From an optimization exercise on the open Yosys and OpenROAD flow, aimed at a short achievable clock period and few clock cycles; shortcuts taken in it are not production practice.
At most, simulation tests tie the RTL to the original design; equivalence was not proved.
Not every run is shown, and edits may drop behaviour that the tests do not exercise.
No functional check of the RTL was part of run 2.

===== design/flow/design.v =====
module setHexValue (output reg [6:0] display, input [3:0] value);
always @(*)begin 
	case(value)
		0: display  <= 7'b0000001;
		1: display  <= 7'b1001111;
		2: display  <= 7'b0010010;
		3: display  <= 7'b0000110;
		4: display  <= 7'b1001100;
		5: display  <= 7'b0100100;
		6: display  <= 7'b0100000;
		7: display  <= 7'b0001111;
		8: display  <= 7'b0000000;
		9: display  <= 7'b0001100;
		10: display  <= 7'b0001000;
		11: display  <= 7'b1100000;
		12: display  <= 7'b0110001;
		14: display  <= 7'b0110000;
		15: display  <= 7'b0111000;
		default: display <= 7'b1111111;  
		endcase
end
endmodule
module displayHex(output [6:0] Out0, Out1, Out2, Out3, 
					output reg [6:0]Out4, Out5, 
					 Out6, Out7, Out8, Out9, Out10, Out11, Out12, Out13,
					 input [13:0] inputBinary);
reg [3:0] temp0, temp1, temp2, temp3;
wire [6:0] tempOut0, tempOut1, tempOut2, tempOut3;
always @(*)begin
	temp0 <= (inputBinary[0]*1) + (inputBinary[1]*2) +
			(inputBinary[2]*4)+ (inputBinary[3]*8);		
	temp1 <= (inputBinary[4]*1) + (inputBinary[5]*2) +
			(inputBinary[6]*4)+ (inputBinary[7]*8);			
	temp2 <= (inputBinary[8]*1) + (inputBinary[9]*2) +
			(inputBinary[10]*4)+ (inputBinary[11]*8);		
	temp3 <= (inputBinary[12]*1) + (inputBinary[13]*2);	
	Out4 <= 7'b1111111;
	Out5 <= 7'b1111111;
	Out6 <= 7'b1111111;
	Out7 <= 7'b1111111;
	Out8 <= 7'b1111111;
	Out9 <= 7'b1111111;
	Out10 <= 7'b1111111;
	Out11 <= 7'b1111111;
	Out12 <= 7'b1111111;
	Out13 <= 7'b1111111;	
end
setHexValue u1(tempOut0, temp0);
setHexValue u2(tempOut1, temp1);
setHexValue u3(tempOut2, temp2);
setHexValue u4(tempOut3, temp3);
assign Out0 = tempOut0;
assign Out1 = tempOut1;
assign Out2 = tempOut2;
assign Out3 = tempOut3;
endmodule
module displayBinary(output reg [6:0] Out0, Out1, Out2, Out3, Out4, Out5, 
					 Out6, Out7, Out8, Out9, Out10, Out11, Out12, Out13,
					input [13:0] inputBinary);
always @(*)begin
	Out0 <= (inputBinary[0] == 1'b0)?(7'b0000001):(7'b1001111);
	Out1 <= (inputBinary[1] == 1'b0)?(7'b0000001):(7'b1001111);
	Out2 <= (inputBinary[2] == 1'b0)?(7'b0000001):(7'b1001111);
	Out3 <= (inputBinary[3] == 1'b0)?(7'b0000001):(7'b1001111);
	Out4 <= (inputBinary[4] == 1'b0)?(7'b0000001):(7'b1001111);
	Out5 <= (inputBinary[5] == 1'b0)?(7'b0000001):(7'b1001111);
	Out6 <= (inputBinary[6] == 1'b0)?(7'b0000001):(7'b1001111);
	Out7 <= (inputBinary[7] == 1'b0)?(7'b0000001):(7'b1001111);
	Out8 <= (inputBinary[8] == 1'b0)?(7'b0000001):(7'b1001111);
	Out9 <= (inputBinary[9] == 1'b0)?(7'b0000001):(7'b1001111);
	Out10 <= (inputBinary[10] == 1'b0)?(7'b0000001):(7'b1001111);
	Out11 <= (inputBinary[11] == 1'b0)?(7'b0000001):(7'b1001111);
	Out12 <= (inputBinary[12] == 1'b0)?(7'b0000001):(7'b1001111);
	Out13 <= (inputBinary[13] == 1'b0)?(7'b0000001):(7'b1001111);
end 
endmodule
module mux21( 
output reg [6:0] disp0, disp1, disp2, disp3, disp4, disp5, disp6, disp7,  
				disp8, disp9, disp10, disp11, disp12, disp13,
input [13:0] inputBinary, 
input DispSelect);
wire [6:0]Out0, Out1, Out2, Out3, Out4, Out5, Out6, 
	Out7, Out8, Out9, Out10, Out11, Out12, Out13, 
	Out14, Out15, Out16, Out17, Out18, Out19, Out20, 
	Out21, Out22, Out23, Out24, Out25, Out26, Out27;
displayHex hex(Out0, Out1, Out2, Out3, Out4, Out5, Out6, Out7, Out8, 
			Out9, Out10, Out11, Out12, Out13,inputBinary);
displayBinary binary(Out14, Out15, Out16, Out17, Out18, Out19, Out20, 
			Out21, Out22, Out23, Out24, Out25, Out26, Out27, inputBinary);	
always@ (*)begin
	if (DispSelect == 1'b1)begin 
		disp0 <= Out0;
		disp1 <= Out1;
		disp2 <= Out2;
		disp3 <= Out3;
		disp4 <= Out4;
		disp5 <= Out5;
		disp6 <= Out6;
		disp7 <= Out7;
		disp8 <= Out8;
		disp9 <= Out9;
		disp10 <= Out10;
		disp11 <= Out11;
		disp12 <= Out12;
		disp13 <= Out13;
		end
	else begin 
		disp0 <= Out14;
		disp1 <= Out15;
		disp2 <= Out16;
		disp3 <= Out17;
		disp4 <= Out18;
		disp5 <= Out19;
		disp6 <= Out20;
		disp7 <= Out21;
		disp8 <= Out22;
		disp9 <= Out23;
		disp10 <= Out24;
		disp11 <= Out25;
		disp12 <= Out26;
		disp13 <= Out27;
		end
end
endmodule
module MUX81 (
    output reg [13:0] dout,
    input [2:0] sel,
    input [13:0] d1, d2, d3, d4, d5, d6, d7, d8,
    input clk);
    always @ (posedge clk) begin
        casez(sel)
            3'b000: dout <= d1;
            3'b001: dout <= d2;
            3'b010: dout <= d3;
            3'b011: dout <= d4;
            3'b100: dout <= d5;
            3'b101: dout <= d6;
            3'b110: dout <= d7;
            3'b111: dout <= d8;
            default: dout <= 14'bz;
        endcase
    end
endmodule
module register(
    output reg [13:0] q,
    input [13:0] R, ALUout,
    input clk, ldR, ldALU, rst);
    always @ (posedge clk) begin
        if (rst == 1'b1) q <= 14'b0;
        else if (ldR == 1'b1) q <= R;
        else if (ldALU == 1'b1) q <= ALUout;
    end
endmodule
module registerArray(
    output [13:0] rout1, rout2, ramOut,
    input [13:0] rin, ALUin,
    input [7:0] ldR, ldALU,
    input [2:0] selrd1, selrd2, selram,
    input clk, rst);
    wire [13:0] rd0, rd1, rd2, rd3, rd4, rd5, rd6, rd7;
    register R0 (rd0, rin, ALUin, clk, ldR[0], ldALU[0], rst);  
    register R1 (rd1, rin, ALUin, clk, ldR[1], ldALU[1], rst);  
    register R2 (rd2, rin, ALUin, clk, ldR[2], ldALU[2], rst);  
    register R3 (rd3, rin, ALUin, clk, ldR[3], ldALU[3], rst);  
    register R4 (rd4, rin, ALUin, clk, ldR[4], ldALU[4], rst);  
    register R5 (rd5, rin, ALUin, clk, ldR[5], ldALU[5], rst);  
    register R6 (rd6, rin, ALUin, clk, ldR[6], ldALU[6], rst);  
    register R7 (rd7, rin, ALUin, clk, ldR[7], ldALU[7], rst);  
    MUX81 M1 (rout1, selrd1, rd0, rd1, rd2, rd3, rd4, rd5, rd6, rd7, clk);
    MUX81 M2 (rout2, selrd2, rd0, rd1, rd2, rd3, rd4, rd5, rd6, rd7, clk);
    MUX81 M3 (ramOut, selram, rd0, rd1, rd2, rd3, rd4, rd5, rd6, rd7, clk);
endmodule
module ALU (ALU_OUTPUT, ALU_FLAGS, A, B, ALU_OpCode, en, rstFlags, clk);
	output reg [13:0] ALU_OUTPUT;
	output reg [2:0] ALU_FLAGS;
	input [13:0] A, B;
	input [4:0] ALU_OpCode;
	input en, rstFlags, clk;
	reg [27:0] tempMult;
	reg [14:0] tempOver;
	always @(posedge clk or posedge rstFlags) begin
		if (rstFlags == 1'b1) begin  
			ALU_OUTPUT <= 14'd0;
			ALU_FLAGS <= 2'd0;
			tempMult <= 15'd0;
			tempOver <= 15'd0;
		end
		else if (en) case (ALU_OpCode)
			5'b00000: ALU_OUTPUT <= 14'b0;  
			5'b00001: ALU_OUTPUT <= 14'b0;  
			5'b00010: ALU_OUTPUT <= 14'b0;  
			5'b00011: begin  
					tempOver = A + B;
					if (tempOver[14] == 1'b1) ALU_FLAGS <= 3'd3;  
					ALU_OUTPUT <= tempOver[13:0];
			end
			5'b00100: begin  
					if (A < B) begin
						ALU_FLAGS <= 3'd4;  
						ALU_OUTPUT <= 14'b0;
					end
					else ALU_OUTPUT <= A - B; 
			end
			5'b00101: begin  
					tempMult = A * B;
					if (tempMult > 14'd255) ALU_FLAGS <= 3'd3;  
					ALU_OUTPUT <= tempMult[13:0];
			end
			5'b00110: begin  
					if (B == 1'd0) begin
						ALU_FLAGS <= 3'd5;  
						ALU_OUTPUT <= A;
					end
					else ALU_OUTPUT <= A / B; 
			end
			5'b00111: ALU_FLAGS <= (A < B) ? 3'd1:3'd2;  
			5'b01000: ALU_FLAGS <= (A > B) ? 3'd1:3'd2;  
			5'b01001: ALU_FLAGS <= (A <= B) ? 3'd1:3'd2;  
			5'b01010: ALU_FLAGS <= (A >= B) ? 3'd1:3'd2;  
			5'b01011: ALU_FLAGS <= (A == B) ? 3'd1:3'd2;  
			5'b01100: ALU_FLAGS <= (A != B) ? 3'd1:3'd2;  
			5'b01101: ALU_OUTPUT <= A & B;  
			5'b01110: ALU_OUTPUT <= A | B;  
			5'b01111: ALU_OUTPUT <= ~A;  
			5'b10000: ALU_OUTPUT <= A ^ B;  
			5'b10001: begin  
					tempOver = (~A) + 1; 
					if (tempOver[14] == 1'b1) ALU_FLAGS <= 3'd3;  
					ALU_OUTPUT <= tempOver[13:0];
			end
			5'b10010: ALU_OUTPUT <= A << B;  
			5'b10011: ALU_OUTPUT <= A >> B;  
			5'b10100: ALU_OUTPUT <= A << 1;  
			5'b10101: ALU_OUTPUT <= A >> 1;  
			5'b10110: ALU_OUTPUT <= A <<< 1;  
			5'b10111: ALU_OUTPUT <= A >>> 1;  
			5'b11000: ALU_OUTPUT <= {A[12:0], A[13]};  
			5'b11001: ALU_OUTPUT <= {A[0], A[13:1]};  
			5'b11010: ALU_OUTPUT <= 14'b0;  
			5'b11011: ALU_OUTPUT <= 14'b0;  
			5'b11100: begin 
					if((A % 2'd2)== 0) ALU_FLAGS <= 3'd6;
					else ALU_FLAGS <= 3'd7;
			end	
			5'b11101: ALU_OUTPUT <= A;  
			5'b11110: ALU_OUTPUT <= 14'b0;  
			5'b11111: ALU_OUTPUT <= 14'b0;  
			default: ALU_FLAGS <= 3'd0;
		endcase
	end
endmodule
module controlUnit (
    output reg readRAM, writeRAM, ldA, ldB,
    output reg [5:0] address,
    output reg [4:0] opcode,
    output reg [7:0] ldALU, ldR,
    output reg [2:0] result, rega, regb, selram,
    output reg displaySelect,
    output aluEn, halted,
    input [13:0] RAMdata,
    input clk, rst);
    reg [3:0] state;
    reg [5:0] pc;
    reg [13:0] currentInstruction;
    assign aluEn = (state == 4'b0011) || (state == 4'b0110);
    assign halted = (state == 4'b1111);
    always @ (posedge clk, posedge rst) begin
        if (rst == 1'b1) begin
            state <= 4'b0000;
            readRAM <= 1'b0;
            writeRAM <= 1'b0;
            ldA <= 1'b0;
            ldB <= 1'b0;
            displaySelect <= 1'b0;
            selram <= 3'b000;
            opcode <= 5'b00000;
            address <= 6'b000000;
            result <= 3'b000;
            rega <= 3'b000;
            regb <= 3'b000;
            ldALU <= 8'b00000000;
            ldR <= 8'b00000000;
            pc <= 6'b000000;
            currentInstruction <= 14'b0;
        end
        else begin
            case(state)
                4'b0000: begin  
                    readRAM <= 1'b1;
                    state <= 4'b0001;
                    address <= pc;
                end
                4'b0001: begin  
                    readRAM <= 1'b0;
                    opcode <= RAMdata[13:9];
                    result <= RAMdata[8:6];
                    rega <= RAMdata[5:3];
                    regb <= RAMdata[2:0];
                    currentInstruction <= RAMdata[13:0];
                    state <= 4'b0010;
                end
                4'b0010: begin  
                    case (opcode)
                        5'b00000:     state <= 4'b0110;
                        5'b00001:       state <= 4'b0110;
                        5'b00010:      state <= 4'b0110;
                        5'b00011:       state <= 4'b0011;
                        5'b00100:       state <= 4'b0011;
                        5'b00101:       state <= 4'b0011;
                        5'b00110:       state <= 4'b0011;
                        5'b00111:     state <= 4'b0110;
                        5'b01000:     state <= 4'b0110;
                        5'b01001:     state <= 4'b0110;
                        5'b01010:     state <= 4'b0110;
                        5'b01011:     state <= 4'b0110;
                        5'b01100:     state <= 4'b0110;
                        5'b01101:      state <= 4'b0011;
                        5'b01110:       state <= 4'b0011;
                        5'b01111:      state <= 4'b0011;
                        5'b10000:      state <= 4'b0011;
                        5'b10001:   state <= 4'b0011;
                        5'b10010:      state <= 4'b0011;
                        5'b10011:      state <= 4'b0011;
                        5'b10100:       state <= 4'b0011;
                        5'b10101:       state <= 4'b0011;
                        5'b10110:       state <= 4'b0011;
                        5'b10111:       state <= 4'b0011;
                        5'b11000:       state <= 4'b0011;
                        5'b11001:       state <= 4'b0011;
                        5'b11010:     state <= 4'b1100;
                        5'b11011:     state <= 4'b1101;
                        5'b11100:       state <= 4'b0110;
                        5'b11101:       state <= 4'b0011;
                        5'b11110:       state <= 4'b0100;
                        5'b11111:       state <= 4'b0101;
                        default:    state <= 4'b0000;
                    endcase
                end
                4'b0011: begin  
                    case(result)
                        3'b000: ldALU <= 8'b00000001;
                        3'b001: ldALU <= 8'b00000010;
                        3'b010: ldALU <= 8'b00000100;
                        3'b011: ldALU <= 8'b00001000;
                        3'b100: ldALU <= 8'b00010000;
                        3'b101: ldALU <= 8'b00100000;
                        3'b110: ldALU <= 8'b01000000;
                        3'b111: ldALU <= 8'b10000000;
                        default: ldALU <= 8'b00000000;
                    endcase
                    state <= 4'b0111;
                end
                4'b0100: begin  
                    readRAM <= 1'b1;
                    address <= RAMdata[5:0];
                    case(result)
                        3'b000: ldR <= 8'b00000001;
                        3'b001: ldR <= 8'b00000010;
                        3'b010: ldR <= 8'b00000100;
                        3'b011: ldR <= 8'b00001000;
                        3'b100: ldR <= 8'b00010000;
                        3'b101: ldR <= 8'b00100000;
                        3'b110: ldR <= 8'b01000000;
                        3'b111: ldR <= 8'b10000000;
                        default: ldR <= 8'b00000000;
                    endcase
                    state <= 4'b0111;
                end
                4'b0101: begin  
                    address <= RAMdata[5:0];
                    selram <= result;
                    state <= 4'b0111;
                end
                4'b0110: begin  
                    if (opcode == 5'b00001) state <= 4'b1111;
                    else state <= 4'b0111;
                end
                4'b0111: begin  
                    if (opcode == 5'b11111) writeRAM <= 1'b1;
                    if (opcode == 5'b11010) displaySelect <= 1'b0;
                    if (opcode == 5'b11011) displaySelect <= 1'b1;
                    state <= 4'b1000;
                end 
                4'b1000: begin  
                    state <= 4'b1011;
                end
                4'b1001: begin
                end
                4'b1010: begin
                end
                4'b1011: begin  
                    ldALU <= 8'b00000000;
                    readRAM <= 1'b0;
                    ldR <= 8'b00000000;
                    writeRAM <= 1'b0;
                    ldA <= 1'b0;
                    pc <= pc + 1;
                    state <= 4'b0000;
                end
                4'b1100: begin  
                    ldA <= 1'b1;
                    state <= 4'b0111;
                end
                4'b1101: begin  
                    ldA <= 1'b1;
                    state <= 4'b0111;
                end
                4'b1111: begin  
                    state <= 4'b1111;
                end
                default: state <= 4'b0000;
            endcase
        end
    end
endmodule
module CPU (
    output [6:0] disp0, disp1, disp2, disp3, disp4, disp5, disp6, disp7, disp8, disp9, disp10, disp11, disp12, disp13,
    output [2:0] flags,
    output halted,
    output [5:0] mem_addr,
    output mem_wr,
    output [13:0] mem_wdata,
    input [13:0] mem_rdata,
    input clk, rst);
    wire [13:0] data_o, A, B, ALUout, ramOut, inputBinary;
    wire [7:0] ldR, ldALU;
    wire [5:0] address;
    wire [4:0] opcode;
    wire [2:0] result, rega, regb, selram;
    wire readRAM, writeRAM, displaySelect, ldA, ldB, aluEn;
    assign data_o = mem_rdata;
    assign mem_addr = address;
    assign mem_wr = writeRAM;
    assign mem_wdata = ramOut;
    registerArray RA1 (A, B, ramOut, data_o, ALUout, ldR, ldALU, rega, regb, selram, clk, rst);
    ALU A1 (ALUout, flags, A, B, opcode, aluEn, rst, clk);
    controlUnit CU1 (readRAM, writeRAM, ldA, ldB, address, opcode, ldALU, ldR, result, rega, regb, selram, displaySelect, aluEn, halted, data_o, clk, rst);
    register disreg (inputBinary, A, B, clk, ldA, ldB, rst);
    mux21 display (disp0, disp1, disp2, disp3, disp4, disp5, disp6, disp7, disp8, disp9, disp10, disp11, disp12, disp13, inputBinary, displaySelect); 
endmodule

===== design/flow/run.sh =====
#!/bin/bash
# synth_recipe.tcl (not shown) runs the flow's synth.tcl, then flattens the netlist and writes it again
# the make line also repeats each setting of config.mk as NAME=value (left out here)
make -C /OpenROAD-flow-scripts/flow DESIGN_CONFIG=/design/flow/config.mk WORK_HOME=/design/flow/orfs CLKGATE_MAP_FILE= SYNTH_SCRIPT=/design/flow/synth_recipe.tcl finish

===== design/flow/config.mk =====
export PLATFORM = sky130hd
export DESIGN_NAME = CPU
export DESIGN_NICKNAME = CPU
export VERILOG_FILES = /design/flow/design.v
export SDC_FILE = /design/flow/constraint.sdc
export NUM_CORES = 4
export LEC_CHECK = 0
export CAP_MARGIN = 20
export CORE_MARGIN = 2
export CORE_UTILIZATION = 40
export PLACE_DENSITY = 0.6
export SLEW_MARGIN = 20

===== design/flow/constraint.sdc =====
create_clock -name core_clock -period 24.0 [get_ports {clk}]
set_input_delay 4.8000 -clock core_clock [delete_from_list [all_inputs] [get_ports {clk}]]
set_output_delay 4.8000 -clock core_clock [all_outputs]
set_load 0.01 [all_outputs]

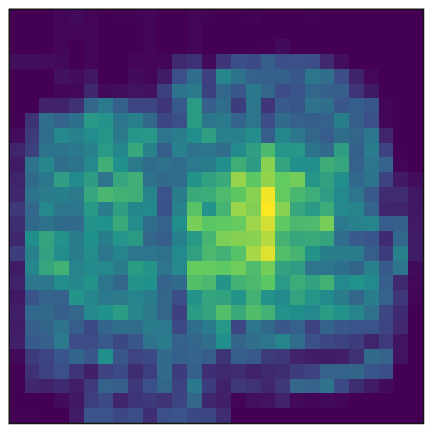
Fig. 1. Wiring heat map (run 1).
Scale: 1.5 px per micron. The die is cut into 28 by 28 equal tiles; dark purple is low, yellow is high, scaled to the fullest tile. Values are wire area over tile area, all layers added.
tiles over half the peak: 19%
densest ninth of the die: middle
fullest tile: 0.85
GRT Util Overall: 28.4%
wire per inst: 23.6 microns
routed wire length: 110000 microns

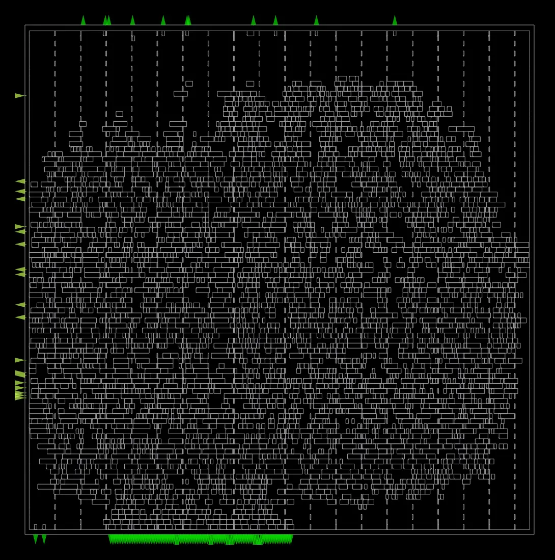
Fig. 2. Placed standard cells (run 1).
Finished Layout Cells: 4682
number of cell rows: 99

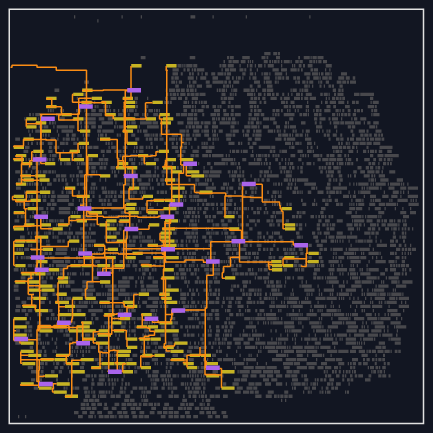
Fig. 3. Routed clock nets over the placement (run 1).
Scale: 1.5 px per micron.
[purple] clock-net drivers | count: 29
[yellow] flip-flops | count: 237
[orange] clock wires | length: 3890 microns
routed clock nets: 30

-- run 1: cell families after synthesis --
logic type / after synthesis / share of synthesized area [%]
simple gates: 1250 / 18.8
compound gates: 904 / 20.0
buf+inv: 594 / 8.38
fa+ha+maj: 403 / 20.8
mux: 287 / 12.4
flops: 237 / 17.3
xor+xnor: 76 / 2.26
other cells: 2 / 0.0255
-- run 1: repair_timing --
item                       CTS  global route
resized for setup            2            40
pin swaps                    0             5
buffers inserted             0             5
gates cloned                 0             0
setup endpoints to repair    1             1
-- run 1: critical path: cells and delay by family, from the launching register on --
family | cells | cell delay (ps)
compound gates | 53 | 10450
simple gates | 31 | 5450
fa+ha+maj | 14 | 4090
buf+inv | 8 | 1240
mux | 3 | 1080
flops | 1 | 330
-- run 1: cells in the mapped netlist, types with 66 or more instances --
library cell / instances
clkbuf_1: 233
a21oi_1: 270
inv_1: 246
nor2_1: 550
o21ai_0: 191
dfxtp_1: 168
dfrtp_1: 69
fa_1: 143
nand2_1: 328
nor3_1: 91
mux2i_1: 166
ha_1: 260
mux2_2: 66
-- run 1: per-layer routing --
metal	vias up	wire length (microns)
met3	292	10100
li1	13000	-
met2	1367	49200
met1	13600	45700
met4	0	5300
met5	-	0
-- run 1: placed cells by master, fill, tap and decap left out, types with 49 or more instances in the layout --
cell             Yosys  routed
mux4_2              54      54
nor2_1             550     550
nand3_1             49      49
clkdlybuf4s50_1      0     126
dfrtp_1             69      66
o21ai_0            191     185
inv_1              246     245
mux2_2              66      66
o21a_1              55      54
ha_1               260     258
nor3_1              91      86
nand2_1            328     327
a21oi_1            270     267
mux2i_1            166     164
dfxtp_1            168     166
fa_1               143     143
buf_4               62     116
-- run 1: area by class of cell --
| type | instances | area share [%] |
|---|---|---|
| inverters | 260 | 3.01 |
| clock buffers | 44 | 2.53 |
| flip-flops and latches | 237 | 15.7 |
| multi-input cells | 2931 | 68.1 |
| repair buffers | 243 | 6.65 |
| clock inverters | 8 | 0.285 |
| well taps | 959 | 3.70 |
==> results.txt, run 1 <==
* Status: finished clean
* Layer with the highest usage: met2
* IO buf count at 127
* Starting Density at 40.4%
* Initial antenna violation count at 1
* Area grow syn2layout at 10.3%
* Tightest Hold Check Type: register to register
* Mapped Avg Cell Area at 7.84 sq um
* R2r setup slk at 1230 ps
* Met3 Usage GRT at 5.00%
* FF/Latch Area at 5100 sq um
* Mapped cell area at 29400 sq um
* Worst endpoint required time at 24440 ps
* Share of cells above drive strength 1 at 10.1%
* Core area at 72800 sq um
* GR Layer Usage met1 at 38.1%
* Htree depth at 1
* RR Endpoint: A1.ALU_OUTPUT[0]$_DFFE_PP0P_
* Setup crit start: RA1.M2.dout[0]$_DFF_P_
* IO Pins at 139
* Placed insts at 4625
* Die width at 275 microns
* Number of failing hold endpoints at the final stage at 0
* Gpl congestion at 1.03
* Minimum clock period at 22770 ps
* DRT iter0 DRCs at 3025
* Critical path capture point type: register
* GR met2 Demand/Resource at 45.2%
* Skew-Pair Late Insertion Delay at 600 ps
* Fin Setup TNS at 0 ps
* Multi-input logic area at 22100 sq um
* Yosys top cell by area: dfxtp_1
* Hold path start: CU1.pc[5]$_DFFE_PP0P_
* Fin crit share at 94.9%
* Fin nets at 4121
* MaxCap Viol Count at 0
* Reg clk slew, reported paths at 60 ps
* Antenna Nets Post-Route at 0
* Largest net degree at the start of global routing at 78
Testbench counts for the RTL of run 1, summed over its fixed seeds: cycles 315,326.
--- run 2 (changed files replaced; the others as in run 1) ---
==> design/flow/design.v <==
module CPU (
    output [6:0] disp0, disp1, disp2, disp3, disp4, disp5, disp6, disp7, disp8, disp9, disp10, disp11, disp12, disp13,
    output [2:0] flags,
    output halted,
    output [5:0] mem_addr,
    output mem_wr,
    output [13:0] mem_wdata,
    input [13:0] mem_rdata,
    input clk, rst);
    parameter K = 3;  
    reg [5:0] addr;         
    reg [5:0] pc;           
    reg halt_r;
    reg dcyc;               
    reg wr_r;
    reg [13:0] wdata_r;
    reg ev;                 
    reg [13:0] ir;
    reg [111:0] rf;         
    reg [2:0] flags_r;
    reg [97:0] disp_r;
    reg mph;
    reg [20:0] p0, p1;
    reg dbusy;
    reg [2:0] dcnt;
    reg [13:0] drem, dq;
    reg [28:0] dd;
    assign mem_addr = addr;
    assign mem_wr = wr_r;
    assign mem_wdata = wdata_r;
    assign flags = flags_r;
    assign halted = halt_r;
    assign {disp13, disp12, disp11, disp10, disp9, disp8, disp7,
            disp6, disp5, disp4, disp3, disp2, disp1, disp0} = disp_r;
    wire [4:0] op = ir[13:9];
    wire [2:0] rd = ir[8:6];
    wire [2:0] ra = ir[5:3];
    wire [2:0] rb = ir[2:0];
    wire [13:0] A = rf[ra*14 +: 14];
    wire [13:0] B = rf[rb*14 +: 14];
    wire [14:0] addAB = {1'b0, A} + {1'b0, B};
    wire [14:0] subAB = {1'b0, A} - {1'b0, B};
    wire ltAB = subAB[14];
    wire eqAB = (A == B);
    wire [14:0] B2 = {B, 1'b0};
    wire lt2B = ({1'b0, A} < B2);
    wire bz = (B == 14'd0);
    wire bbig = |B[13:4];
    wire [13:0] shl = bbig ? 14'd0 : (A << B[3:0]);
    wire [13:0] shr = bbig ? 14'd0 : (A >> B[3:0]);
    wire [13:0] mulres = p0[13:0] + {p1[6:0], 7'd0};
    wire mulovf = (p1 > 21'd1) || (p1 == 21'd1 && p0 >= 21'd128) || (p0 >= 21'd256);
    function [3:0] msb14(input [13:0] x);
        integer i;
        begin
            msb14 = 4'd0;
            for (i = 0; i < 14; i = i + 1) if (x[i]) msb14 = i;
        end
    endfunction
    wire [3:0] ma = msb14(A);
    wire [3:0] mb = msb14(B);
    wire [3:0] s0 = ma - mb;
    wire [2:0] ngrp = (s0 + K) / K;          
    wire [4:0] dshift = ngrp * K - 1;
    wire div_slow = !bz && !lt2B;            
    reg [13:0] dr_n;
    reg [K-1:0] dbits;
    integer j;
    always @(*) begin
        dr_n = drem;
        for (j = 0; j < K; j = j + 1) begin
            if ({15'd0, dr_n} >= (dd >> j)) begin
                dr_n = dr_n - (dd >> j);
                dbits[K-1-j] = 1'b1;
            end else
                dbits[K-1-j] = 1'b0;
        end
    end
    wire [13:0] dq_n = (dq << K) | dbits;
    wire dlast = (dcnt == 3'd1);
    wire isMUL = (op == 5'b00101);
    wire isDIV = (op == 5'b00110);
    wire stall = ev && ((isMUL && !mph) ||
                        (isDIV && !dbusy && div_slow) ||
                        (isDIV && dbusy && !dlast));
    reg [13:0] res;
    reg wreg;
    always @(*) begin
        wreg = 1'b1;
        res = 14'd0;
        case (op)
            5'b00011: res = addAB[13:0];
            5'b00100: res = ltAB ? 14'd0 : subAB[13:0];
            5'b00101: res = mulres;
            5'b00110: res = dbusy ? dq_n : (bz ? A : (ltAB ? 14'd0 : 14'd1));
            5'b01101: res = A & B;
            5'b01110: res = A | B;
            5'b01111: res = ~A;
            5'b10000: res = A ^ B;
            5'b10001: res = 14'd0 - A;
            5'b10010: res = shl;
            5'b10011: res = shr;
            5'b10100, 5'b10110: res = {A[12:0], 1'b0};
            5'b10101, 5'b10111: res = {1'b0, A[13:1]};
            5'b11000: res = {A[12:0], A[13]};
            5'b11001: res = {A[0], A[13:1]};
            5'b11101: res = A;
            default: wreg = 1'b0;
        endcase
    end
    reg fset;
    reg [2:0] fval;
    always @(*) begin
        fset = 1'b0;
        fval = 3'd0;
        case (op)
            5'b00011: begin fset = addAB[14]; fval = 3'd3; end
            5'b00100: begin fset = ltAB; fval = 3'd4; end
            5'b00101: begin fset = mulovf; fval = 3'd3; end
            5'b00110: begin fset = !dbusy && bz; fval = 3'd5; end
            5'b00111: begin fset = 1'b1; fval = ltAB ? 3'd1 : 3'd2; end
            5'b01000: begin fset = 1'b1; fval = (!ltAB && !eqAB) ? 3'd1 : 3'd2; end
            5'b01001: begin fset = 1'b1; fval = (ltAB || eqAB) ? 3'd1 : 3'd2; end
            5'b01010: begin fset = 1'b1; fval = !ltAB ? 3'd1 : 3'd2; end
            5'b01011: begin fset = 1'b1; fval = eqAB ? 3'd1 : 3'd2; end
            5'b01100: begin fset = 1'b1; fval = !eqAB ? 3'd1 : 3'd2; end
            5'b10001: begin fset = (A != 14'd0); fval = 3'd3; end
            5'b11100: begin fset = 1'b1; fval = A[0] ? 3'd7 : 3'd6; end
            default: ;
        endcase
    end
    function [6:0] hex7(input [3:0] v);
        case (v)
            4'd0: hex7 = 7'b0000001;
            4'd1: hex7 = 7'b1001111;
            4'd2: hex7 = 7'b0010010;
            4'd3: hex7 = 7'b0000110;
            4'd4: hex7 = 7'b1001100;
            4'd5: hex7 = 7'b0100100;
            4'd6: hex7 = 7'b0100000;
            4'd7: hex7 = 7'b0001111;
            4'd8: hex7 = 7'b0000000;
            4'd9: hex7 = 7'b0001100;
            4'd10: hex7 = 7'b0001000;
            4'd11: hex7 = 7'b1100000;
            4'd12: hex7 = 7'b0110001;
            4'd14: hex7 = 7'b0110000;
            4'd15: hex7 = 7'b0111000;
            default: hex7 = 7'b1111111;
        endcase
    endfunction
    reg [97:0] dispb, disph;
    integer k;
    always @(*) begin
        for (k = 0; k < 14; k = k + 1)
            dispb[k*7 +: 7] = A[k] ? 7'b1001111 : 7'b0000001;
        disph = {98{1'b1}};
        disph[6:0] = hex7(A[3:0]);
        disph[13:7] = hex7(A[7:4]);
        disph[20:14] = hex7(A[11:8]);
        disph[27:21] = hex7({2'b00, A[13:12]});
    end
    wire ex = ev && !stall;                   
    wire [7:0] wsel = (ex && wreg) ? (8'd1 << rd) : 8'd0;
    wire [7:0] lsel = (ev && op == 5'b11110) ? (8'd1 << rd) : 8'd0;
    reg [111:0] rf_fwd;
    always @(*) begin
        for (k = 0; k < 8; k = k + 1)
            rf_fwd[k*14 +: 14] = wsel[k] ? res : rf[k*14 +: 14];
    end
    wire fetch = !halt_r && !dcyc && !stall;
    wire [4:0] fop = mem_rdata[13:9];
    wire fmem = (fop == 5'b11110) || (fop == 5'b11111);
    wire [5:0] addr1 = addr + 6'd1;
    always @(posedge clk or posedge rst) begin
        if (rst) begin
            addr <= 6'd0;
            pc <= 6'd0;
            halt_r <= 1'b0;
            dcyc <= 1'b0;
            wr_r <= 1'b0;
            ev <= 1'b0;
            ir <= 14'd0;
            mph <= 1'b0;
            dbusy <= 1'b0;
            dcnt <= 3'd0;
        end else begin
            wr_r <= fetch && fop == 5'b11111;
            if (fetch) begin
                pc <= addr1;
                addr <= fmem ? mem_rdata[5:0] : addr1;
                dcyc <= fmem;
                ir <= mem_rdata;
                ev <= (fop != 5'b00001);
                if (fop == 5'b00001) halt_r <= 1'b1;
            end else if (dcyc) begin
                addr <= pc;
                dcyc <= 1'b0;
                ev <= 1'b0;
            end
            if (ev && isMUL) mph <= !mph;
            if (ev && isDIV) begin
                if (!dbusy) begin
                    dbusy <= div_slow;
                    dcnt <= ngrp;
                end else begin
                    dcnt <= dcnt - 3'd1;
                    if (dlast) dbusy <= 1'b0;
                end
            end
        end
    end
    always @(posedge clk) begin
        if (fetch) wdata_r <= rf_fwd[mem_rdata[8:6]*14 +: 14];
        if (ev && isMUL && !mph) begin
            p0 <= A * B[6:0];
            p1 <= A * B[13:7];
        end
        if (ev && isDIV) begin
            if (!dbusy) begin
                drem <= A;
                dq <= 14'd0;
                dd <= {15'd0, B} << dshift;
            end else begin
                drem <= dr_n;
                dq <= dq_n;
                dd <= dd >> K;
            end
        end
    end
    always @(posedge clk or posedge rst) begin
        if (rst) begin
            rf <= 112'd0;
            flags_r <= 3'd0;
            disp_r <= {14{7'b0000001}};
        end else begin
            for (k = 0; k < 8; k = k + 1) begin
                if (lsel[k]) rf[k*14 +: 14] <= mem_rdata;
                else if (wsel[k]) rf[k*14 +: 14] <= res;
            end
            if (ex && fset) flags_r <= fval;
            if (ev && op == 5'b11010) disp_r <= dispb;
            if (ev && op == 5'b11011) disp_r <= disph;
        end
    end
endmodule
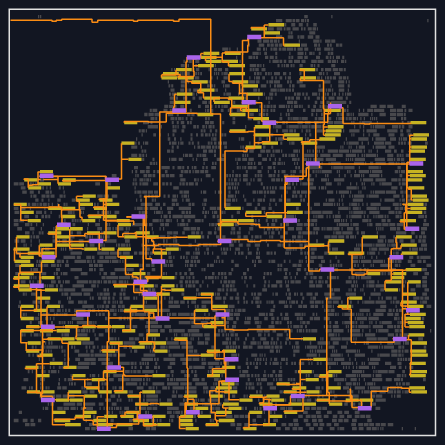
Fig. 4. Routed clock nets over the placement (run 2).
Scale: 1.5 px per micron.
[orange] clock wires | length: 5410 microns
[purple] clock-net drivers | count: 40
[yellow] flip-flops | count: 297
flops lie: spread over the die
Worst Skew: 66.1 ps
Skew-Pair Late Insertion Delay: 630 ps

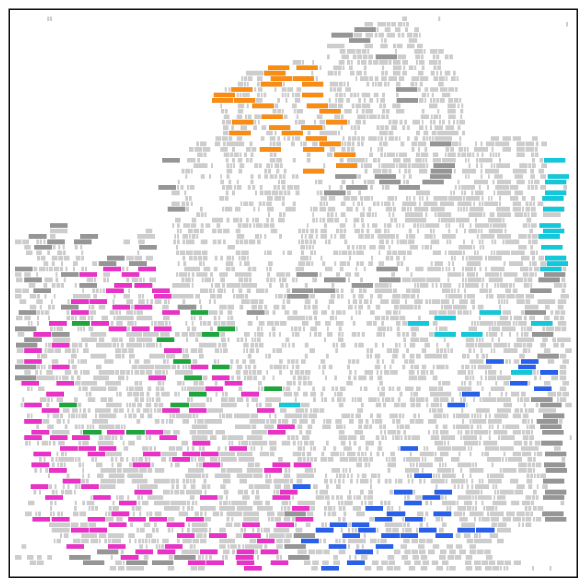
Fig. 5. Where the registers sit (run 2).
Scale: 2 px per micron. Other sequential cells in the stronger grey, the rest of the logic in the fainter grey.
[cyan] p0 | placed flops: 21 | where: right middle
[blue] disp_r | placed flops: 37
[orange] dd | placed flops: 29 | where: top middle
[magenta] rf | placed flops: 112
[green] ir | placed flops: 14
not coloured: 84
sequential share of cell area: 23.1%
final core utilization: 44.8%
FF/Latch Area: 7990 sq um

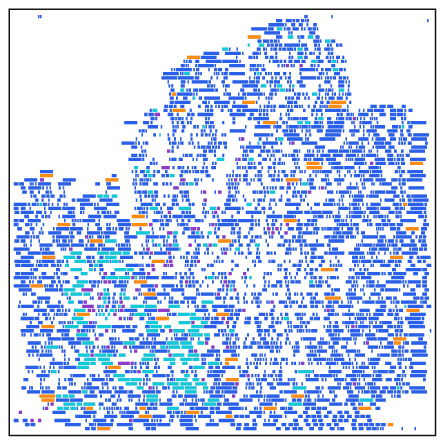
Fig. 6. Drive-strength map (run 2).
Scale: 1.5 px per micron.
[blue] x1 and smaller | cells: 3250 | most used: nand2_1
[orange] x6 and larger | cells: 53 | most used: clkbuf_16
[purple] x3 and x4 | cells: 116 | most used: buf_4
[cyan] x2 | cells: 205 | most used: mux4_2

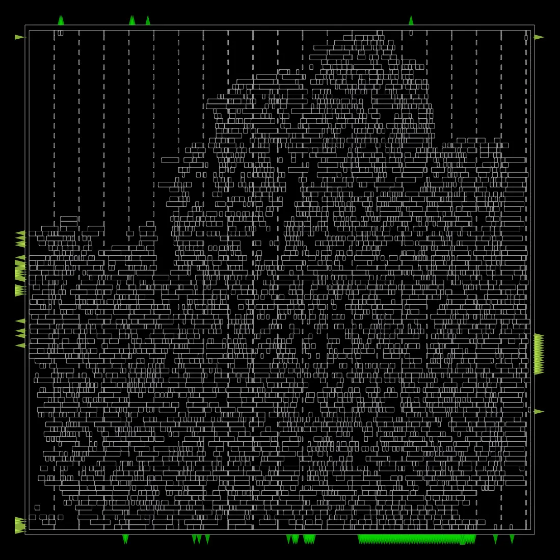
Fig. 7. Placed standard cells (run 2).
Filler Cell Count: 7553
Finished Layout Cells: 4664
n_taps: 1040

==> run 2 against run 1 <==
Compared with the run above: register-to-register slack improved by 12000 ps; sequential share of layout area is 7.4 points higher; synthesized area grew 6.0%; cell area grew 6.8%; largest cell class unchanged; highest routed layer is now met5.
==> results.txt, run 2 <==
* Area grow syn2layout at 11.2%
* Tightest Hold Check Type: register to register
* Synth top cells by count: 467 x nand2_1, 301 x o21ai_0, 280 x nor2_1
* Largest net degree at the start of global routing at 69 (-12%)
* Wire per inst at 25.2 microns (+6.9%)
* Critical path capture point type: register
* Worst endpoint required time at 24350 ps (-90 ps)
* Fin nets at 3954 (-4.1%)
* Routed wire length at 117000 microns (+6.5%)
* Post-CTS setup buffers at 0 (unchanged)
* Status: finished clean
* Starting Density at 40.3% (-0.068 points)
* Cts repair resizes at 0 (-2)
* Number of cell rows at 102 (+3.0%)
* Drc violations at 0
* Fin crit share at 46.6% (-48 points)
* IO buf count at 127 (unchanged)
* Commonest cells after routing, fill and taps aside: 467 x nand2_1, 301 x o21ai_0, 271 x nor2_1
* Mapped Avg Cell Area at 8.65 sq um (+10%)
* Crit path max-delay family: adder cells
* MaxCap Viol Count at 0 (unchanged)
* DRT iter0 DRCs at 3149 (+4.1%)
* Gpl congestion at 1.02 (-1.2%)
* GRT Util Overall at 28.6% (+0.17 points)
* Htree depth at 2 (+1)
* Minimum clock period at 11170 ps (-11590 ps)
* Reg clk slew, reported paths at 60 ps (about the same)
* Top-count cell post-synth: nand2_1
* Commonest non-fill, non-tap cell in the layout: nand2_1
* Placed insts at 4589 (-0.78%)
* Core area at 77300 sq um (+6.2%)
* Yosys top cell by area: dfrtp_1
* Worst Path Buf+Inv at 6 (-2)
* Mapped cell area at 31200 sq um (+6.0%)
* Share of cells above drive strength 1 at 10.3% (+0.22 points)
* Fin Setup TNS at 0 ps (unchanged)
* Initial antenna violation count at 4 (+3)
* First-pass GRT wire length at 177000 microns
* Antenna Nets Post-Route at 0 (unchanged)
run 2: final timing paths:
kind | from | endpoint | slack [ps] | depth (start not counted)
min in group asynchronous | rst | disp_r[8]$_DFFE_PP0P_ | 4590 | 2
worst min-delay path | disp_r[17]$_DFFE_PP0P_ | disp_r[17]$_DFFE_PP0P_ | 460 | 2
worst max register to register | ir[3]$_DFFE_PP0P_ | dd[27]$_SDFFCE_PP0P_ | 12830 | 33
max in group asynchronous | rst | dbusy$_DFFE_PP0P_ | 18020 | 3
worst max-delay path | ir[3]$_DFFE_PP0P_ | dd[27]$_SDFFCE_PP0P_ | 12830 | 33
worst min register to register | disp_r[17]$_DFFE_PP0P_ | disp_r[17]$_DFFE_PP0P_ | 460 | 2
run 2: layer usage:
layer	track usage, %	routed length, microns	vias to the layer above
met4	13.1	6250	4
met3	5.25	11400	352
met1	39.2	48600	13900
li1	-	-	12900
met2	43.8	51200	1605
met5	0	24	-
run 2: cell type report:
type,instances,area (sq um),area share [%]
well taps,1040,1300,3.75
inverters,243,920,2.65
flip-flops and latches,297,7990,23.1
clock buffers,48,1070,3.09
multi-input cells,2783,21100,60.8
clock inverters,26,274,0.790
repair buffers,227,2020,5.83
run 2: cell families after synthesis:
kind of cell               Yosys count  share of synthesized area, %
DFF                                297                          25.6
and+or+nand+nor                   1078                          15.4
muxes                              267                          11.8
adders and majority gates          346                          16.9
xor gates and xnor gates            97                          2.89
buffers and inverters              532                          7.39
other                                2                        0.0241
AOI/OAI and AO/OA                  984                          20.0
run 2: through the flow:
stage / util, % / hold WS [ps] / setup WS [ps]
2_1_floorplan: - / 446 / 14120
4_1_cts: 44.8 / 472 / 12940
3_5_place_dp: 43.1 / 460 / 13020
5_1_grt: 44.8 / 508 / 11970
3_3_place_gp: 43.1 / 454 / 13120
6_report: 44.8 / 463 / 12830
==> run 3: a larger rewrite; changed files in full <==
==> design/flow/design.v <==
module CPU (
    output [6:0] disp0, disp1, disp2, disp3, disp4, disp5, disp6, disp7, disp8, disp9, disp10, disp11, disp12, disp13,
    output [2:0] flags,
    output halted,
    output [5:0] mem_addr,
    output mem_wr,
    output [13:0] mem_wdata,
    input [13:0] mem_rdata,
    input clk, rst);
    reg rst_q;              
    reg [5:0] addr;         
    reg [5:0] pc;           
    reg halt_r;
    reg dcyc;               
    reg wr_r;
    reg [13:0] wdata_r;
    reg ev;                 
    reg [13:0] ir;
    reg [13:0] A, B;        
    reg [111:0] rf;         
    reg [2:0] flags_r;
    reg [97:0] disp_r;
    reg mph;
    reg [20:0] p0, p1;
    reg dbusy;
    reg [3:0] dcnt;
    reg [13:0] drem, dq;
    reg [27:0] dd;
    assign mem_addr = addr;
    assign mem_wr = wr_r;
    assign mem_wdata = wdata_r;
    assign flags = flags_r;
    assign halted = halt_r;
    assign {disp13, disp12, disp11, disp10, disp9, disp8, disp7,
            disp6, disp5, disp4, disp3, disp2, disp1, disp0} = disp_r;
    wire [4:0] op = ir[13:9];
    wire [2:0] rd = ir[8:6];
    function [14:0] addc14(input [13:0] a, input [13:0] b, input cin);
        reg [13:0] g, p, G, P;
        integer i, d;
        begin
            g = a & b;
            p = a ^ b;
            G = g;
            P = p;
            G[0] = g[0] | (p[0] & cin);
            for (d = 1; d < 14; d = d * 2)
                for (i = 13; i >= d; i = i - 1) begin
                    G[i] = G[i] | (P[i] & G[i-d]);
                    P[i] = P[i] & P[i-d];
                end
            addc14 = {G[13], p ^ {G[12:0], cin}};
        end
    endfunction
    wire [14:0] addAB = addc14(A, B, 1'b0);
    wire [14:0] subAB = addc14(A, ~B, 1'b1);     
    wire ltAB = !subAB[14];
    wire eqAB = (A == B);
    wire [14:0] cmp2 = addc14({1'b0, A[13:1]}, ~{1'b0, B[12:0]}, 1'b1);
    wire lt2B = B[13] || !cmp2[14];
    wire bz = (B == 14'd0);
    wire bbig = |B[13:4];
    wire [13:0] shl = bbig ? 14'd0 : (A << B[3:0]);
    wire [13:0] shr = bbig ? 14'd0 : (A >> B[3:0]);
    wire [14:0] mulhi = addc14({7'd0, p0[13:7]}, {7'd0, p1[6:0]}, 1'b0);
    wire [13:0] mulres = {mulhi[6:0], p0[6:0]};
    wire mulovf = (p1 > 21'd1) || (p1 == 21'd1 && p0 >= 21'd128) || (p0 >= 21'd256);
    wire [14:0] cg1 = addc14(A >> 3, ~B, 1'b1);
    wire [14:0] cg2 = addc14(A >> 6, ~B, 1'b1);
    wire [14:0] cg3 = addc14(A >> 9, ~B, 1'b1);
    wire [14:0] cg4 = addc14(A >> 12, ~B, 1'b1);
    wire c1 = cg1[14];
    wire c2 = cg2[14];
    wire c3 = cg3[14];
    wire c4 = cg4[14];
    wire [3:0] nstep = c4 ? 4'd15 : c3 ? 4'd12 : c2 ? 4'd9 : c1 ? 4'd6 : 4'd3;
    wire [27:0] dd0 = c4 ? {B, 14'd0} : c3 ? {3'd0, B, 11'd0} : c2 ? {6'd0, B, 8'd0} :
                      c1 ? {9'd0, B, 5'd0} : {12'd0, B, 2'd0};
    wire div_slow = !bz && !lt2B;            
    wire [14:0] dt = addc14(drem, ~dd[13:0], 1'b1);
    wire dbit = dt[14] && (dd[27:14] == 14'd0);
    wire [13:0] dr_n = dbit ? dt[13:0] : drem;
    wire [13:0] dq_n = {dq[12:0], dbit};
    wire dlast = (dcnt == 4'd1);
    wire mz = (A == 14'd0) || (B == 14'd0);
    wire isMUL = (op == 5'b00101);
    wire isDIV = (op == 5'b00110);
    wire stall = ev && ((isMUL && !mph && !mz) ||
                        (isDIV && !dbusy && div_slow) ||
                        (isDIV && dbusy && !dlast));
    reg [13:0] res;
    reg wreg;
    always @(*) begin
        wreg = 1'b1;
        res = 14'd0;
        case (op)
            5'b00011: res = addAB[13:0];
            5'b00100: res = ltAB ? 14'd0 : subAB[13:0];
            5'b00101: res = mph ? mulres : 14'd0;
            5'b00110: res = dbusy ? dq_n : (bz ? A : (ltAB ? 14'd0 : 14'd1));
            5'b01101: res = A & B;
            5'b01110: res = A | B;
            5'b01111: res = ~A;
            5'b10000: res = A ^ B;
            5'b10001: res = ~A + 14'd1;
            5'b10010: res = shl;
            5'b10011: res = shr;
            5'b10100, 5'b10110: res = {A[12:0], 1'b0};
            5'b10101, 5'b10111: res = {1'b0, A[13:1]};
            5'b11000: res = {A[12:0], A[13]};
            5'b11001: res = {A[0], A[13:1]};
            5'b11101: res = A;
            default: wreg = 1'b0;
        endcase
    end
    reg fset;
    reg [2:0] fval;
    always @(*) begin
        fset = 1'b0;
        fval = 3'd0;
        case (op)
            5'b00011: begin fset = addAB[14]; fval = 3'd3; end
            5'b00100: begin fset = ltAB; fval = 3'd4; end
            5'b00101: begin fset = mph && mulovf; fval = 3'd3; end
            5'b00110: begin fset = !dbusy && bz; fval = 3'd5; end
            5'b00111: begin fset = 1'b1; fval = ltAB ? 3'd1 : 3'd2; end
            5'b01000: begin fset = 1'b1; fval = (!ltAB && !eqAB) ? 3'd1 : 3'd2; end
            5'b01001: begin fset = 1'b1; fval = (ltAB || eqAB) ? 3'd1 : 3'd2; end
            5'b01010: begin fset = 1'b1; fval = !ltAB ? 3'd1 : 3'd2; end
            5'b01011: begin fset = 1'b1; fval = eqAB ? 3'd1 : 3'd2; end
            5'b01100: begin fset = 1'b1; fval = !eqAB ? 3'd1 : 3'd2; end
            5'b10001: begin fset = (A != 14'd0); fval = 3'd3; end
            5'b11100: begin fset = 1'b1; fval = A[0] ? 3'd7 : 3'd6; end
            default: ;
        endcase
    end
    function [6:0] hex7(input [3:0] v);
        case (v)
            4'd0: hex7 = 7'b0000001;
            4'd1: hex7 = 7'b1001111;
            4'd2: hex7 = 7'b0010010;
            4'd3: hex7 = 7'b0000110;
            4'd4: hex7 = 7'b1001100;
            4'd5: hex7 = 7'b0100100;
            4'd6: hex7 = 7'b0100000;
            4'd7: hex7 = 7'b0001111;
            4'd8: hex7 = 7'b0000000;
            4'd9: hex7 = 7'b0001100;
            4'd10: hex7 = 7'b0001000;
            4'd11: hex7 = 7'b1100000;
            4'd12: hex7 = 7'b0110001;
            4'd14: hex7 = 7'b0110000;
            4'd15: hex7 = 7'b0111000;
            default: hex7 = 7'b1111111;
        endcase
    endfunction
    reg [97:0] dispb, disph;
    integer k;
    always @(*) begin
        for (k = 0; k < 14; k = k + 1)
            dispb[k*7 +: 7] = A[k] ? 7'b1001111 : 7'b0000001;
        disph = {98{1'b1}};
        disph[6:0] = hex7(A[3:0]);
        disph[13:7] = hex7(A[7:4]);
        disph[20:14] = hex7(A[11:8]);
        disph[27:21] = hex7({2'b00, A[13:12]});
    end
    wire ex = ev && !stall;                   
    wire wen = ex && wreg;
    wire [7:0] wsel = wen ? (8'd1 << rd) : 8'd0;
    wire [7:0] lsel = (ev && op == 5'b11110) ? (8'd1 << rd) : 8'd0;
    wire fetch = !halt_r && !dcyc && !stall;
    wire [4:0] fop = mem_rdata[13:9];
    wire [2:0] fd = mem_rdata[8:6];
    wire [2:0] fa = mem_rdata[5:3];
    wire [2:0] fb = mem_rdata[2:0];
    wire fmem = (fop == 5'b11110) || (fop == 5'b11111);
    wire [5:0] addr1 = addr + 6'd1;
    wire [13:0] rfa = (wen && rd == fa) ? res : rf[fa*14 +: 14];
    wire [13:0] rfb = (wen && rd == fb) ? res : rf[fb*14 +: 14];
    wire [13:0] rfd = (wen && rd == fd) ? res : rf[fd*14 +: 14];
    always @(posedge clk or posedge rst) begin
        if (rst) begin
            rst_q <= 1'b1;
            addr <= 6'd0;
            halt_r <= 1'b0;
            dcyc <= 1'b0;
            wr_r <= 1'b0;
            ev <= 1'b0;
        end else begin
            rst_q <= 1'b0;
            wr_r <= fetch && fop == 5'b11111;
            if (fetch) begin
                addr <= fmem ? mem_rdata[5:0] : addr1;
                dcyc <= fmem;
                ev <= (fop != 5'b00001);
                if (fop == 5'b00001) halt_r <= 1'b1;
            end else if (dcyc) begin
                addr <= pc;
                dcyc <= 1'b0;
                ev <= 1'b0;
            end
        end
    end
    always @(posedge clk) begin
        if (fetch) begin
            pc <= addr1;
            ir <= mem_rdata;
            A <= rfa;
            B <= rfb;
            wdata_r <= rfd;
        end
        if (ev && isMUL && !mph) begin
            p0 <= A * B[6:0];
            p1 <= A * B[13:7];
        end
        if (ev && isDIV) begin
            if (!dbusy) begin
                drem <= A;
                dq <= 14'd0;
                dd <= dd0;
                dcnt <= nstep;
            end else begin
                drem <= dr_n;
                dq <= dq_n;
                dd <= dd >> 1;
                dcnt <= dcnt - 4'd1;
            end
        end
    end
    always @(posedge clk) begin
        if (rst_q) begin
            rf <= 112'd0;
            flags_r <= 3'd0;
            disp_r <= {14{7'b0000001}};
            mph <= 1'b0;
            dbusy <= 1'b0;
        end else begin
            for (k = 0; k < 8; k = k + 1) begin
                if (lsel[k]) rf[k*14 +: 14] <= mem_rdata;
                else if (wsel[k]) rf[k*14 +: 14] <= res;
            end
            if (ex && fset) flags_r <= fval;
            if (ev && op == 5'b11010) disp_r <= dispb;
            if (ev && op == 5'b11011) disp_r <= disph;
            if (ev && isMUL) mph <= !mph && !mz;
            if (ev && isDIV) begin
                if (!dbusy) dbusy <= div_slow;
                else if (dlast) dbusy <= 1'b0;
            end
        end
    end
endmodule
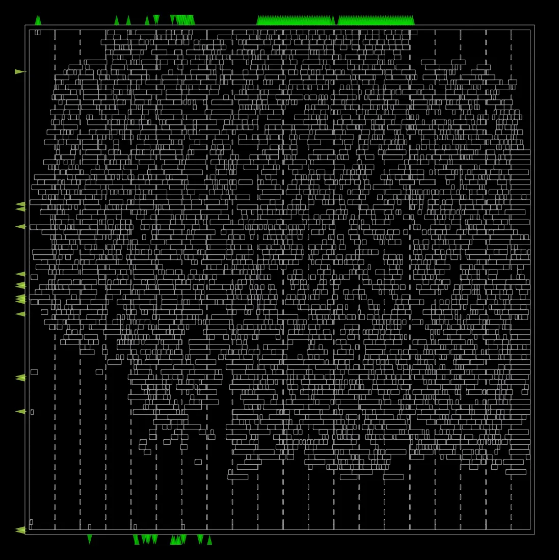
Fig. 8. Placed standard cells (run 3).
Finished Layout Cells: 4191
final core utilization: 44.7%
Filler Cell Count: 7203
number of sequential cells: 343
sequential share of cell area: 25.6%

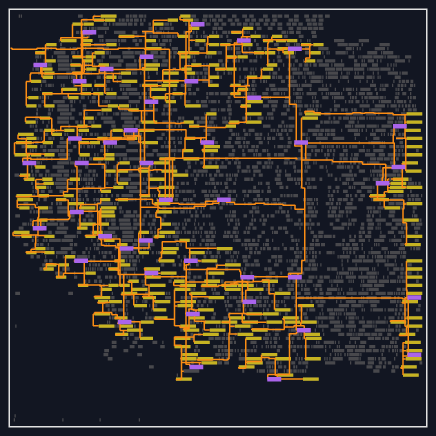
Fig. 9. Routed clock nets over the placement (run 3).
Scale: 1.5 px per micron.
[orange] clock wires | length: 5640 microns
[yellow] flip-flops | count: 343
[purple] clock-net drivers | count: 42
flops lie: spread over the die
routed clock nets: 43
Worst Skew: 39.9 ps

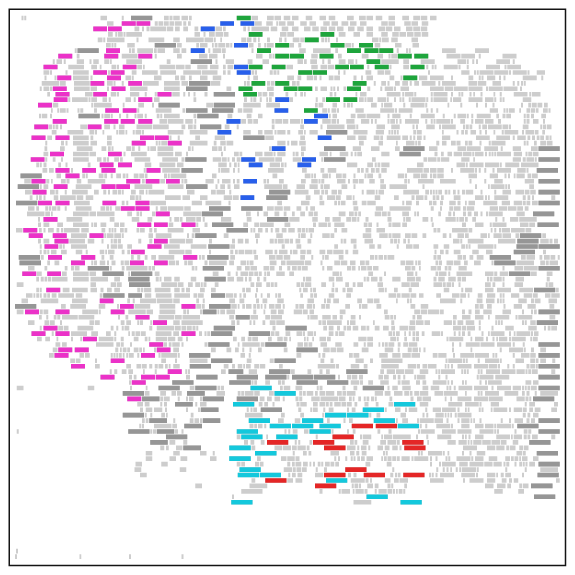
Fig. 10. Where the registers sit (run 3).
Scale: 2 px per micron. Other sequential cells in the stronger grey, the rest of the logic in the fainter grey.
[green] disp_r | placed flops: 37 | where: top middle
[cyan] dd | placed flops: 28 | where: bottom middle
[blue] disph | placed flops: 21 | where: top middle
[red] drem | placed flops: 14 | where: bottom middle
[magenta] rf | placed flops: 112
not coloured: 131
FF/Latch Area: 8500 sq um

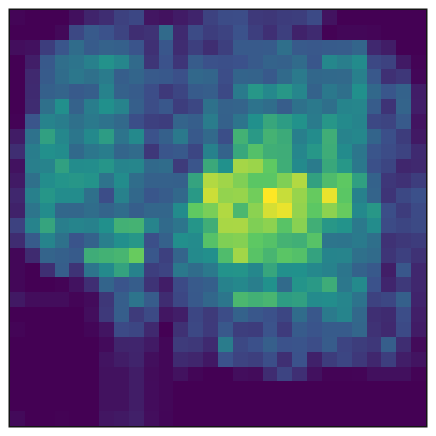
Fig. 11. Wiring heat map (run 3).
Scale: 1.5 px per micron. The die is cut into 28 by 28 equal tiles; dark purple is low, yellow is high, scaled to the fullest tile. Values are wire area over tile area, all layers added.
mean over tiles: 0.23
emptiest ninth of the die: bottom left
tiles over half the peak: 15%
GRT Util Overall: 26.5%
Vias: 25300
wire per inst: 24.9 microns
routed wire length: 105000 microns

==> run 3 against run 2 <==
Compared with the run above: critical path depth down 19; largest cell class unchanged; critical endpoint is now disph[3]$_DFF_P_; critical path type is now input port to register; wire length shrank 11%; global-route usage shrank 2.1 points; still clean.
==> results.txt, run 3 <==
* Gpl congestion at 1.04 (+2.0%)
* Fin crit share at 31.5% (-15 points)
* Fin nets at 3559 (-10%)
* Hold_ws at 447 ps (-16.3 ps)
* Initial antenna violation count at 1 (-3)
* Status: finished clean
* Share of cells above drive strength 1 at 11.5% (+1.1 points)
* Tightest Hold Check Type: register to register
* IO buf count at 127 (unchanged)
* Reg clk slew, reported paths at 60 ps (about the same)
* Mapped Avg Cell Area at 9.32 sq um (+7.7%)
* MaxCap Viol Count at 0 (unchanged)
* Top-count cell post-synth: nor2_1
* Critical path capture point type: register
* Layer with the highest usage: met2
* Synth top cells by count: 352 x nor2_1, 233 x ha_1, 224 x inv_1
* Fin Setup TNS at 0 ps (unchanged)
* Number of cell rows at 100 (-2.0%)
* First-pass GRT wire length at 156000 microns (-12%)
* Cts repair resizes at 0 (unchanged)
* Antenna Nets Post-Route at 0 (unchanged)
* Starting Density at 40.3% (about the same)
* Commonest cells after routing, fill and taps aside: 348 x nor2_1, 233 x ha_1, 223 x inv_1
* Commonest non-fill, non-tap cell in the layout: nor2_1
* Mapped cell area at 29900 sq um (-4.1%)
* Largest net degree at the start of global routing at 107 (+55%)
* Yosys top cell by area: edfxtp_1
* Post-CTS setup buffers at 0 (unchanged)
* DRT iter0 DRCs at 2922 (-7.2%)
* GR met2 Demand/Resource at 43.1% (-0.73 points)
Testbench counts for the RTL of run 3, summed over its fixed seeds: cycles 63,354.
run 3: cell count changes after synthesis, sizes merged, moves of 72 or more:
cell and delta:
a21oi -85, nand2 -253, dfxtp +175, mux2i -72, o21ai -167, dfrtp -173
run 3: metrics by stage:
step | worst slack (ps) | instances | util, %
global route | 16210 | 4191 | 44.7
floorplan | 16120 | 3220 | -
global placement | 15810 | 4112 | 42.7
finish | 16440 | 4191 | 44.7
CTS | 16450 | 4189 | 44.6
detailed placement | 15820 | 4112 | 42.7
run 3: worst paths after layout:
path / slack, ps / end / start / cells past startpoint
setup / recovery: 16440 / disph[3]$_DFF_P_ / mem_rdata[5] / 14
hold / removal: 450 / addr[2]$_DFFE_PP0P_ / pc[2]$_DFFE_PN_ / 1
setup reg to reg: 17600 / disph[10]$_DFF_P_ / B[6]$_DFFE_PN_ / 16
hold reg to reg: 450 / addr[2]$_DFFE_PP0P_ / pc[2]$_DFFE_PN_ / 1
max in group asynchronous: 19180 / rst_q$_DFF_PP1_ / rst / 2
min in group asynchronous: 4490 / halt_r$_DFFE_PP0P_ / rst / 2
run 3: kinds of logic after synthesis:
logic type      after synthesis  synth area share [%]
compound gates              727                  16.8
flops                       343                  28.4
xor+xnor                     82                  2.40
mux                         210                  11.4
other cells                   2                0.0251
fa+ha+maj                   354                  17.9
simple gates                959                  15.3
buf+inv                     532                  7.85
run 3: worst max-delay path, stage by stage:
cell and delay [ps]:
clkdlybuf4s50_1 470, buf_4 380, xor2_1 120, nor3_1 190, nand4_1 130, a21oi_2 140
buf_4 300, mux2_2 400, mux2_4 300, inv_1 130, ha_1 310, nor3_1 210
a31o_2 130, a311oi_1 40
run 3: metal layers:
metal	share of wire, %	wire length (microns)
met1	41	42500
met2	47	48700
met3	8.7	9130
met4	4.0	4210
met5	0	0
run 3: layout make-up:
type                    count  area, sq um  area share, %
clock inverters            21          245          0.739
repair buffers            218         1950           5.86
flip-flops and latches    343         8500           25.6
multi-input cells        2345        19200           57.8
well taps                 969         1210           3.65
clock buffers              56         1210           3.64
inverters                 239          898           2.71
==> run 4: a larger rewrite; changed files in full <==
removed: design/flow/run.sh
==> design/flow/design.v <==
module CPU (
    output [6:0] disp0, disp1, disp2, disp3, disp4, disp5, disp6, disp7, disp8, disp9, disp10, disp11, disp12, disp13,
    output [2:0] flags,
    output halted,
    output [5:0] mem_addr,
    output mem_wr,
    output [13:0] mem_wdata,
    input [13:0] mem_rdata,
    input clk, rst);
    reg rst_q;              
    reg [5:0] addr;         
    reg [5:0] pc;           
    reg halt_r;
    reg dcyc;               
    reg wr_r;
    reg [13:0] wdata_r;
    reg ev;                 
    reg [13:0] ir;
    reg [13:0] A, B;        
    reg [111:0] rf;         
    reg [2:0] flags_r;
    reg [97:0] disp_r;
    reg [1:0] mph;
    reg [17:0] pp0, pp1, pp2;
    reg [15:0] pp3;
    reg [13:0] mres;
    reg movf;
    reg dbusy;
    reg [3:0] dcnt;
    reg [13:0] drem, dq;
    reg [27:0] dd;
    assign mem_addr = addr;
    assign mem_wr = wr_r;
    assign mem_wdata = wdata_r;
    assign flags = flags_r;
    assign halted = halt_r;
    assign {disp13, disp12, disp11, disp10, disp9, disp8, disp7,
            disp6, disp5, disp4, disp3, disp2, disp1, disp0} = disp_r;
    wire [4:0] op = ir[13:9];
    wire [2:0] rd = ir[8:6];
    function [14:0] addc14(input [13:0] a, input [13:0] b, input cin);
        reg [13:0] g, p, G, P;
        integer i, d;
        begin
            g = a & b;
            p = a ^ b;
            G = g;
            P = p;
            G[0] = g[0] | (p[0] & cin);
            for (d = 1; d < 14; d = d * 2)
                for (i = 13; i >= d; i = i - 1) begin
                    G[i] = G[i] | (P[i] & G[i-d]);
                    P[i] = P[i] & P[i-d];
                end
            addc14 = {G[13], p ^ {G[12:0], cin}};
        end
    endfunction
    wire [14:0] addAB = addc14(A, B, 1'b0);
    wire [14:0] subAB = addc14(A, ~B, 1'b1);     
    wire ltAB = !subAB[14];
    wire eqAB = (A == B);
    wire [14:0] cmp2 = addc14({1'b0, A[13:1]}, ~{1'b0, B[12:0]}, 1'b1);
    wire lt2B = B[13] || !cmp2[14];
    wire bz = (B == 14'd0);
    wire bbig = |B[13:4];
    wire [13:0] shl = bbig ? 14'd0 : (A << B[3:0]);
    wire [13:0] shr = bbig ? 14'd0 : (A >> B[3:0]);
    wire [21:0] mlo = {4'd0, pp0} + {pp1, 4'd0};
    wire [13:0] mfull = mlo[13:0] + {pp2[5:0], 8'd0} + {pp3[1:0], 12'd0};
    wire mover = (|mlo[21:8]) || (|pp2) || (|pp3);
    wire [14:0] cg1 = addc14(A >> 3, ~B, 1'b1);
    wire [14:0] cg2 = addc14(A >> 6, ~B, 1'b1);
    wire [14:0] cg3 = addc14(A >> 9, ~B, 1'b1);
    wire [14:0] cg4 = addc14(A >> 12, ~B, 1'b1);
    wire c1 = cg1[14];
    wire c2 = cg2[14];
    wire c3 = cg3[14];
    wire c4 = cg4[14];
    wire [3:0] nstep = c4 ? 4'd15 : c3 ? 4'd12 : c2 ? 4'd9 : c1 ? 4'd6 : 4'd3;
    wire [27:0] dd0 = c4 ? {B, 14'd0} : c3 ? {3'd0, B, 11'd0} : c2 ? {6'd0, B, 8'd0} :
                      c1 ? {9'd0, B, 5'd0} : {12'd0, B, 2'd0};
    wire div_slow = !bz && !lt2B;            
    wire [14:0] dt = addc14(drem, ~dd[13:0], 1'b1);
    wire dbit = dt[14] && (dd[27:14] == 14'd0);
    wire [13:0] dr_n = dbit ? dt[13:0] : drem;
    wire [13:0] dq_n = {dq[12:0], dbit};
    wire dlast = (dcnt == 4'd1);
    wire mz = (A == 14'd0) || (B == 14'd0);
    wire isMUL = (op == 5'b00101);
    wire isDIV = (op == 5'b00110);
    wire stall = ev && ((isMUL && mph == 2'd0 && !mz) || (isMUL && mph == 2'd1) ||
                        (isDIV && !dbusy && div_slow) ||
                        (isDIV && dbusy && !dlast));
    reg [13:0] res;
    reg wreg;
    always @(*) begin
        wreg = 1'b1;
        res = 14'd0;
        case (op)
            5'b00011: res = addAB[13:0];
            5'b00100: res = ltAB ? 14'd0 : subAB[13:0];
            5'b00101: res = mph[1] ? mres : 14'd0;
            5'b00110: res = dbusy ? dq_n : (bz ? A : (ltAB ? 14'd0 : 14'd1));
            5'b01101: res = A & B;
            5'b01110: res = A | B;
            5'b01111: res = ~A;
            5'b10000: res = A ^ B;
            5'b10001: res = ~A + 14'd1;
            5'b10010: res = shl;
            5'b10011: res = shr;
            5'b10100, 5'b10110: res = {A[12:0], 1'b0};
            5'b10101, 5'b10111: res = {1'b0, A[13:1]};
            5'b11000: res = {A[12:0], A[13]};
            5'b11001: res = {A[0], A[13:1]};
            5'b11101: res = A;
            default: wreg = 1'b0;
        endcase
    end
    reg fset;
    reg [2:0] fval;
    always @(*) begin
        fset = 1'b0;
        fval = 3'd0;
        case (op)
            5'b00011: begin fset = addAB[14]; fval = 3'd3; end
            5'b00100: begin fset = ltAB; fval = 3'd4; end
            5'b00101: begin fset = mph[1] && movf; fval = 3'd3; end
            5'b00110: begin fset = !dbusy && bz; fval = 3'd5; end
            5'b00111: begin fset = 1'b1; fval = ltAB ? 3'd1 : 3'd2; end
            5'b01000: begin fset = 1'b1; fval = (!ltAB && !eqAB) ? 3'd1 : 3'd2; end
            5'b01001: begin fset = 1'b1; fval = (ltAB || eqAB) ? 3'd1 : 3'd2; end
            5'b01010: begin fset = 1'b1; fval = !ltAB ? 3'd1 : 3'd2; end
            5'b01011: begin fset = 1'b1; fval = eqAB ? 3'd1 : 3'd2; end
            5'b01100: begin fset = 1'b1; fval = !eqAB ? 3'd1 : 3'd2; end
            5'b10001: begin fset = (A != 14'd0); fval = 3'd3; end
            5'b11100: begin fset = 1'b1; fval = A[0] ? 3'd7 : 3'd6; end
            default: ;
        endcase
    end
    function [6:0] hex7(input [3:0] v);
        reg [15:0] m;
        begin
            m = 16'd1 << v;
            hex7[6] = |(m & 16'h2812);
            hex7[5] = |(m & 16'hf860);
            hex7[4] = |(m & 16'hf004);
            hex7[3] = |(m & 16'ha692);
            hex7[2] = |(m & 16'h22ba);
            hex7[1] = |(m & 16'h208e);
            hex7[0] = |(m & 16'h3083);
        end
    endfunction
    reg [97:0] dispb, disph;
    integer k;
    always @(*) begin
        for (k = 0; k < 14; k = k + 1)
            dispb[k*7 +: 7] = A[k] ? 7'b1001111 : 7'b0000001;
        disph = {98{1'b1}};
        disph[6:0] = hex7(A[3:0]);
        disph[13:7] = hex7(A[7:4]);
        disph[20:14] = hex7(A[11:8]);
        disph[27:21] = hex7({2'b00, A[13:12]});
    end
    wire ex = ev && !stall;                   
    wire wen = ex && wreg;
    wire [7:0] wsel = wen ? (8'd1 << rd) : 8'd0;
    wire [7:0] lsel = (ev && op == 5'b11110) ? (8'd1 << rd) : 8'd0;
    wire fetch = !halt_r && !dcyc && !stall;
    wire [4:0] fop = mem_rdata[13:9];
    wire [2:0] fd = mem_rdata[8:6];
    wire [2:0] fa = mem_rdata[5:3];
    wire [2:0] fb = mem_rdata[2:0];
    wire fmem = (fop == 5'b11110) || (fop == 5'b11111);
    wire [5:0] addr1 = addr + 6'd1;
    wire fw = ev && wreg;
    wire [13:0] rfa = (fw && rd == fa) ? res : rf[fa*14 +: 14];
    wire [13:0] rfb = (fw && rd == fb) ? res : rf[fb*14 +: 14];
    wire [13:0] rfd = (fw && rd == fd) ? res : rf[fd*14 +: 14];
    always @(posedge clk or posedge rst) begin
        if (rst) begin
            rst_q <= 1'b1;
            addr <= 6'd0;
            halt_r <= 1'b0;
            dcyc <= 1'b0;
            wr_r <= 1'b0;
            ev <= 1'b0;
        end else begin
            rst_q <= 1'b0;
            wr_r <= fetch && fop == 5'b11111;
            if (fetch) begin
                addr <= fmem ? mem_rdata[5:0] : addr1;
                dcyc <= fmem;
                ev <= (fop != 5'b00001);
                if (fop == 5'b00001) halt_r <= 1'b1;
            end else if (dcyc) begin
                addr <= pc;
                dcyc <= 1'b0;
                ev <= 1'b0;
            end
        end
    end
    always @(posedge clk) begin
        wdata_r <= rfd;
        if (fetch) begin
            pc <= addr1;
            ir <= mem_rdata;
            A <= rfa;
            B <= rfb;
        end
        if (ev && isMUL && mph == 2'd0) begin
            pp0 <= A * B[3:0];
            pp1 <= A * B[7:4];
            pp2 <= A * B[11:8];
            pp3 <= A * B[13:12];
        end
        if (ev && isMUL && mph == 2'd1) begin
            mres <= mfull;
            movf <= mover;
        end
        if (ev && isDIV) begin
            if (!dbusy) begin
                drem <= A;
                dq <= 14'd0;
                dd <= dd0;
                dcnt <= nstep;
            end else begin
                drem <= dr_n;
                dq <= dq_n;
                dd <= dd >> 1;
                dcnt <= dcnt - 4'd1;
            end
        end
    end
    always @(posedge clk) begin
        if (rst_q) begin
            rf <= 112'd0;
            flags_r <= 3'd0;
            disp_r <= {14{7'b0000001}};
            mph <= 2'd0;
            dbusy <= 1'b0;
        end else begin
            for (k = 0; k < 8; k = k + 1) begin
                if (lsel[k]) rf[k*14 +: 14] <= mem_rdata;
                else if (wsel[k]) rf[k*14 +: 14] <= res;
            end
            if (ex && fset) flags_r <= fval;
            if (ev && op == 5'b11010) disp_r <= dispb;
            if (ev && op == 5'b11011) disp_r <= disph;
            if (ev && isMUL) mph <= (mph == 2'd0) ? {1'b0, !mz} : (mph == 2'd1) ? 2'd2 : 2'd0;
            if (ev && isDIV) begin
                if (!dbusy) dbusy <= div_slow;
                else if (dlast) dbusy <= 1'b0;
            end
        end
    end
endmodule
==> design/flow/flow/run.sh <==
#!/bin/bash
# The standard layout, with timing repair aimed well below the clock period
# (the constraints are unchanged): a setup margin for repair_timing, cell
# resizing not held to the same footprint, and ports buffered with buf_4.
set -euo pipefail
bash standard.sh SETUP_SLACK_MARGIN=18 MATCH_CELL_FOOTPRINT=0 \
    "BUFFER_PORTS_ARGS=-buffer_cell sky130_fd_sc_hd__buf_4" finish > make_finish.log 2>&1
==> design/flow/standard.sh <==
#!/bin/bash
# synth_recipe.tcl (not shown) runs the flow's synth.tcl, then flattens the netlist and writes it again
# the make line also repeats each setting of config.mk as NAME=value (left out here)
make -C /OpenROAD-flow-scripts/flow DESIGN_CONFIG=/design/flow/config.mk WORK_HOME=/design/flow/orfs CLKGATE_MAP_FILE= SYNTH_SCRIPT=/design/flow/synth_recipe.tcl "${@:-finish}"
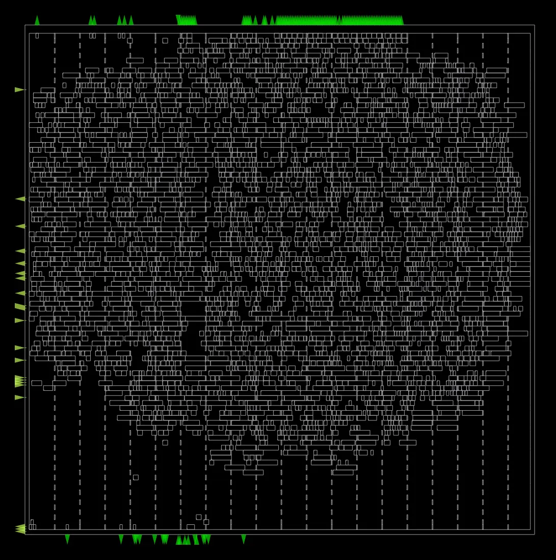
Fig. 12. Placed standard cells (run 4).
n_taps: 969
core area: 74700 sq um

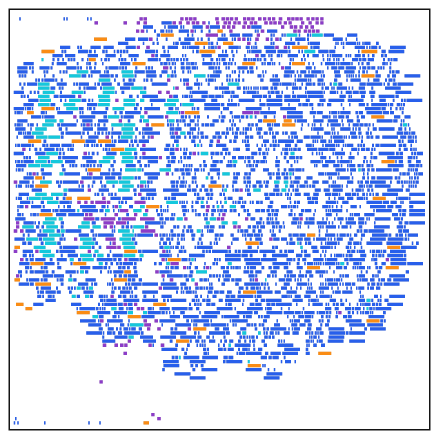
Fig. 13. Drive-strength map (run 4).
Scale: 1.5 px per micron.
[blue] x1 and smaller | cells: 2893 | most used: nor2_1
[purple] x3 and x4 | cells: 223 | most used: buf_4
[cyan] x2 | cells: 183 | most used: mux4_2
[orange] x6 and larger | cells: 62 | most used: clkbuf_16

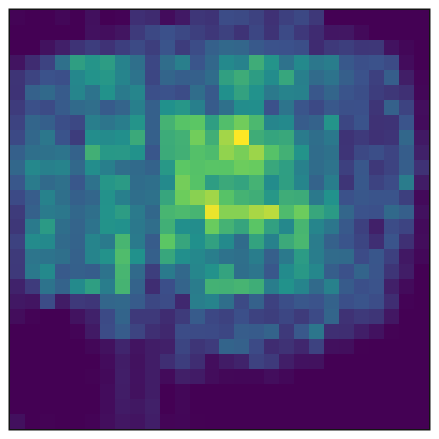
Fig. 14. Wiring heat map (run 4).
Scale: 1.5 px per micron. The die is cut into 28 by 28 equal tiles; dark purple is low, yellow is high, scaled to the fullest tile. Values are wire area over tile area, all layers added.
fullest tile: 0.81
densest ninth of the die: middle
mean over tiles: 0.21
nearly empty tiles: 20%
tiles over half the peak: 16%

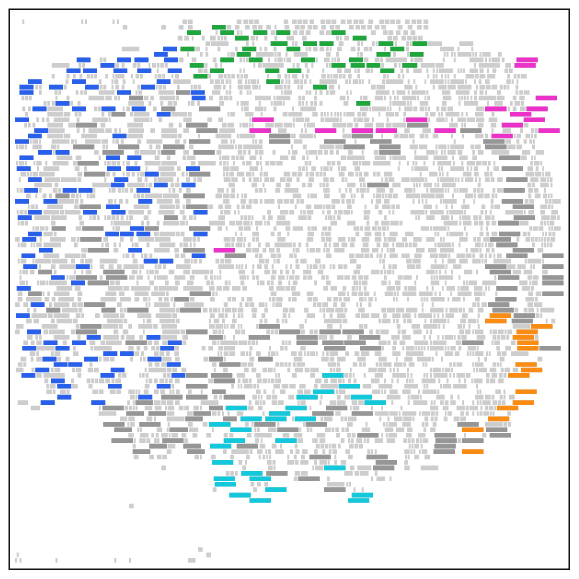
Fig. 15. Where the registers sit (run 4).
Scale: 2 px per micron. Other sequential cells in the stronger grey, the rest of the logic in the fainter grey.
[cyan] dd | placed flops: 28 | where: bottom middle
[magenta] pp0 | placed flops: 18
[orange] pp3 | placed flops: 16
[blue] rf | placed flops: 112
[green] disp_r | placed flops: 37 | where: top middle

==> run 4 against run 3 <==
Compared with the run above: utilization grew 0.14 points; wire length shrank 4.4%; sequential cell count grew 23; synthesized area grew 1.4%; critical path type is now register to primary output; largest cell class unchanged; highest routed layer unchanged.
==> results.txt, run 4 <==
* Status: finished clean
* IO buf count at 127 (unchanged)
* Mapped cell area at 30300 sq um (+1.4%)
* Initial antenna violation count at 1 (unchanged)
* Routed wire length at 100000 microns (-4.4%)
* MaxCap Viol Count at 0 (unchanged)
* Share of cells above drive strength 1 at 13.9% (+2.5 points)
* Critical path cell sequence: buf_12, buf_4
* Worst-path cell with the longest stage delay: dfxtp_4
* Largest net degree at the start of global routing at 86 (-20%)
* Wire per inst at 23.1 microns (-7.4%)
* Critical path capture point type: primary output
* Top-count cell post-synth: nor2_1
* Worst Skew at 32.7 ps (-7.17 ps)
* Number of cell rows at 100 (unchanged)
* Synth top cells by count: 298 x nor2_1, 263 x nand2_1, 243 x inv_1
* Crit path max-delay family: flip-flops
* Worst slack, placed at 16910 ps (+1090 ps)
* Fin nets at 3662 (+2.9%)
* GRT Util Overall at 25.2% (-1.3 points)
* Final setup margin at 17970 ps (+1540 ps)
* Fin crit share at 25.1% (-6.4 points)
* Starting Density at 40.6% (+0.28 points)
* Commonest non-fill, non-tap cell in the layout: nor2_1
* Tightest Hold Check Type: register to register
* Yosys top cell by area: edfxtp_1
* DRT iter0 DRCs at 2617 (-10%)
* Mapped Avg Cell Area at 9.04 sq um (-3.0%)
* Gpl congestion at 0.978 (-5.8%)
* Antenna Nets Post-Route at 0 (unchanged)
* Max stage delay on crit path at 350 ps (-120 ps)
* Finished Layout Cells at 4330 (+3.3%)
Testbench counts for the RTL of run 4, summed over its fixed seeds: cycles 63,495.
==> run 4: cell types whose count changed in the layout (fill, tap and decap cells not counted), moves of 48 or more <==
cell / delta
clkdlybuf4s50_1: -121
a21oi_1: +57
nor2_1: -54
a31oi_1: +61
nand2_1: +48
buf_4: +116
==> run 4: through the flow <==
step / hold WS, ps / utilization, %
final: 426 / 44.9
after floorplan: 400 / -
after CTS: 427 / 44.7
after global routing: 436 / 44.9
after detailed placement: 412 / 42.8
after global placement: 401 / 42.8
==> run 4: path summary, 6_finish.rpt <==
kind | start | to | slack (ps) | cells past startpoint
setup / recovery | disp_r[96]$_SDFFE_PP0P_ | disp12[4] | 17970 | 2
hold / removal | pp0[3]$_DFFE_PP_ | mres[3]$_DFFE_PP_ | 430 | 0
setup reg to reg | A[3]$_DFFE_PP_ | B[0]$_DFFE_PP_ | 18620 | 11
hold reg to reg | pp0[3]$_DFFE_PP_ | mres[3]$_DFFE_PP_ | 430 | 0
max in group asynchronous | rst | rst_q$_DFF_PP1_ | 19430 | 2
min in group asynchronous | rst | ev$_DFFE_PP0P_ | 4230 | 2
==> run 4: cell families (layout without fill, tap and decap cells) <==
kind of cell	after synthesis	count (layout)	synth area share, %
DFF	366	366	30.5
other	2	13	0.0248
adders and majority gates	316	316	15.0
and+or+nand+nor	978	978	15.4
buffers and inverters	548	545	7.86
AOI/OAI and AO/OA	889	889	19.5
xor gates and xnor gates	98	98	2.83
muxes	156	156	8.97
==> run 4: cell type report <==
type                       count  area, sq um
clock buffer                  60         1180
clock inverter                16          200
tap                          969         1210
multi-input combinational   2450        19000
inverter                     256          961
timing repair buffer         213         1660
sequential                   366         9260
fill                        7210        41200
==> run 4: layer usage <==
| layer | global-route usage (%) | vias up | part of all wire, % |
|---|---|---|---|
| met1 | 33.6 | 12500 | 41 |
| li1 | - | 12100 | - |
| met5 | 0 | - | 0 |
| met2 | 40.1 | 1110 | 45 |
| met3 | 5.17 | 258 | 8.9 |
| met4 | 9.97 | 0 | 4.3 |
==> run 4: timing repair <==
action,CTS,global route
resized for setup,5,11
setup endpoints to repair,59,41
setup buffers,8,2
pin swaps,3,0
==> run 4 -> run 5 <==
--- a/design/flow/design.v
+++ b/design/flow/design.v
@@ -151,7 +151,7 @@
         end
     endfunction
     reg [97:0] dispb, disph;
-    integer k;
+    integer k, kf, kw;
     always @(*) begin
         for (k = 0; k < 14; k = k + 1)
             dispb[k*7 +: 7] = A[k] ? 7'b1001111 : 7'b0000001;
@@ -172,10 +172,15 @@
     wire [2:0] fb = mem_rdata[2:0];
     wire fmem = (fop == 5'b11110) || (fop == 5'b11111);
     wire [5:0] addr1 = addr + 6'd1;
-    wire fw = ev && wreg;
-    wire [13:0] rfa = (fw && rd == fa) ? res : rf[fa*14 +: 14];
-    wire [13:0] rfb = (fw && rd == fb) ? res : rf[fb*14 +: 14];
-    wire [13:0] rfd = (fw && rd == fd) ? res : rf[fd*14 +: 14];
+    wire [7:0] fsel = (ev && wreg) ? (8'd1 << rd) : 8'd0;
+    reg [111:0] rfn;
+    always @(*) begin
+        for (kf = 0; kf < 8; kf = kf + 1)
+            rfn[kf*14 +: 14] = fsel[kf] ? res : rf[kf*14 +: 14];
+    end
+    wire [13:0] rfa = rfn[fa*14 +: 14];
+    wire [13:0] rfb = rfn[fb*14 +: 14];
+    wire [13:0] rfd = rfn[fd*14 +: 14];
     always @(posedge clk or posedge rst) begin
         if (rst) begin
             rst_q <= 1'b1;
@@ -200,12 +205,12 @@
         end
     end
     always @(posedge clk) begin
+        A <= rfa;
+        B <= rfb;
         wdata_r <= rfd;
         if (fetch) begin
             pc <= addr1;
             ir <= mem_rdata;
-            A <= rfa;
-            B <= rfb;
         end
         if (ev && isMUL && mph == 2'd0) begin
             pp0 <= A * B[3:0];
@@ -239,9 +244,9 @@
             mph <= 2'd0;
             dbusy <= 1'b0;
         end else begin
-            for (k = 0; k < 8; k = k + 1) begin
-                if (lsel[k]) rf[k*14 +: 14] <= mem_rdata;
-                else if (wsel[k]) rf[k*14 +: 14] <= res;
+            for (kw = 0; kw < 8; kw = kw + 1) begin
+                if (lsel[kw]) rf[kw*14 +: 14] <= mem_rdata;
+                else if (wsel[kw]) rf[kw*14 +: 14] <= res;
             end
             if (ex && fset) flags_r <= fval;
             if (ev && op == 5'b11010) disp_r <= dispb;
==> design/flow/flow/run.sh (replaced) <==
#!/bin/bash
# The standard layout, with timing repair aimed well below the clock period
# (the constraints are unchanged): a setup margin for repair_timing, cell
# resizing not held to the same footprint, and ports buffered with buf_4.
set -euo pipefail
bash standard.sh SETUP_SLACK_MARGIN=18.5 MATCH_CELL_FOOTPRINT=0 \
    "BUFFER_PORTS_ARGS=-buffer_cell sky130_fd_sc_hd__buf_4" finish > make_finish.log 2>&1
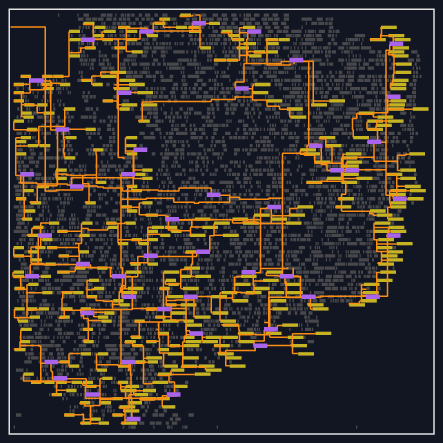
Fig. 16. Routed clock nets over the placement (run 5).
Scale: 1.5 px per micron.
[purple] clock-net drivers | count: 47
[yellow] flip-flops | count: 366
[orange] clock wires | length: 6080 microns
flops lie: spread over the die

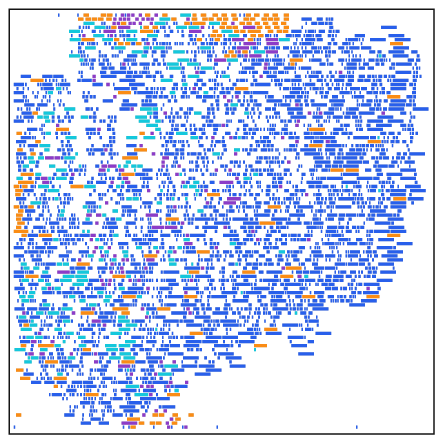
Fig. 17. Drive-strength map (run 5).
Scale: 1.5 px per micron.
[orange] x6 and larger | cells: 166 | most used: buf_6
[cyan] x2 | cells: 232 | most used: dfxtp_2
[blue] x1 and smaller | cells: 3163 | most used: nor2_1
[purple] x3 and x4 | cells: 190 | most used: buf_4

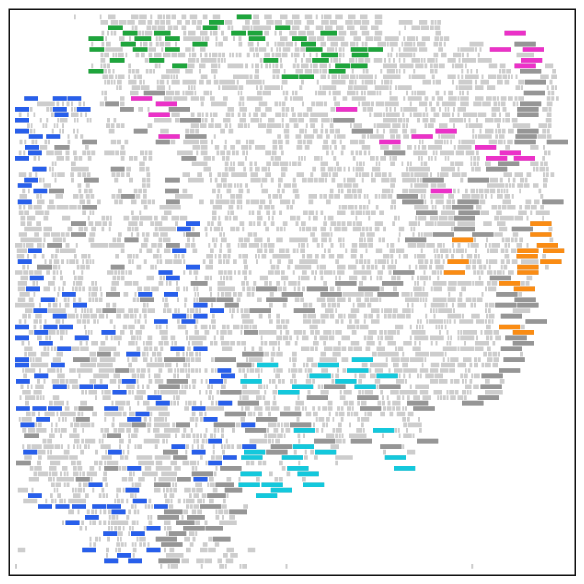
Fig. 18. Where the registers sit (run 5).
Scale: 2 px per micron. Other sequential cells in the stronger grey, the rest of the logic in the fainter grey.
[orange] pp3 | placed flops: 16 | where: right middle
[green] disp_r | placed flops: 37
[magenta] pp0 | placed flops: 18
[cyan] dd | placed flops: 28 | where: bottom middle
[blue] rf | placed flops: 112

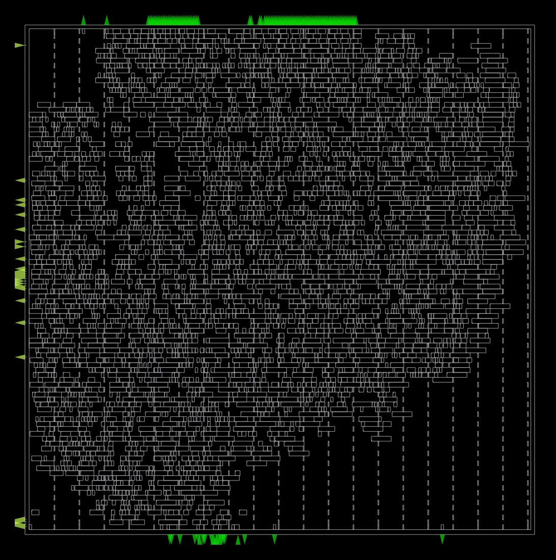
Fig. 19. Placed standard cells (run 5).
Finished Layout Cells: 4791
number of cell rows: 102
sequential share of cell area: 25.7%

==> run 5 against run 4 <==
Compared with the run above: final cell count increased by 11%; worst hold slack got worse by 9.3 ps; critical path type unchanged; first-iteration DRC count grew 20%; critical endpoint is now disp8[5]; clock skew rose by 36 ps; global-route usage grew 4.6 points; die area is 2.1% higher; synthesized area up 2.2%; still clean; non-clock buffer count up 30; via count rose by 14%.
==> results.txt, run 5 <==
* Met3 Usage GRT at 6.17% (+1.0 points)
* DRT iter0 DRCs at 3147 (+20%)
* GRT Util Overall at 29.8% (+4.6 points)
* Worst-path cell with the longest stage delay: dfxtp_4
* Number of clock-tree buffers in the layout at 52 (-13%)
* Starting Density at 40.2% (-0.40 points)
* Synth Area in XOR/XNOR at 2.74% (-0.088 points)
* Routed wire length at 121000 microns (+21%)
* Combinational family with the most area after synthesis: compound AO/OA/AOI/OAI gates
* Status: finished clean
* Post-Synth Adder-Cell Area at 14.7% (-0.29 points)
* Hold_ws at 417 ps (-9.32 ps)
* GR met2 Demand/Resource at 45.6% (+5.6 points)
* MaxCap Viol Count at 0 (unchanged)
* Layer with the highest usage: met2
* Tightest Hold Check Type: register to register
* IO buf count at 127 (unchanged)
* Multiplexer area fraction after synthesis at 5.81% (-3.2 points)
* Filler Cell Count at 7705 (+6.9%)
* Largest net degree at the start of global routing at 82 (-4.7%)
* Final core utilization at 45.9% (+1.1 points)
* N_taps at 1040 (+7.3%)
* Critical path cell sequence: buf_6, buf_4
* Wire per inst at 25.3 microns (+9.6%)
* Signal buffers at 243 (+14%)
* Commonest non-fill, non-tap cell in the layout: nor2_1
* Multi-input logic area at 20300 sq um (+6.8%)
* Dominant class by area: multi-input combinational cells
* Fraction of area in multi-input gates at 57.4% (+0.62 points)
* Antenna Nets Post-Route at 0 (unchanged)
* Initial antenna violation count at 0 (-1)
* Top-count cell post-synth: nor2_1
* Clk tree area frac at 4.45% (+0.33 points)
Testbench counts for the RTL of run 5, summed over its fixed seeds: cycles 63,495.
run 5: changes by cell type after synthesis, sizes merged, moves of 36 or more:
cell,change
o22ai,+64
mux4,-59
nor2,+122
a31oi,-52
a22oi,+70
o21ai,+36
inv,-41
nand2,+135
run 5: path summary, 6_finish.rpt:
check | to | cells after the start | start | slack, ps
worst min register to register | mres[0]$_DFFE_PP_ | 0 | pp0[0]$_DFFE_PP_ | 420
worst min-delay path | mres[0]$_DFFE_PP_ | 0 | pp0[0]$_DFFE_PP_ | 420
min in group asynchronous | addr[4]$_DFFE_PP0P_ | 2 | rst | 4160
worst max-delay path | disp8[5] | 2 | disp_r[96]$_SDFFE_PP0P_ | 17940
max in group asynchronous | addr[0]$_DFFE_PP0P_ | 2 | rst | 19490
worst max register to register | wdata_r[13]$_DFF_P_ | 14 | A[1]$_DFF_P_ | 18650
run 5: worst reg2reg max path: cells and delay by family (launching register included):
| family | cells | cell delay [ps] |
|---|---|---|
| AO/OA/AOI/OAI | 7 | 2070 |
| buffers and inverters | 3 | 1290 |
| multiplexers | 2 | 770 |
| adder cells (fa/ha/maj) | 1 | 570 |
| flip-flops | 1 | 300 |
| AND/OR/NAND/NOR | 1 | 230 |
run 5: routing by layer:
metal | wire [microns] | part of all wire [%] | up-vias
li1 | - | - | 13400
met2 | 52600 | 43 | 1608
met1 | 49100 | 41 | 14200
met4 | 7980 | 6.6 | 0
met3 | 11500 | 9.5 | 440
met5 | 0 | 0 | -
run 5: cells by family after synthesis:
family	Yosys count
XOR/XNOR	97
AO/OA/AOI/OAI	1010
other	2
adder cells (fa/ha/maj)	316
buffers and inverters	516
AND/OR/NAND/NOR	1272
multiplexers	135
flip-flops	366
run 5: repair_timing:
item,4_1_cts,5_1_grt
setup endpoints to repair,149,147
buffers inserted,12,12
gates resized for setup,184,21
hold buffers,0,0
pin swaps,0,1
==> run 5 -> run 6 <==
==> design/flow/flow/run.sh (replaced) <==
#!/bin/bash
# The standard layout, with timing repair aimed well below the clock period
# (the constraints are unchanged): a setup margin for repair_timing, cell
# resizing not held to the same footprint, ports buffered with buf_4, and a
# denser floorplan for a smaller clock tree.
set -euo pipefail
bash standard.sh SETUP_SLACK_MARGIN=18.8 MATCH_CELL_FOOTPRINT=0 \
    "BUFFER_PORTS_ARGS=-buffer_cell sky130_fd_sc_hd__buf_4" \
    CORE_UTILIZATION=60 PLACE_DENSITY=0.72 finish > make_finish.log 2>&1
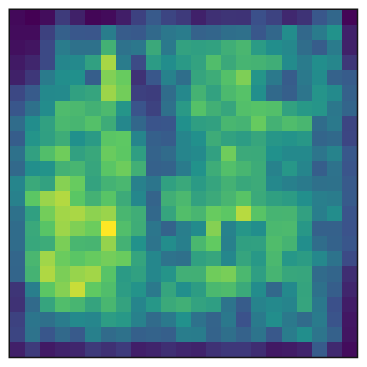
Fig. 20. Wiring heat map (run 6).
Scale: 1.5 px per micron. The die is cut into 23 by 23 equal tiles; dark purple is low, yellow is high, scaled to the fullest tile. Values are wire area over tile area, all layers added.
mean over tiles: 0.45
tiles over half the peak: 45%
fullest tile: 0.95
nearly empty tiles: 0.60%
densest ninth of the die: left middle
GRT Util Overall: 46.8%
wire per inst: 28.9 microns
routed wire length: 130000 microns
Vias: 31900

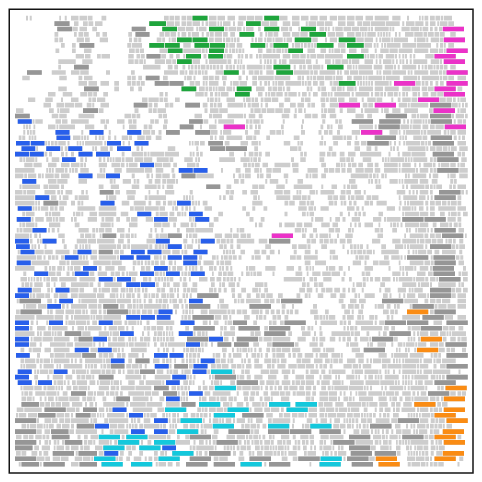
Fig. 21. Where the registers sit (run 6).
Scale: 2 px per micron. Other sequential cells in the stronger grey, the rest of the logic in the fainter grey.
[magenta] pp0 | placed flops: 18
[cyan] dd | placed flops: 28
[orange] pp3 | placed flops: 16 | where: bottom right
[green] disp_r | placed flops: 37 | where: top middle
[blue] rf | placed flops: 112
not coloured: 155

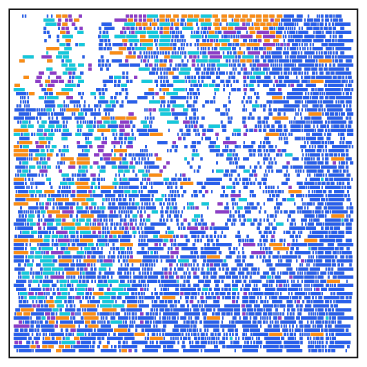
Fig. 22. Drive-strength map (run 6).
Scale: 1.5 px per micron.
[purple] x3 and x4 | cells: 234 | most used: buf_4
[orange] x6 and larger | cells: 196 | most used: buf_6
[cyan] x2 | cells: 296 | most used: a22oi_2
[blue] x1 and smaller | cells: 3076 | most used: nor2_1

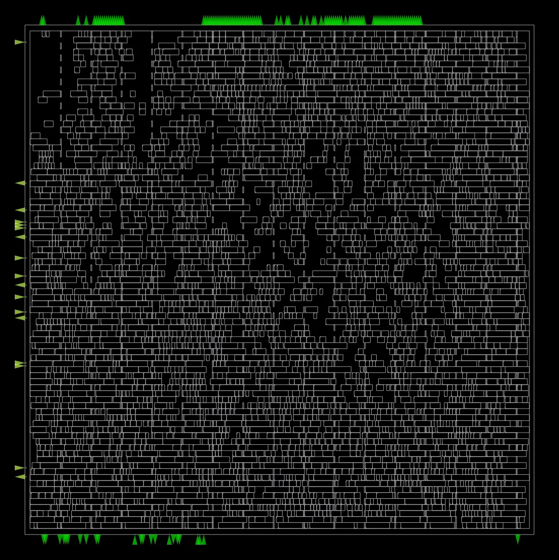
Fig. 23. Placed standard cells (run 6).
number of cell rows: 83
Filler Cell Count: 3713
core area: 51200 sq um
final core utilization: 71.0%

==> run 6 against run 5 <==
Compared with the run above: still clean on timing, DRC and antenna; via count increased by 7.5%; non-clock buffer count increased by 61; critical path depth unchanged; worst setup slack improved by 15 ps; final cell count decreased by 6.4%.
==> results.txt, run 6 <==
* MaxCap Viol Count at 0 (unchanged)
* DRT iter0 DRCs at 4637 (+47%)
* RR Endpoint: wdata_r[13]$_DFF_P_
* N_taps at 680 (-35%)
* Multi-input logic area at 21000 sq um (+3.2%)
* Antenna Nets Post-Route at 0 (unchanged)
* R2r setup slk at 18820 ps (+170 ps)
* Initial antenna violation count at 1 (+1)
* Stages on the worst setup path at 2 (unchanged)
* Clk tree area frac at 3.57% (-0.88 points)
* Post-synth EDFFs at 158
* Sequential share of cell area at 24.9% (-0.74 points)
* Fraction of area in multi-input gates at 57.7% (+0.24 points)
* Commonest non-fill, non-tap cell in the layout: nor2_1
* Mapped Avg Cell Area at 8.34 sq um
* Top-count cell post-synth: nor2_1
* Setup crit start: disp_r[96]$_SDFFE_PP0P_
* Worst setup path end: disp5[4]
* Worst-path cell with the longest stage delay: dfxtp_4
* IO buf count at 127 (unchanged)
* Worst EP arrival at 1250 ps
* Minimum clock period at 6050 ps
* Hold_ws at 426 ps (+9.13 ps)
* Dominant class by area: multi-input combinational cells
* Finished Layout Cells at 4484 (-6.4%)
* Status: finished clean
* Yosys reg bits at 366
* Largest net degree at the start of global routing at 87 (+6.1%)
* Tightest Hold Check Type: register to register
* Vias in the first global route at 31000
* Signal buffers at 304 (+25%)
* Critical path cell sequence: buf_12, buf_4
* Starting Density at 60.5% (+20 points)
* # hold bufs at CTS at 0 (unchanged)
* R2r startpoint: B[2]$_DFF_P_
-- run 6: kinds of logic after synthesis --
family                     Yosys count  synth area share, %
adders and majority gates          316                 14.7
and+or+nand+nor                   1272                 19.0
AOI/OAI and AO/OA                 1010                 21.5
DFF                                366                 29.0
other                                2               0.0243
buffers and inverters              516                 7.29
muxes                              135                 5.81
xor gates and xnor gates            97                 2.74
-- run 6: worst reg2reg max path: stages, from the launching register on --
cell,delay (ps)
dfxtp_1,310
buf_4,470
clkinv_1,210
buf_4,290
ha_1,540
o21bai_1,150
o211ai_1,340
a211oi_2,180
a211o_1,390
nand2_4,240
nor3_1,120
nor4b_4,350
buf_4,350
o21ai_0,280
mux4_2,550
a211o_1,280
-- run 6: metrics by stage --
stage          instance area, sq um  worst slack (ps)
3_3_place_gp                  32800             17560
2_1_floorplan                 32500             18220
5_1_grt                       36400             17940
3_5_place_dp                  32800             17540
4_1_cts                       35500             17960
6_report                      36400             17950
-- run 6: timing repair --
action | CTS | global route
endpoints found under the setup margin | 164 | 158
buffers inserted | 37 | 39
cloned | 11 | 6
gates resized for setup | 225 | 89
pin swaps | 13 | 33
-- run 6: routing by layer --
layer	routed length, microns	part of all wire (%)	track usage (%)	vias up
li1	-	-	-	13400
met1	43400	33	54.9	14900
met2	57000	44	72.9	2685
met3	16500	13	11.0	801
met4	12900	10	38.8	0
met5	0	0	0	-
-- run 6: worst min-delay path by stage --
| stage | from | end | slack [ps] | depth (start not counted) |
|---|---|---|---|---|
| 3_5_place_dp | pp0[0]$_DFFE_PP_ | mres[0]$_DFFE_PP_ | 410 | 0 |
| 6_report | pp0[1]$_DFFE_PP_ | mres[1]$_DFFE_PP_ | 430 | 0 |
| 2_1_floorplan | pp0[0]$_DFFE_PP_ | mres[0]$_DFFE_PP_ | 400 | 0 |
| 4_1_cts | pp0[1]$_DFFE_PP_ | mres[1]$_DFFE_PP_ | 430 | 0 |
| 3_3_place_gp | pp0[0]$_DFFE_PP_ | mres[0]$_DFFE_PP_ | 410 | 0 |
| 5_1_grt | pp0[3]$_DFFE_PP_ | mres[3]$_DFFE_PP_ | 440 | 0 |
==> run 6 -> run 7 <==
--- a/design/flow/design.v
+++ b/design/flow/design.v
@@ -11,6 +11,9 @@
     reg [5:0] addr;         
     reg [5:0] pc;           
     reg halt_r;
+    reg [447:0] shadow;
+    reg [6:0] hw;
+    reg lh;                 
     reg dcyc;               
     reg wr_r;
     reg [13:0] wdata_r;
@@ -113,6 +116,7 @@
             5'b11000: res = {A[12:0], A[13]};
             5'b11001: res = {A[0], A[13:1]};
             5'b11101: res = A;
+            5'b11110: begin wreg = lh; res = shadow[ir[4:0]*14 +: 14]; end
             default: wreg = 1'b0;
         endcase
     end
@@ -164,13 +168,14 @@
     wire ex = ev && !stall;                   
     wire wen = ex && wreg;
     wire [7:0] wsel = wen ? (8'd1 << rd) : 8'd0;
-    wire [7:0] lsel = (ev && op == 5'b11110) ? (8'd1 << rd) : 8'd0;
+    wire [7:0] lsel = (dcyc && op == 5'b11110) ? (8'd1 << rd) : 8'd0;
     wire fetch = !halt_r && !dcyc && !stall;
     wire [4:0] fop = mem_rdata[13:9];
     wire [2:0] fd = mem_rdata[8:6];
     wire [2:0] fa = mem_rdata[5:3];
     wire [2:0] fb = mem_rdata[2:0];
-    wire fmem = (fop == 5'b11110) || (fop == 5'b11111);
+    wire fhit = ({1'b0, mem_rdata[5:0]} < hw) && (mem_rdata[5:5] == 0);
+    wire fmem = (fop == 5'b11110 && !fhit) || (fop == 5'b11111);
     wire [5:0] addr1 = addr + 6'd1;
     wire [7:0] fsel = (ev && wreg) ? (8'd1 << rd) : 8'd0;
     reg [111:0] rfn;
@@ -186,15 +191,18 @@
             rst_q <= 1'b1;
             addr <= 6'd0;
             halt_r <= 1'b0;
+            hw <= 7'd0;
             dcyc <= 1'b0;
             wr_r <= 1'b0;
             ev <= 1'b0;
         end else begin
             rst_q <= 1'b0;
             wr_r <= fetch && fop == 5'b11111;
+            if (fetch && !hw[6] && addr == hw[5:0]) hw <= hw + 7'd1;
             if (fetch) begin
                 addr <= fmem ? mem_rdata[5:0] : addr1;
                 dcyc <= fmem;
+                lh <= (fop == 5'b11110);
                 ev <= (fop != 5'b00001);
                 if (fop == 5'b00001) halt_r <= 1'b1;
             end else if (dcyc) begin
@@ -205,6 +213,7 @@
         end
     end
     always @(posedge clk) begin
+        if (addr[5:5] == 0) shadow[addr[4:0]*14 +: 14] <= wr_r ? wdata_r : mem_rdata;
         A <= rfa;
         B <= rfb;
         wdata_r <= rfd;
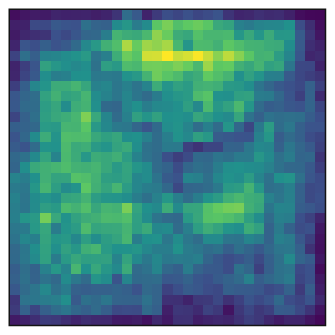
Fig. 24. Wiring heat map (run 7).
Scale: 1 px per micron. The die is cut into 31 by 31 equal tiles; dark purple is low, yellow is high, scaled to the fullest tile. Values are wire area over tile area, all layers added.
fullest tile: 1.2
mean over tiles: 0.52
emptiest ninth of the die: bottom right

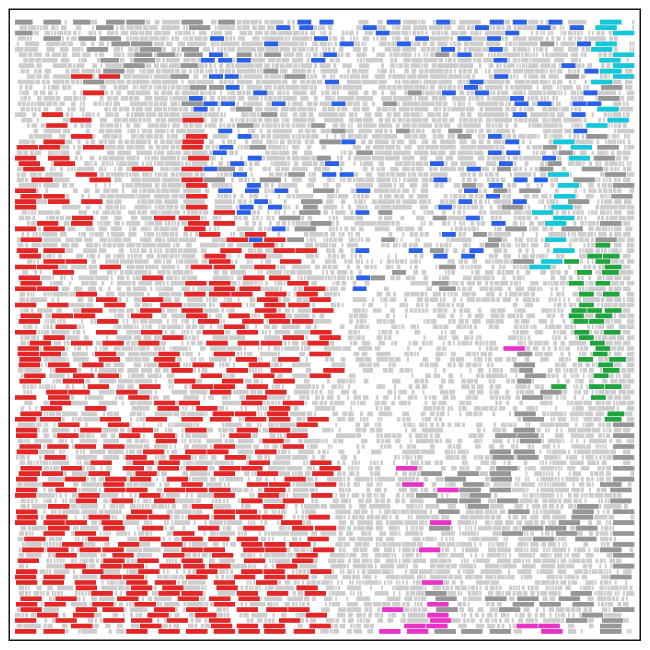
Fig. 25. Where the registers sit (run 7).
Scale: 2 px per micron. Other sequential cells in the stronger grey, the rest of the logic in the fainter grey.
[red] shadow | placed flops: 448
[blue] rf | placed flops: 112
[cyan] dd | placed flops: 28 | where: top right
[green] disp_r | placed flops: 37 | where: right middle
[magenta] pp0 | placed flops: 18
not coloured: 184
sequential share of cell area: 31.6%
final core utilization: 76.1%

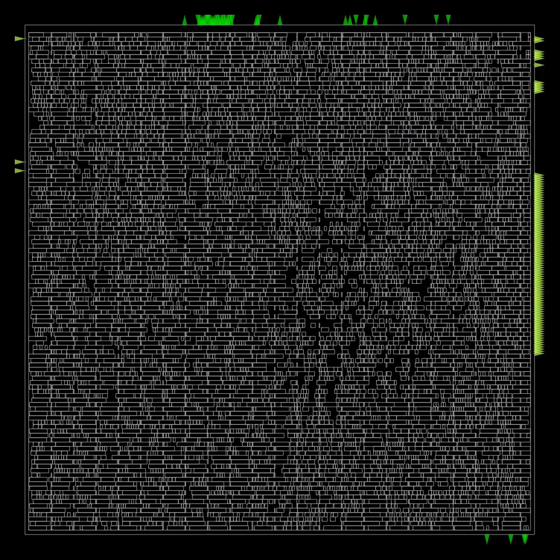
Fig. 26. Placed standard cells (run 7).
Filler Cell Count: 6362
number of cell rows: 113

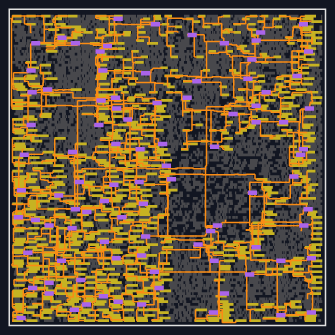
Fig. 27. Routed clock nets over the placement (run 7).
Scale: 1 px per micron.
[purple] clock-net drivers | count: 94
[orange] clock wires | length: 12100 microns
[yellow] flip-flops | count: 827
routed clock nets: 95
flops lie: spread over the die
Skew-Pair Late Insertion Delay: 770 ps

==> run 7 against run 6 <==
Compared with the run above: via count up 85%; maximum frequency down 3.4%; highest routed layer is now met5; non-clock buffer count up 349; still clean on timing, DRC and antenna; global-route usage up 4.7 points; sequential cell count up 461; wire length up 100%; critical endpoint is now shadow[49]$_DFFE_PN_; largest cell class unchanged; sequential share of layout area up 6.6 points; critical path depth up 11; worst hold slack worse by 25 ps.
==> results.txt, run 7 <==
* DRT iter0 DRCs at 10800 (+130%)
* Antenna Nets Post-Route at 0 (unchanged)
* MaxCap Viol Count at 0 (unchanged)
* Post-synthesis compound-gate area fraction at 19.9% (-1.6 points)
* Wire per inst at 33.7 microns (+16%)
* # hold bufs at CTS at 0 (unchanged)
* Stages on the worst setup path at 13 (+11)
* Mapped Avg Cell Area at 9.25 sq um (+11%)
* Initial antenna violation count at 28 (+27)
* Post-Synth Adder-Cell Area at 8.36% (-6.3 points)
* GRT Util Overall at 51.4% (+4.7 points)
* Starting Density at 60.8% (+0.33 points)
* IO buf count at 127 (unchanged)
* Minimum clock period at 6260 ps (+213 ps)
* GR Layer Usage met1 at 62.0% (+7.1 points)
* Finished Cell Area at 72600 sq um (+100%)
* Placed inst area at 60900 sq um (+86%)
* Vias at 58900 (+85%)
* Yosys reg bits at 827 (+130%)
* Tightest Hold Check Type: register to register
* Commonest non-fill, non-tap cell in the layout: nand2_1
* GR met2 Demand/Resource at 73.2% (+0.25 points)
* Routed wire length at 266000 microns (+100%)
* Largest net degree at the start of global routing at 106 (+22%)
* Status: finished clean
* Worst-path cell with the longest stage delay: or3_1
* Combinational family with the most area after synthesis: compound AO/OA/AOI/OAI gates
* Worst slack, placed at 16140 ps (-1400 ps)
Testbench counts for the RTL of run 7, summed over its fixed seeds: cycles 60,953.
## run 7: changes by cell type after synthesis, moves of 23 or more
cell	change
a21oi_1	+92
a221o_1	+23
a22o_1	+83
buf_2	+26
nand3_1	+129
mux4_2	+96
o21ai_0	+346
clkbuf_1	+137
nor2_1	+170
edfxtp_1	+454
mux2i_1	+31
nor3_1	+36
nand2_1	+567
o211ai_1	+93
## run 7: final timing paths
| check | from | end |
|---|---|---|
| hold reg to reg | pp0[3]$_DFFE_PP_ | mres[3]$_DFFE_PP_ |
| setup / recovery | mem_rdata[7] | shadow[49]$_DFFE_PN_ |
| min in group asynchronous | rst | addr[0]$_DFFE_PP0P_ |
| hold / removal | pp0[3]$_DFFE_PP_ | mres[3]$_DFFE_PP_ |
| setup reg to reg | addr[0]$_DFFE_PP0P_ | shadow[424]$_DFFE_PN_ |
| max in group asynchronous | rst | halt_r$_DFFE_PP0P_ |
## run 7: layer usage
layer	share of wire, %	vias to the layer above
li1	-	23700
met1	32	27600
met2	41	5654
met3	16	1824
met4	11	34
met5	0.19	-
## run 7: cells by family (layout without fill, tap and decap cells)
kind of cell	after synthesis	after routing
buf+inv	732	1067
xor+xnor	117	117
flops	827	827
mux	291	291
compound gates	1761	1761
other cells	2	28
simple gates	2198	2198
fa+ha+maj	337	337
## run 7: area by class of cell
| class | instances | area (sq um) |
|---|---|---|
| fillers | 6362 | 22700 |
| repair inverters | 5 | 53.8 |
| clock inverters | 48 | 637 |
| inverters | 235 | 1010 |
| clock buffers | 126 | 2620 |
| repair buffers | 653 | 7510 |
| flip-flops and latches | 827 | 22900 |
| multi-input cells | 4717 | 36200 |
| diodes | 15 | 37.5 |
| well taps | 1265 | 1580 |
## run 7: timing repair
item,CTS,global route
gates cloned,31,5
pin swaps,127,100
endpoints found under the setup margin,636,621
buffers inserted,221,102
resized for setup,797,301
==> run 7 -> run 8 <==
==> design/flow/flow/run.sh (replaced) <==
#!/bin/bash
# The standard layout, with timing repair aimed well below the clock period
# (the constraints are unchanged): a setup margin for repair_timing, cell
# resizing not held to the same footprint, and ports buffered with buf_4.
set -euo pipefail
bash standard.sh SETUP_SLACK_MARGIN=18.5 MATCH_CELL_FOOTPRINT=0 \
    "BUFFER_PORTS_ARGS=-buffer_cell sky130_fd_sc_hd__buf_4" finish > make_finish.log 2>&1
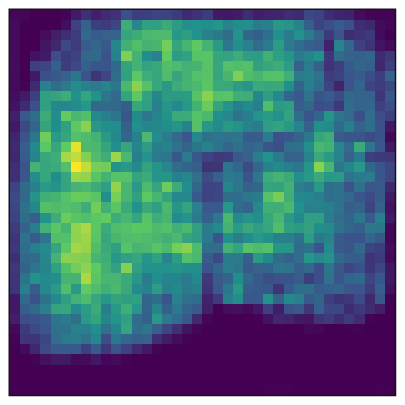
Fig. 28. Wiring heat map (run 8).
Scale: 1 px per micron. The die is cut into 38 by 38 equal tiles; dark purple is low, yellow is high, scaled to the fullest tile. Values are wire area over tile area, all layers added.
nearly empty tiles: 17%
tiles over half the peak: 30%
fullest tile: 0.93
mean over tiles: 0.32
emptiest ninth of the die: bottom right

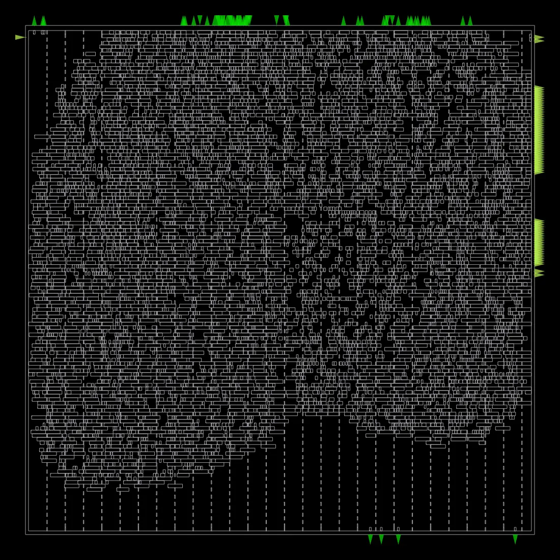
Fig. 29. Placed standard cells (run 8).
final core utilization: 51.1%
core area: 144000 sq um
number of sequential cells: 827
sequential share of cell area: 31.2%

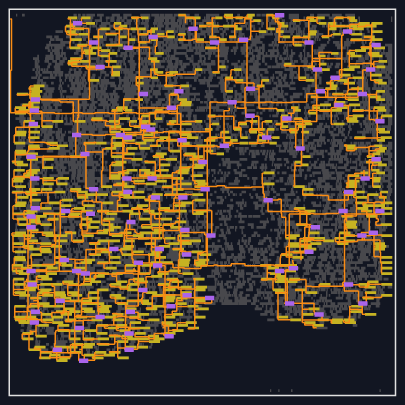
Fig. 30. Routed clock nets over the placement (run 8).
Scale: 1 px per micron.
[yellow] flip-flops | count: 827
[purple] clock-net drivers | count: 98
[orange] clock wires | length: 13000 microns
flops lie: spread over the die
Worst Skew: 90.5 ps

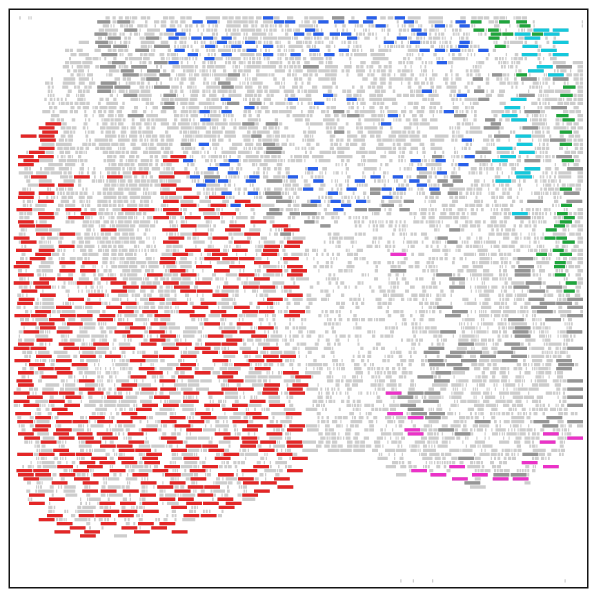
Fig. 31. Where the registers sit (run 8).
Scale: 1.5 px per micron. Other sequential cells in the stronger grey, the rest of the logic in the fainter grey.
[red] shadow | placed flops: 448
[cyan] dd | placed flops: 28 | where: top right
[blue] rf | placed flops: 112
[magenta] pp0 | placed flops: 18 | where: bottom right
[green] disp_r | placed flops: 37
not coloured: 184

==> run 8 against run 7 <==
Compared with the run above: first-iteration DRC count shrank 30%; clock skew rose by 14 ps; final cell count grew 8.2%; critical path type is now register to primary output; critical endpoint is now disp11[5]; register-to-register slack better by 100 ps.
==> results.txt, run 8 <==
* Relative slew slack at 12.5%
* Setup crit start: disp_r[96]$_SDFFE_PP0P_
* Initial antenna violation count at 15 (-46%)
* Worst slack, placed at 16220 ps (+75.3 ps)
* First-pass GRT wire length at 375000 microns
* Starting Density at 40.3% (-20 points)
* Largest net degree at the start of global routing at 82 (-23%)
* R2r startpoint: addr[0]$_DFFE_PP0P_
* Yosys reg bits at 827 (unchanged)
* Number of failing hold endpoints at the final stage at 0
* RSZ-0062 raised after global routing: yes
* Antenna Nets Post-Route at 0 (unchanged)
* Mapped Avg Cell Area at 9.25 sq um (unchanged)
* Filler Cell Count at 12900 (+100%)
* MaxCap Viol Count at 0 (unchanged)
* Vias at 56300 (-4.4%)
* Tightest Hold Check Type: register to register
* Status: finished clean
* GRT Util Overall at 34.7% (-17 points)
* Routed wire length at 267000 microns (+0.64%)
* IO buf count at 127 (unchanged)
* Worst setup path end: disp11[5]
* Htree depth at 3
* # hold bufs at CTS at 0 (unchanged)
* Count of cell types in the netlist at 113
* Clock sink count at 827
* Finished Layout Cells at 8540
* Hold path start: pp0[2]$_DFFE_PP_
* Number of cell rows at 139 (+23%)
* Wire per inst at 31.3 microns (-7.0%)
-- run 8: cell counts after synthesis --
No cell type changed its count.
-- run 8: critical path, stage by stage, from the launching register on --
cell	delay (ps)
dfxtp_4	380
clkbuf_16	160
buf_4	130
-- run 8: logic make-up after synthesis --
logic type	Yosys count	synth area share, %
compound gates	1761	19.9
xor+xnor	117	1.82
fa+ha+maj	337	8.36
buf+inv	732	5.62
flops	827	39.3
mux	291	8.37
other cells	2	0.0130
simple gates	2198	16.7
-- run 8: worst min-delay path by stage --
stage	endpoint	slack, ps	cells past startpoint
floorplan	mres[0]$_DFFE_PP_	400	0
global placement	mres[0]$_DFFE_PP_	400	0
detailed placement	mres[1]$_DFFE_PP_	420	0
CTS	mres[1]$_DFFE_PP_	420	0
global route	mres[1]$_DFFE_PP_	420	0
finish	mres[2]$_DFFE_PP_	420	0
-- run 8: layer usage --
layer | vias up | track usage (%) | wire, microns | part of all wire [%]
li1 | 23700 | - | - | -
met1 | 27600 | 44.4 | 98800 | 37
met2 | 3944 | 52.1 | 115000 | 43
met3 | 1016 | 9.02 | 32200 | 12
met4 | 18 | 22.0 | 21500 | 8.0
met5 | - | 0 | 112 | 0.042
-- run 8: what timing repair did --
item / 4_1_cts / 5_1_grt
endpoints found under the setup margin: 669 / 627
resized for setup: 745 / 367
buffers inserted: 223 / 112
pin swaps: 90 / 104
gates cloned: 27 / 7
-- run 8: metrics by stage --
step | cell area [sq um] | util (%)
CTS | 70600 | 49.2
detailed placement | 61600 | 42.9
global route | 73400 | 51.1
floorplan | 59600 | -
global placement | 61500 | 42.8
finish | 73400 | 51.1
-- run 8: cell type report --
cell class	count	area (sq um)	area share [%]
diodes	6	15.0	0.0205
clock buffers	127	2760	3.76
clock inverters	56	727	0.990
inverters	235	996	1.36
multi-input cells	4717	36000	49.0
flip-flops and latches	827	22900	31.2
well taps	1903	2380	3.24
repair buffers	665	7570	10.3
repair inverters	4	65.1	0.0886

port drivers added, routing unchanged:
In the flow no input, the clock included, has a driving cell. The finished layouts below were timed again as built, in two steps.
Step 1 (the two cells are an assumption about what drives the block):
set clk [get_ports {clk}]
set_driving_cell -lib_cell sky130_fd_sc_hd__clkbuf_16 $clk
set_driving_cell -lib_cell sky130_fd_sc_hd__buf_2 [delete_from_list [all_inputs] $clk]
Step 2 times the ports against the registers' clock, not the clock port: input delays grow and output delays shrink by t, the midpoint of the rising clock arrivals with the driver on.
Slacks: no drivers / after step 1 / after step 2; pairs: no drivers / after step 1.
run	t (ns)	setup WS [ns]	worst register clock-pin slew, ns	cell pins on the clock port's net
run 1	0.649	1.233 / 1.233 / 1.233	0.08 / 0.08	1
run 2	0.667	12.827 / 12.827 / 12.827	0.07 / 0.07	1
run 3	0.664	16.437 / 16.478 / 15.814	0.07 / 0.07	1
run 4	0.661	17.973 / 17.911 / 17.498	0.07 / 0.07	1
run 5	0.699	17.939 / 17.871 / 17.853	0.07 / 0.07	1
run 6	0.665	17.954 / 17.890 / 17.921	0.07 / 0.07	1
run 7	0.806	17.741 / 17.682 / 16.876	0.08 / 0.08	1
run 8	0.812	17.767 / 17.683 / 17.007	0.07 / 0.07	1
After both steps setup and hold are still met in every run listed. For run 7, which loses most, drivers alone change the setup slack by -0.059 ns; drivers and shift together by -0.865 ns.
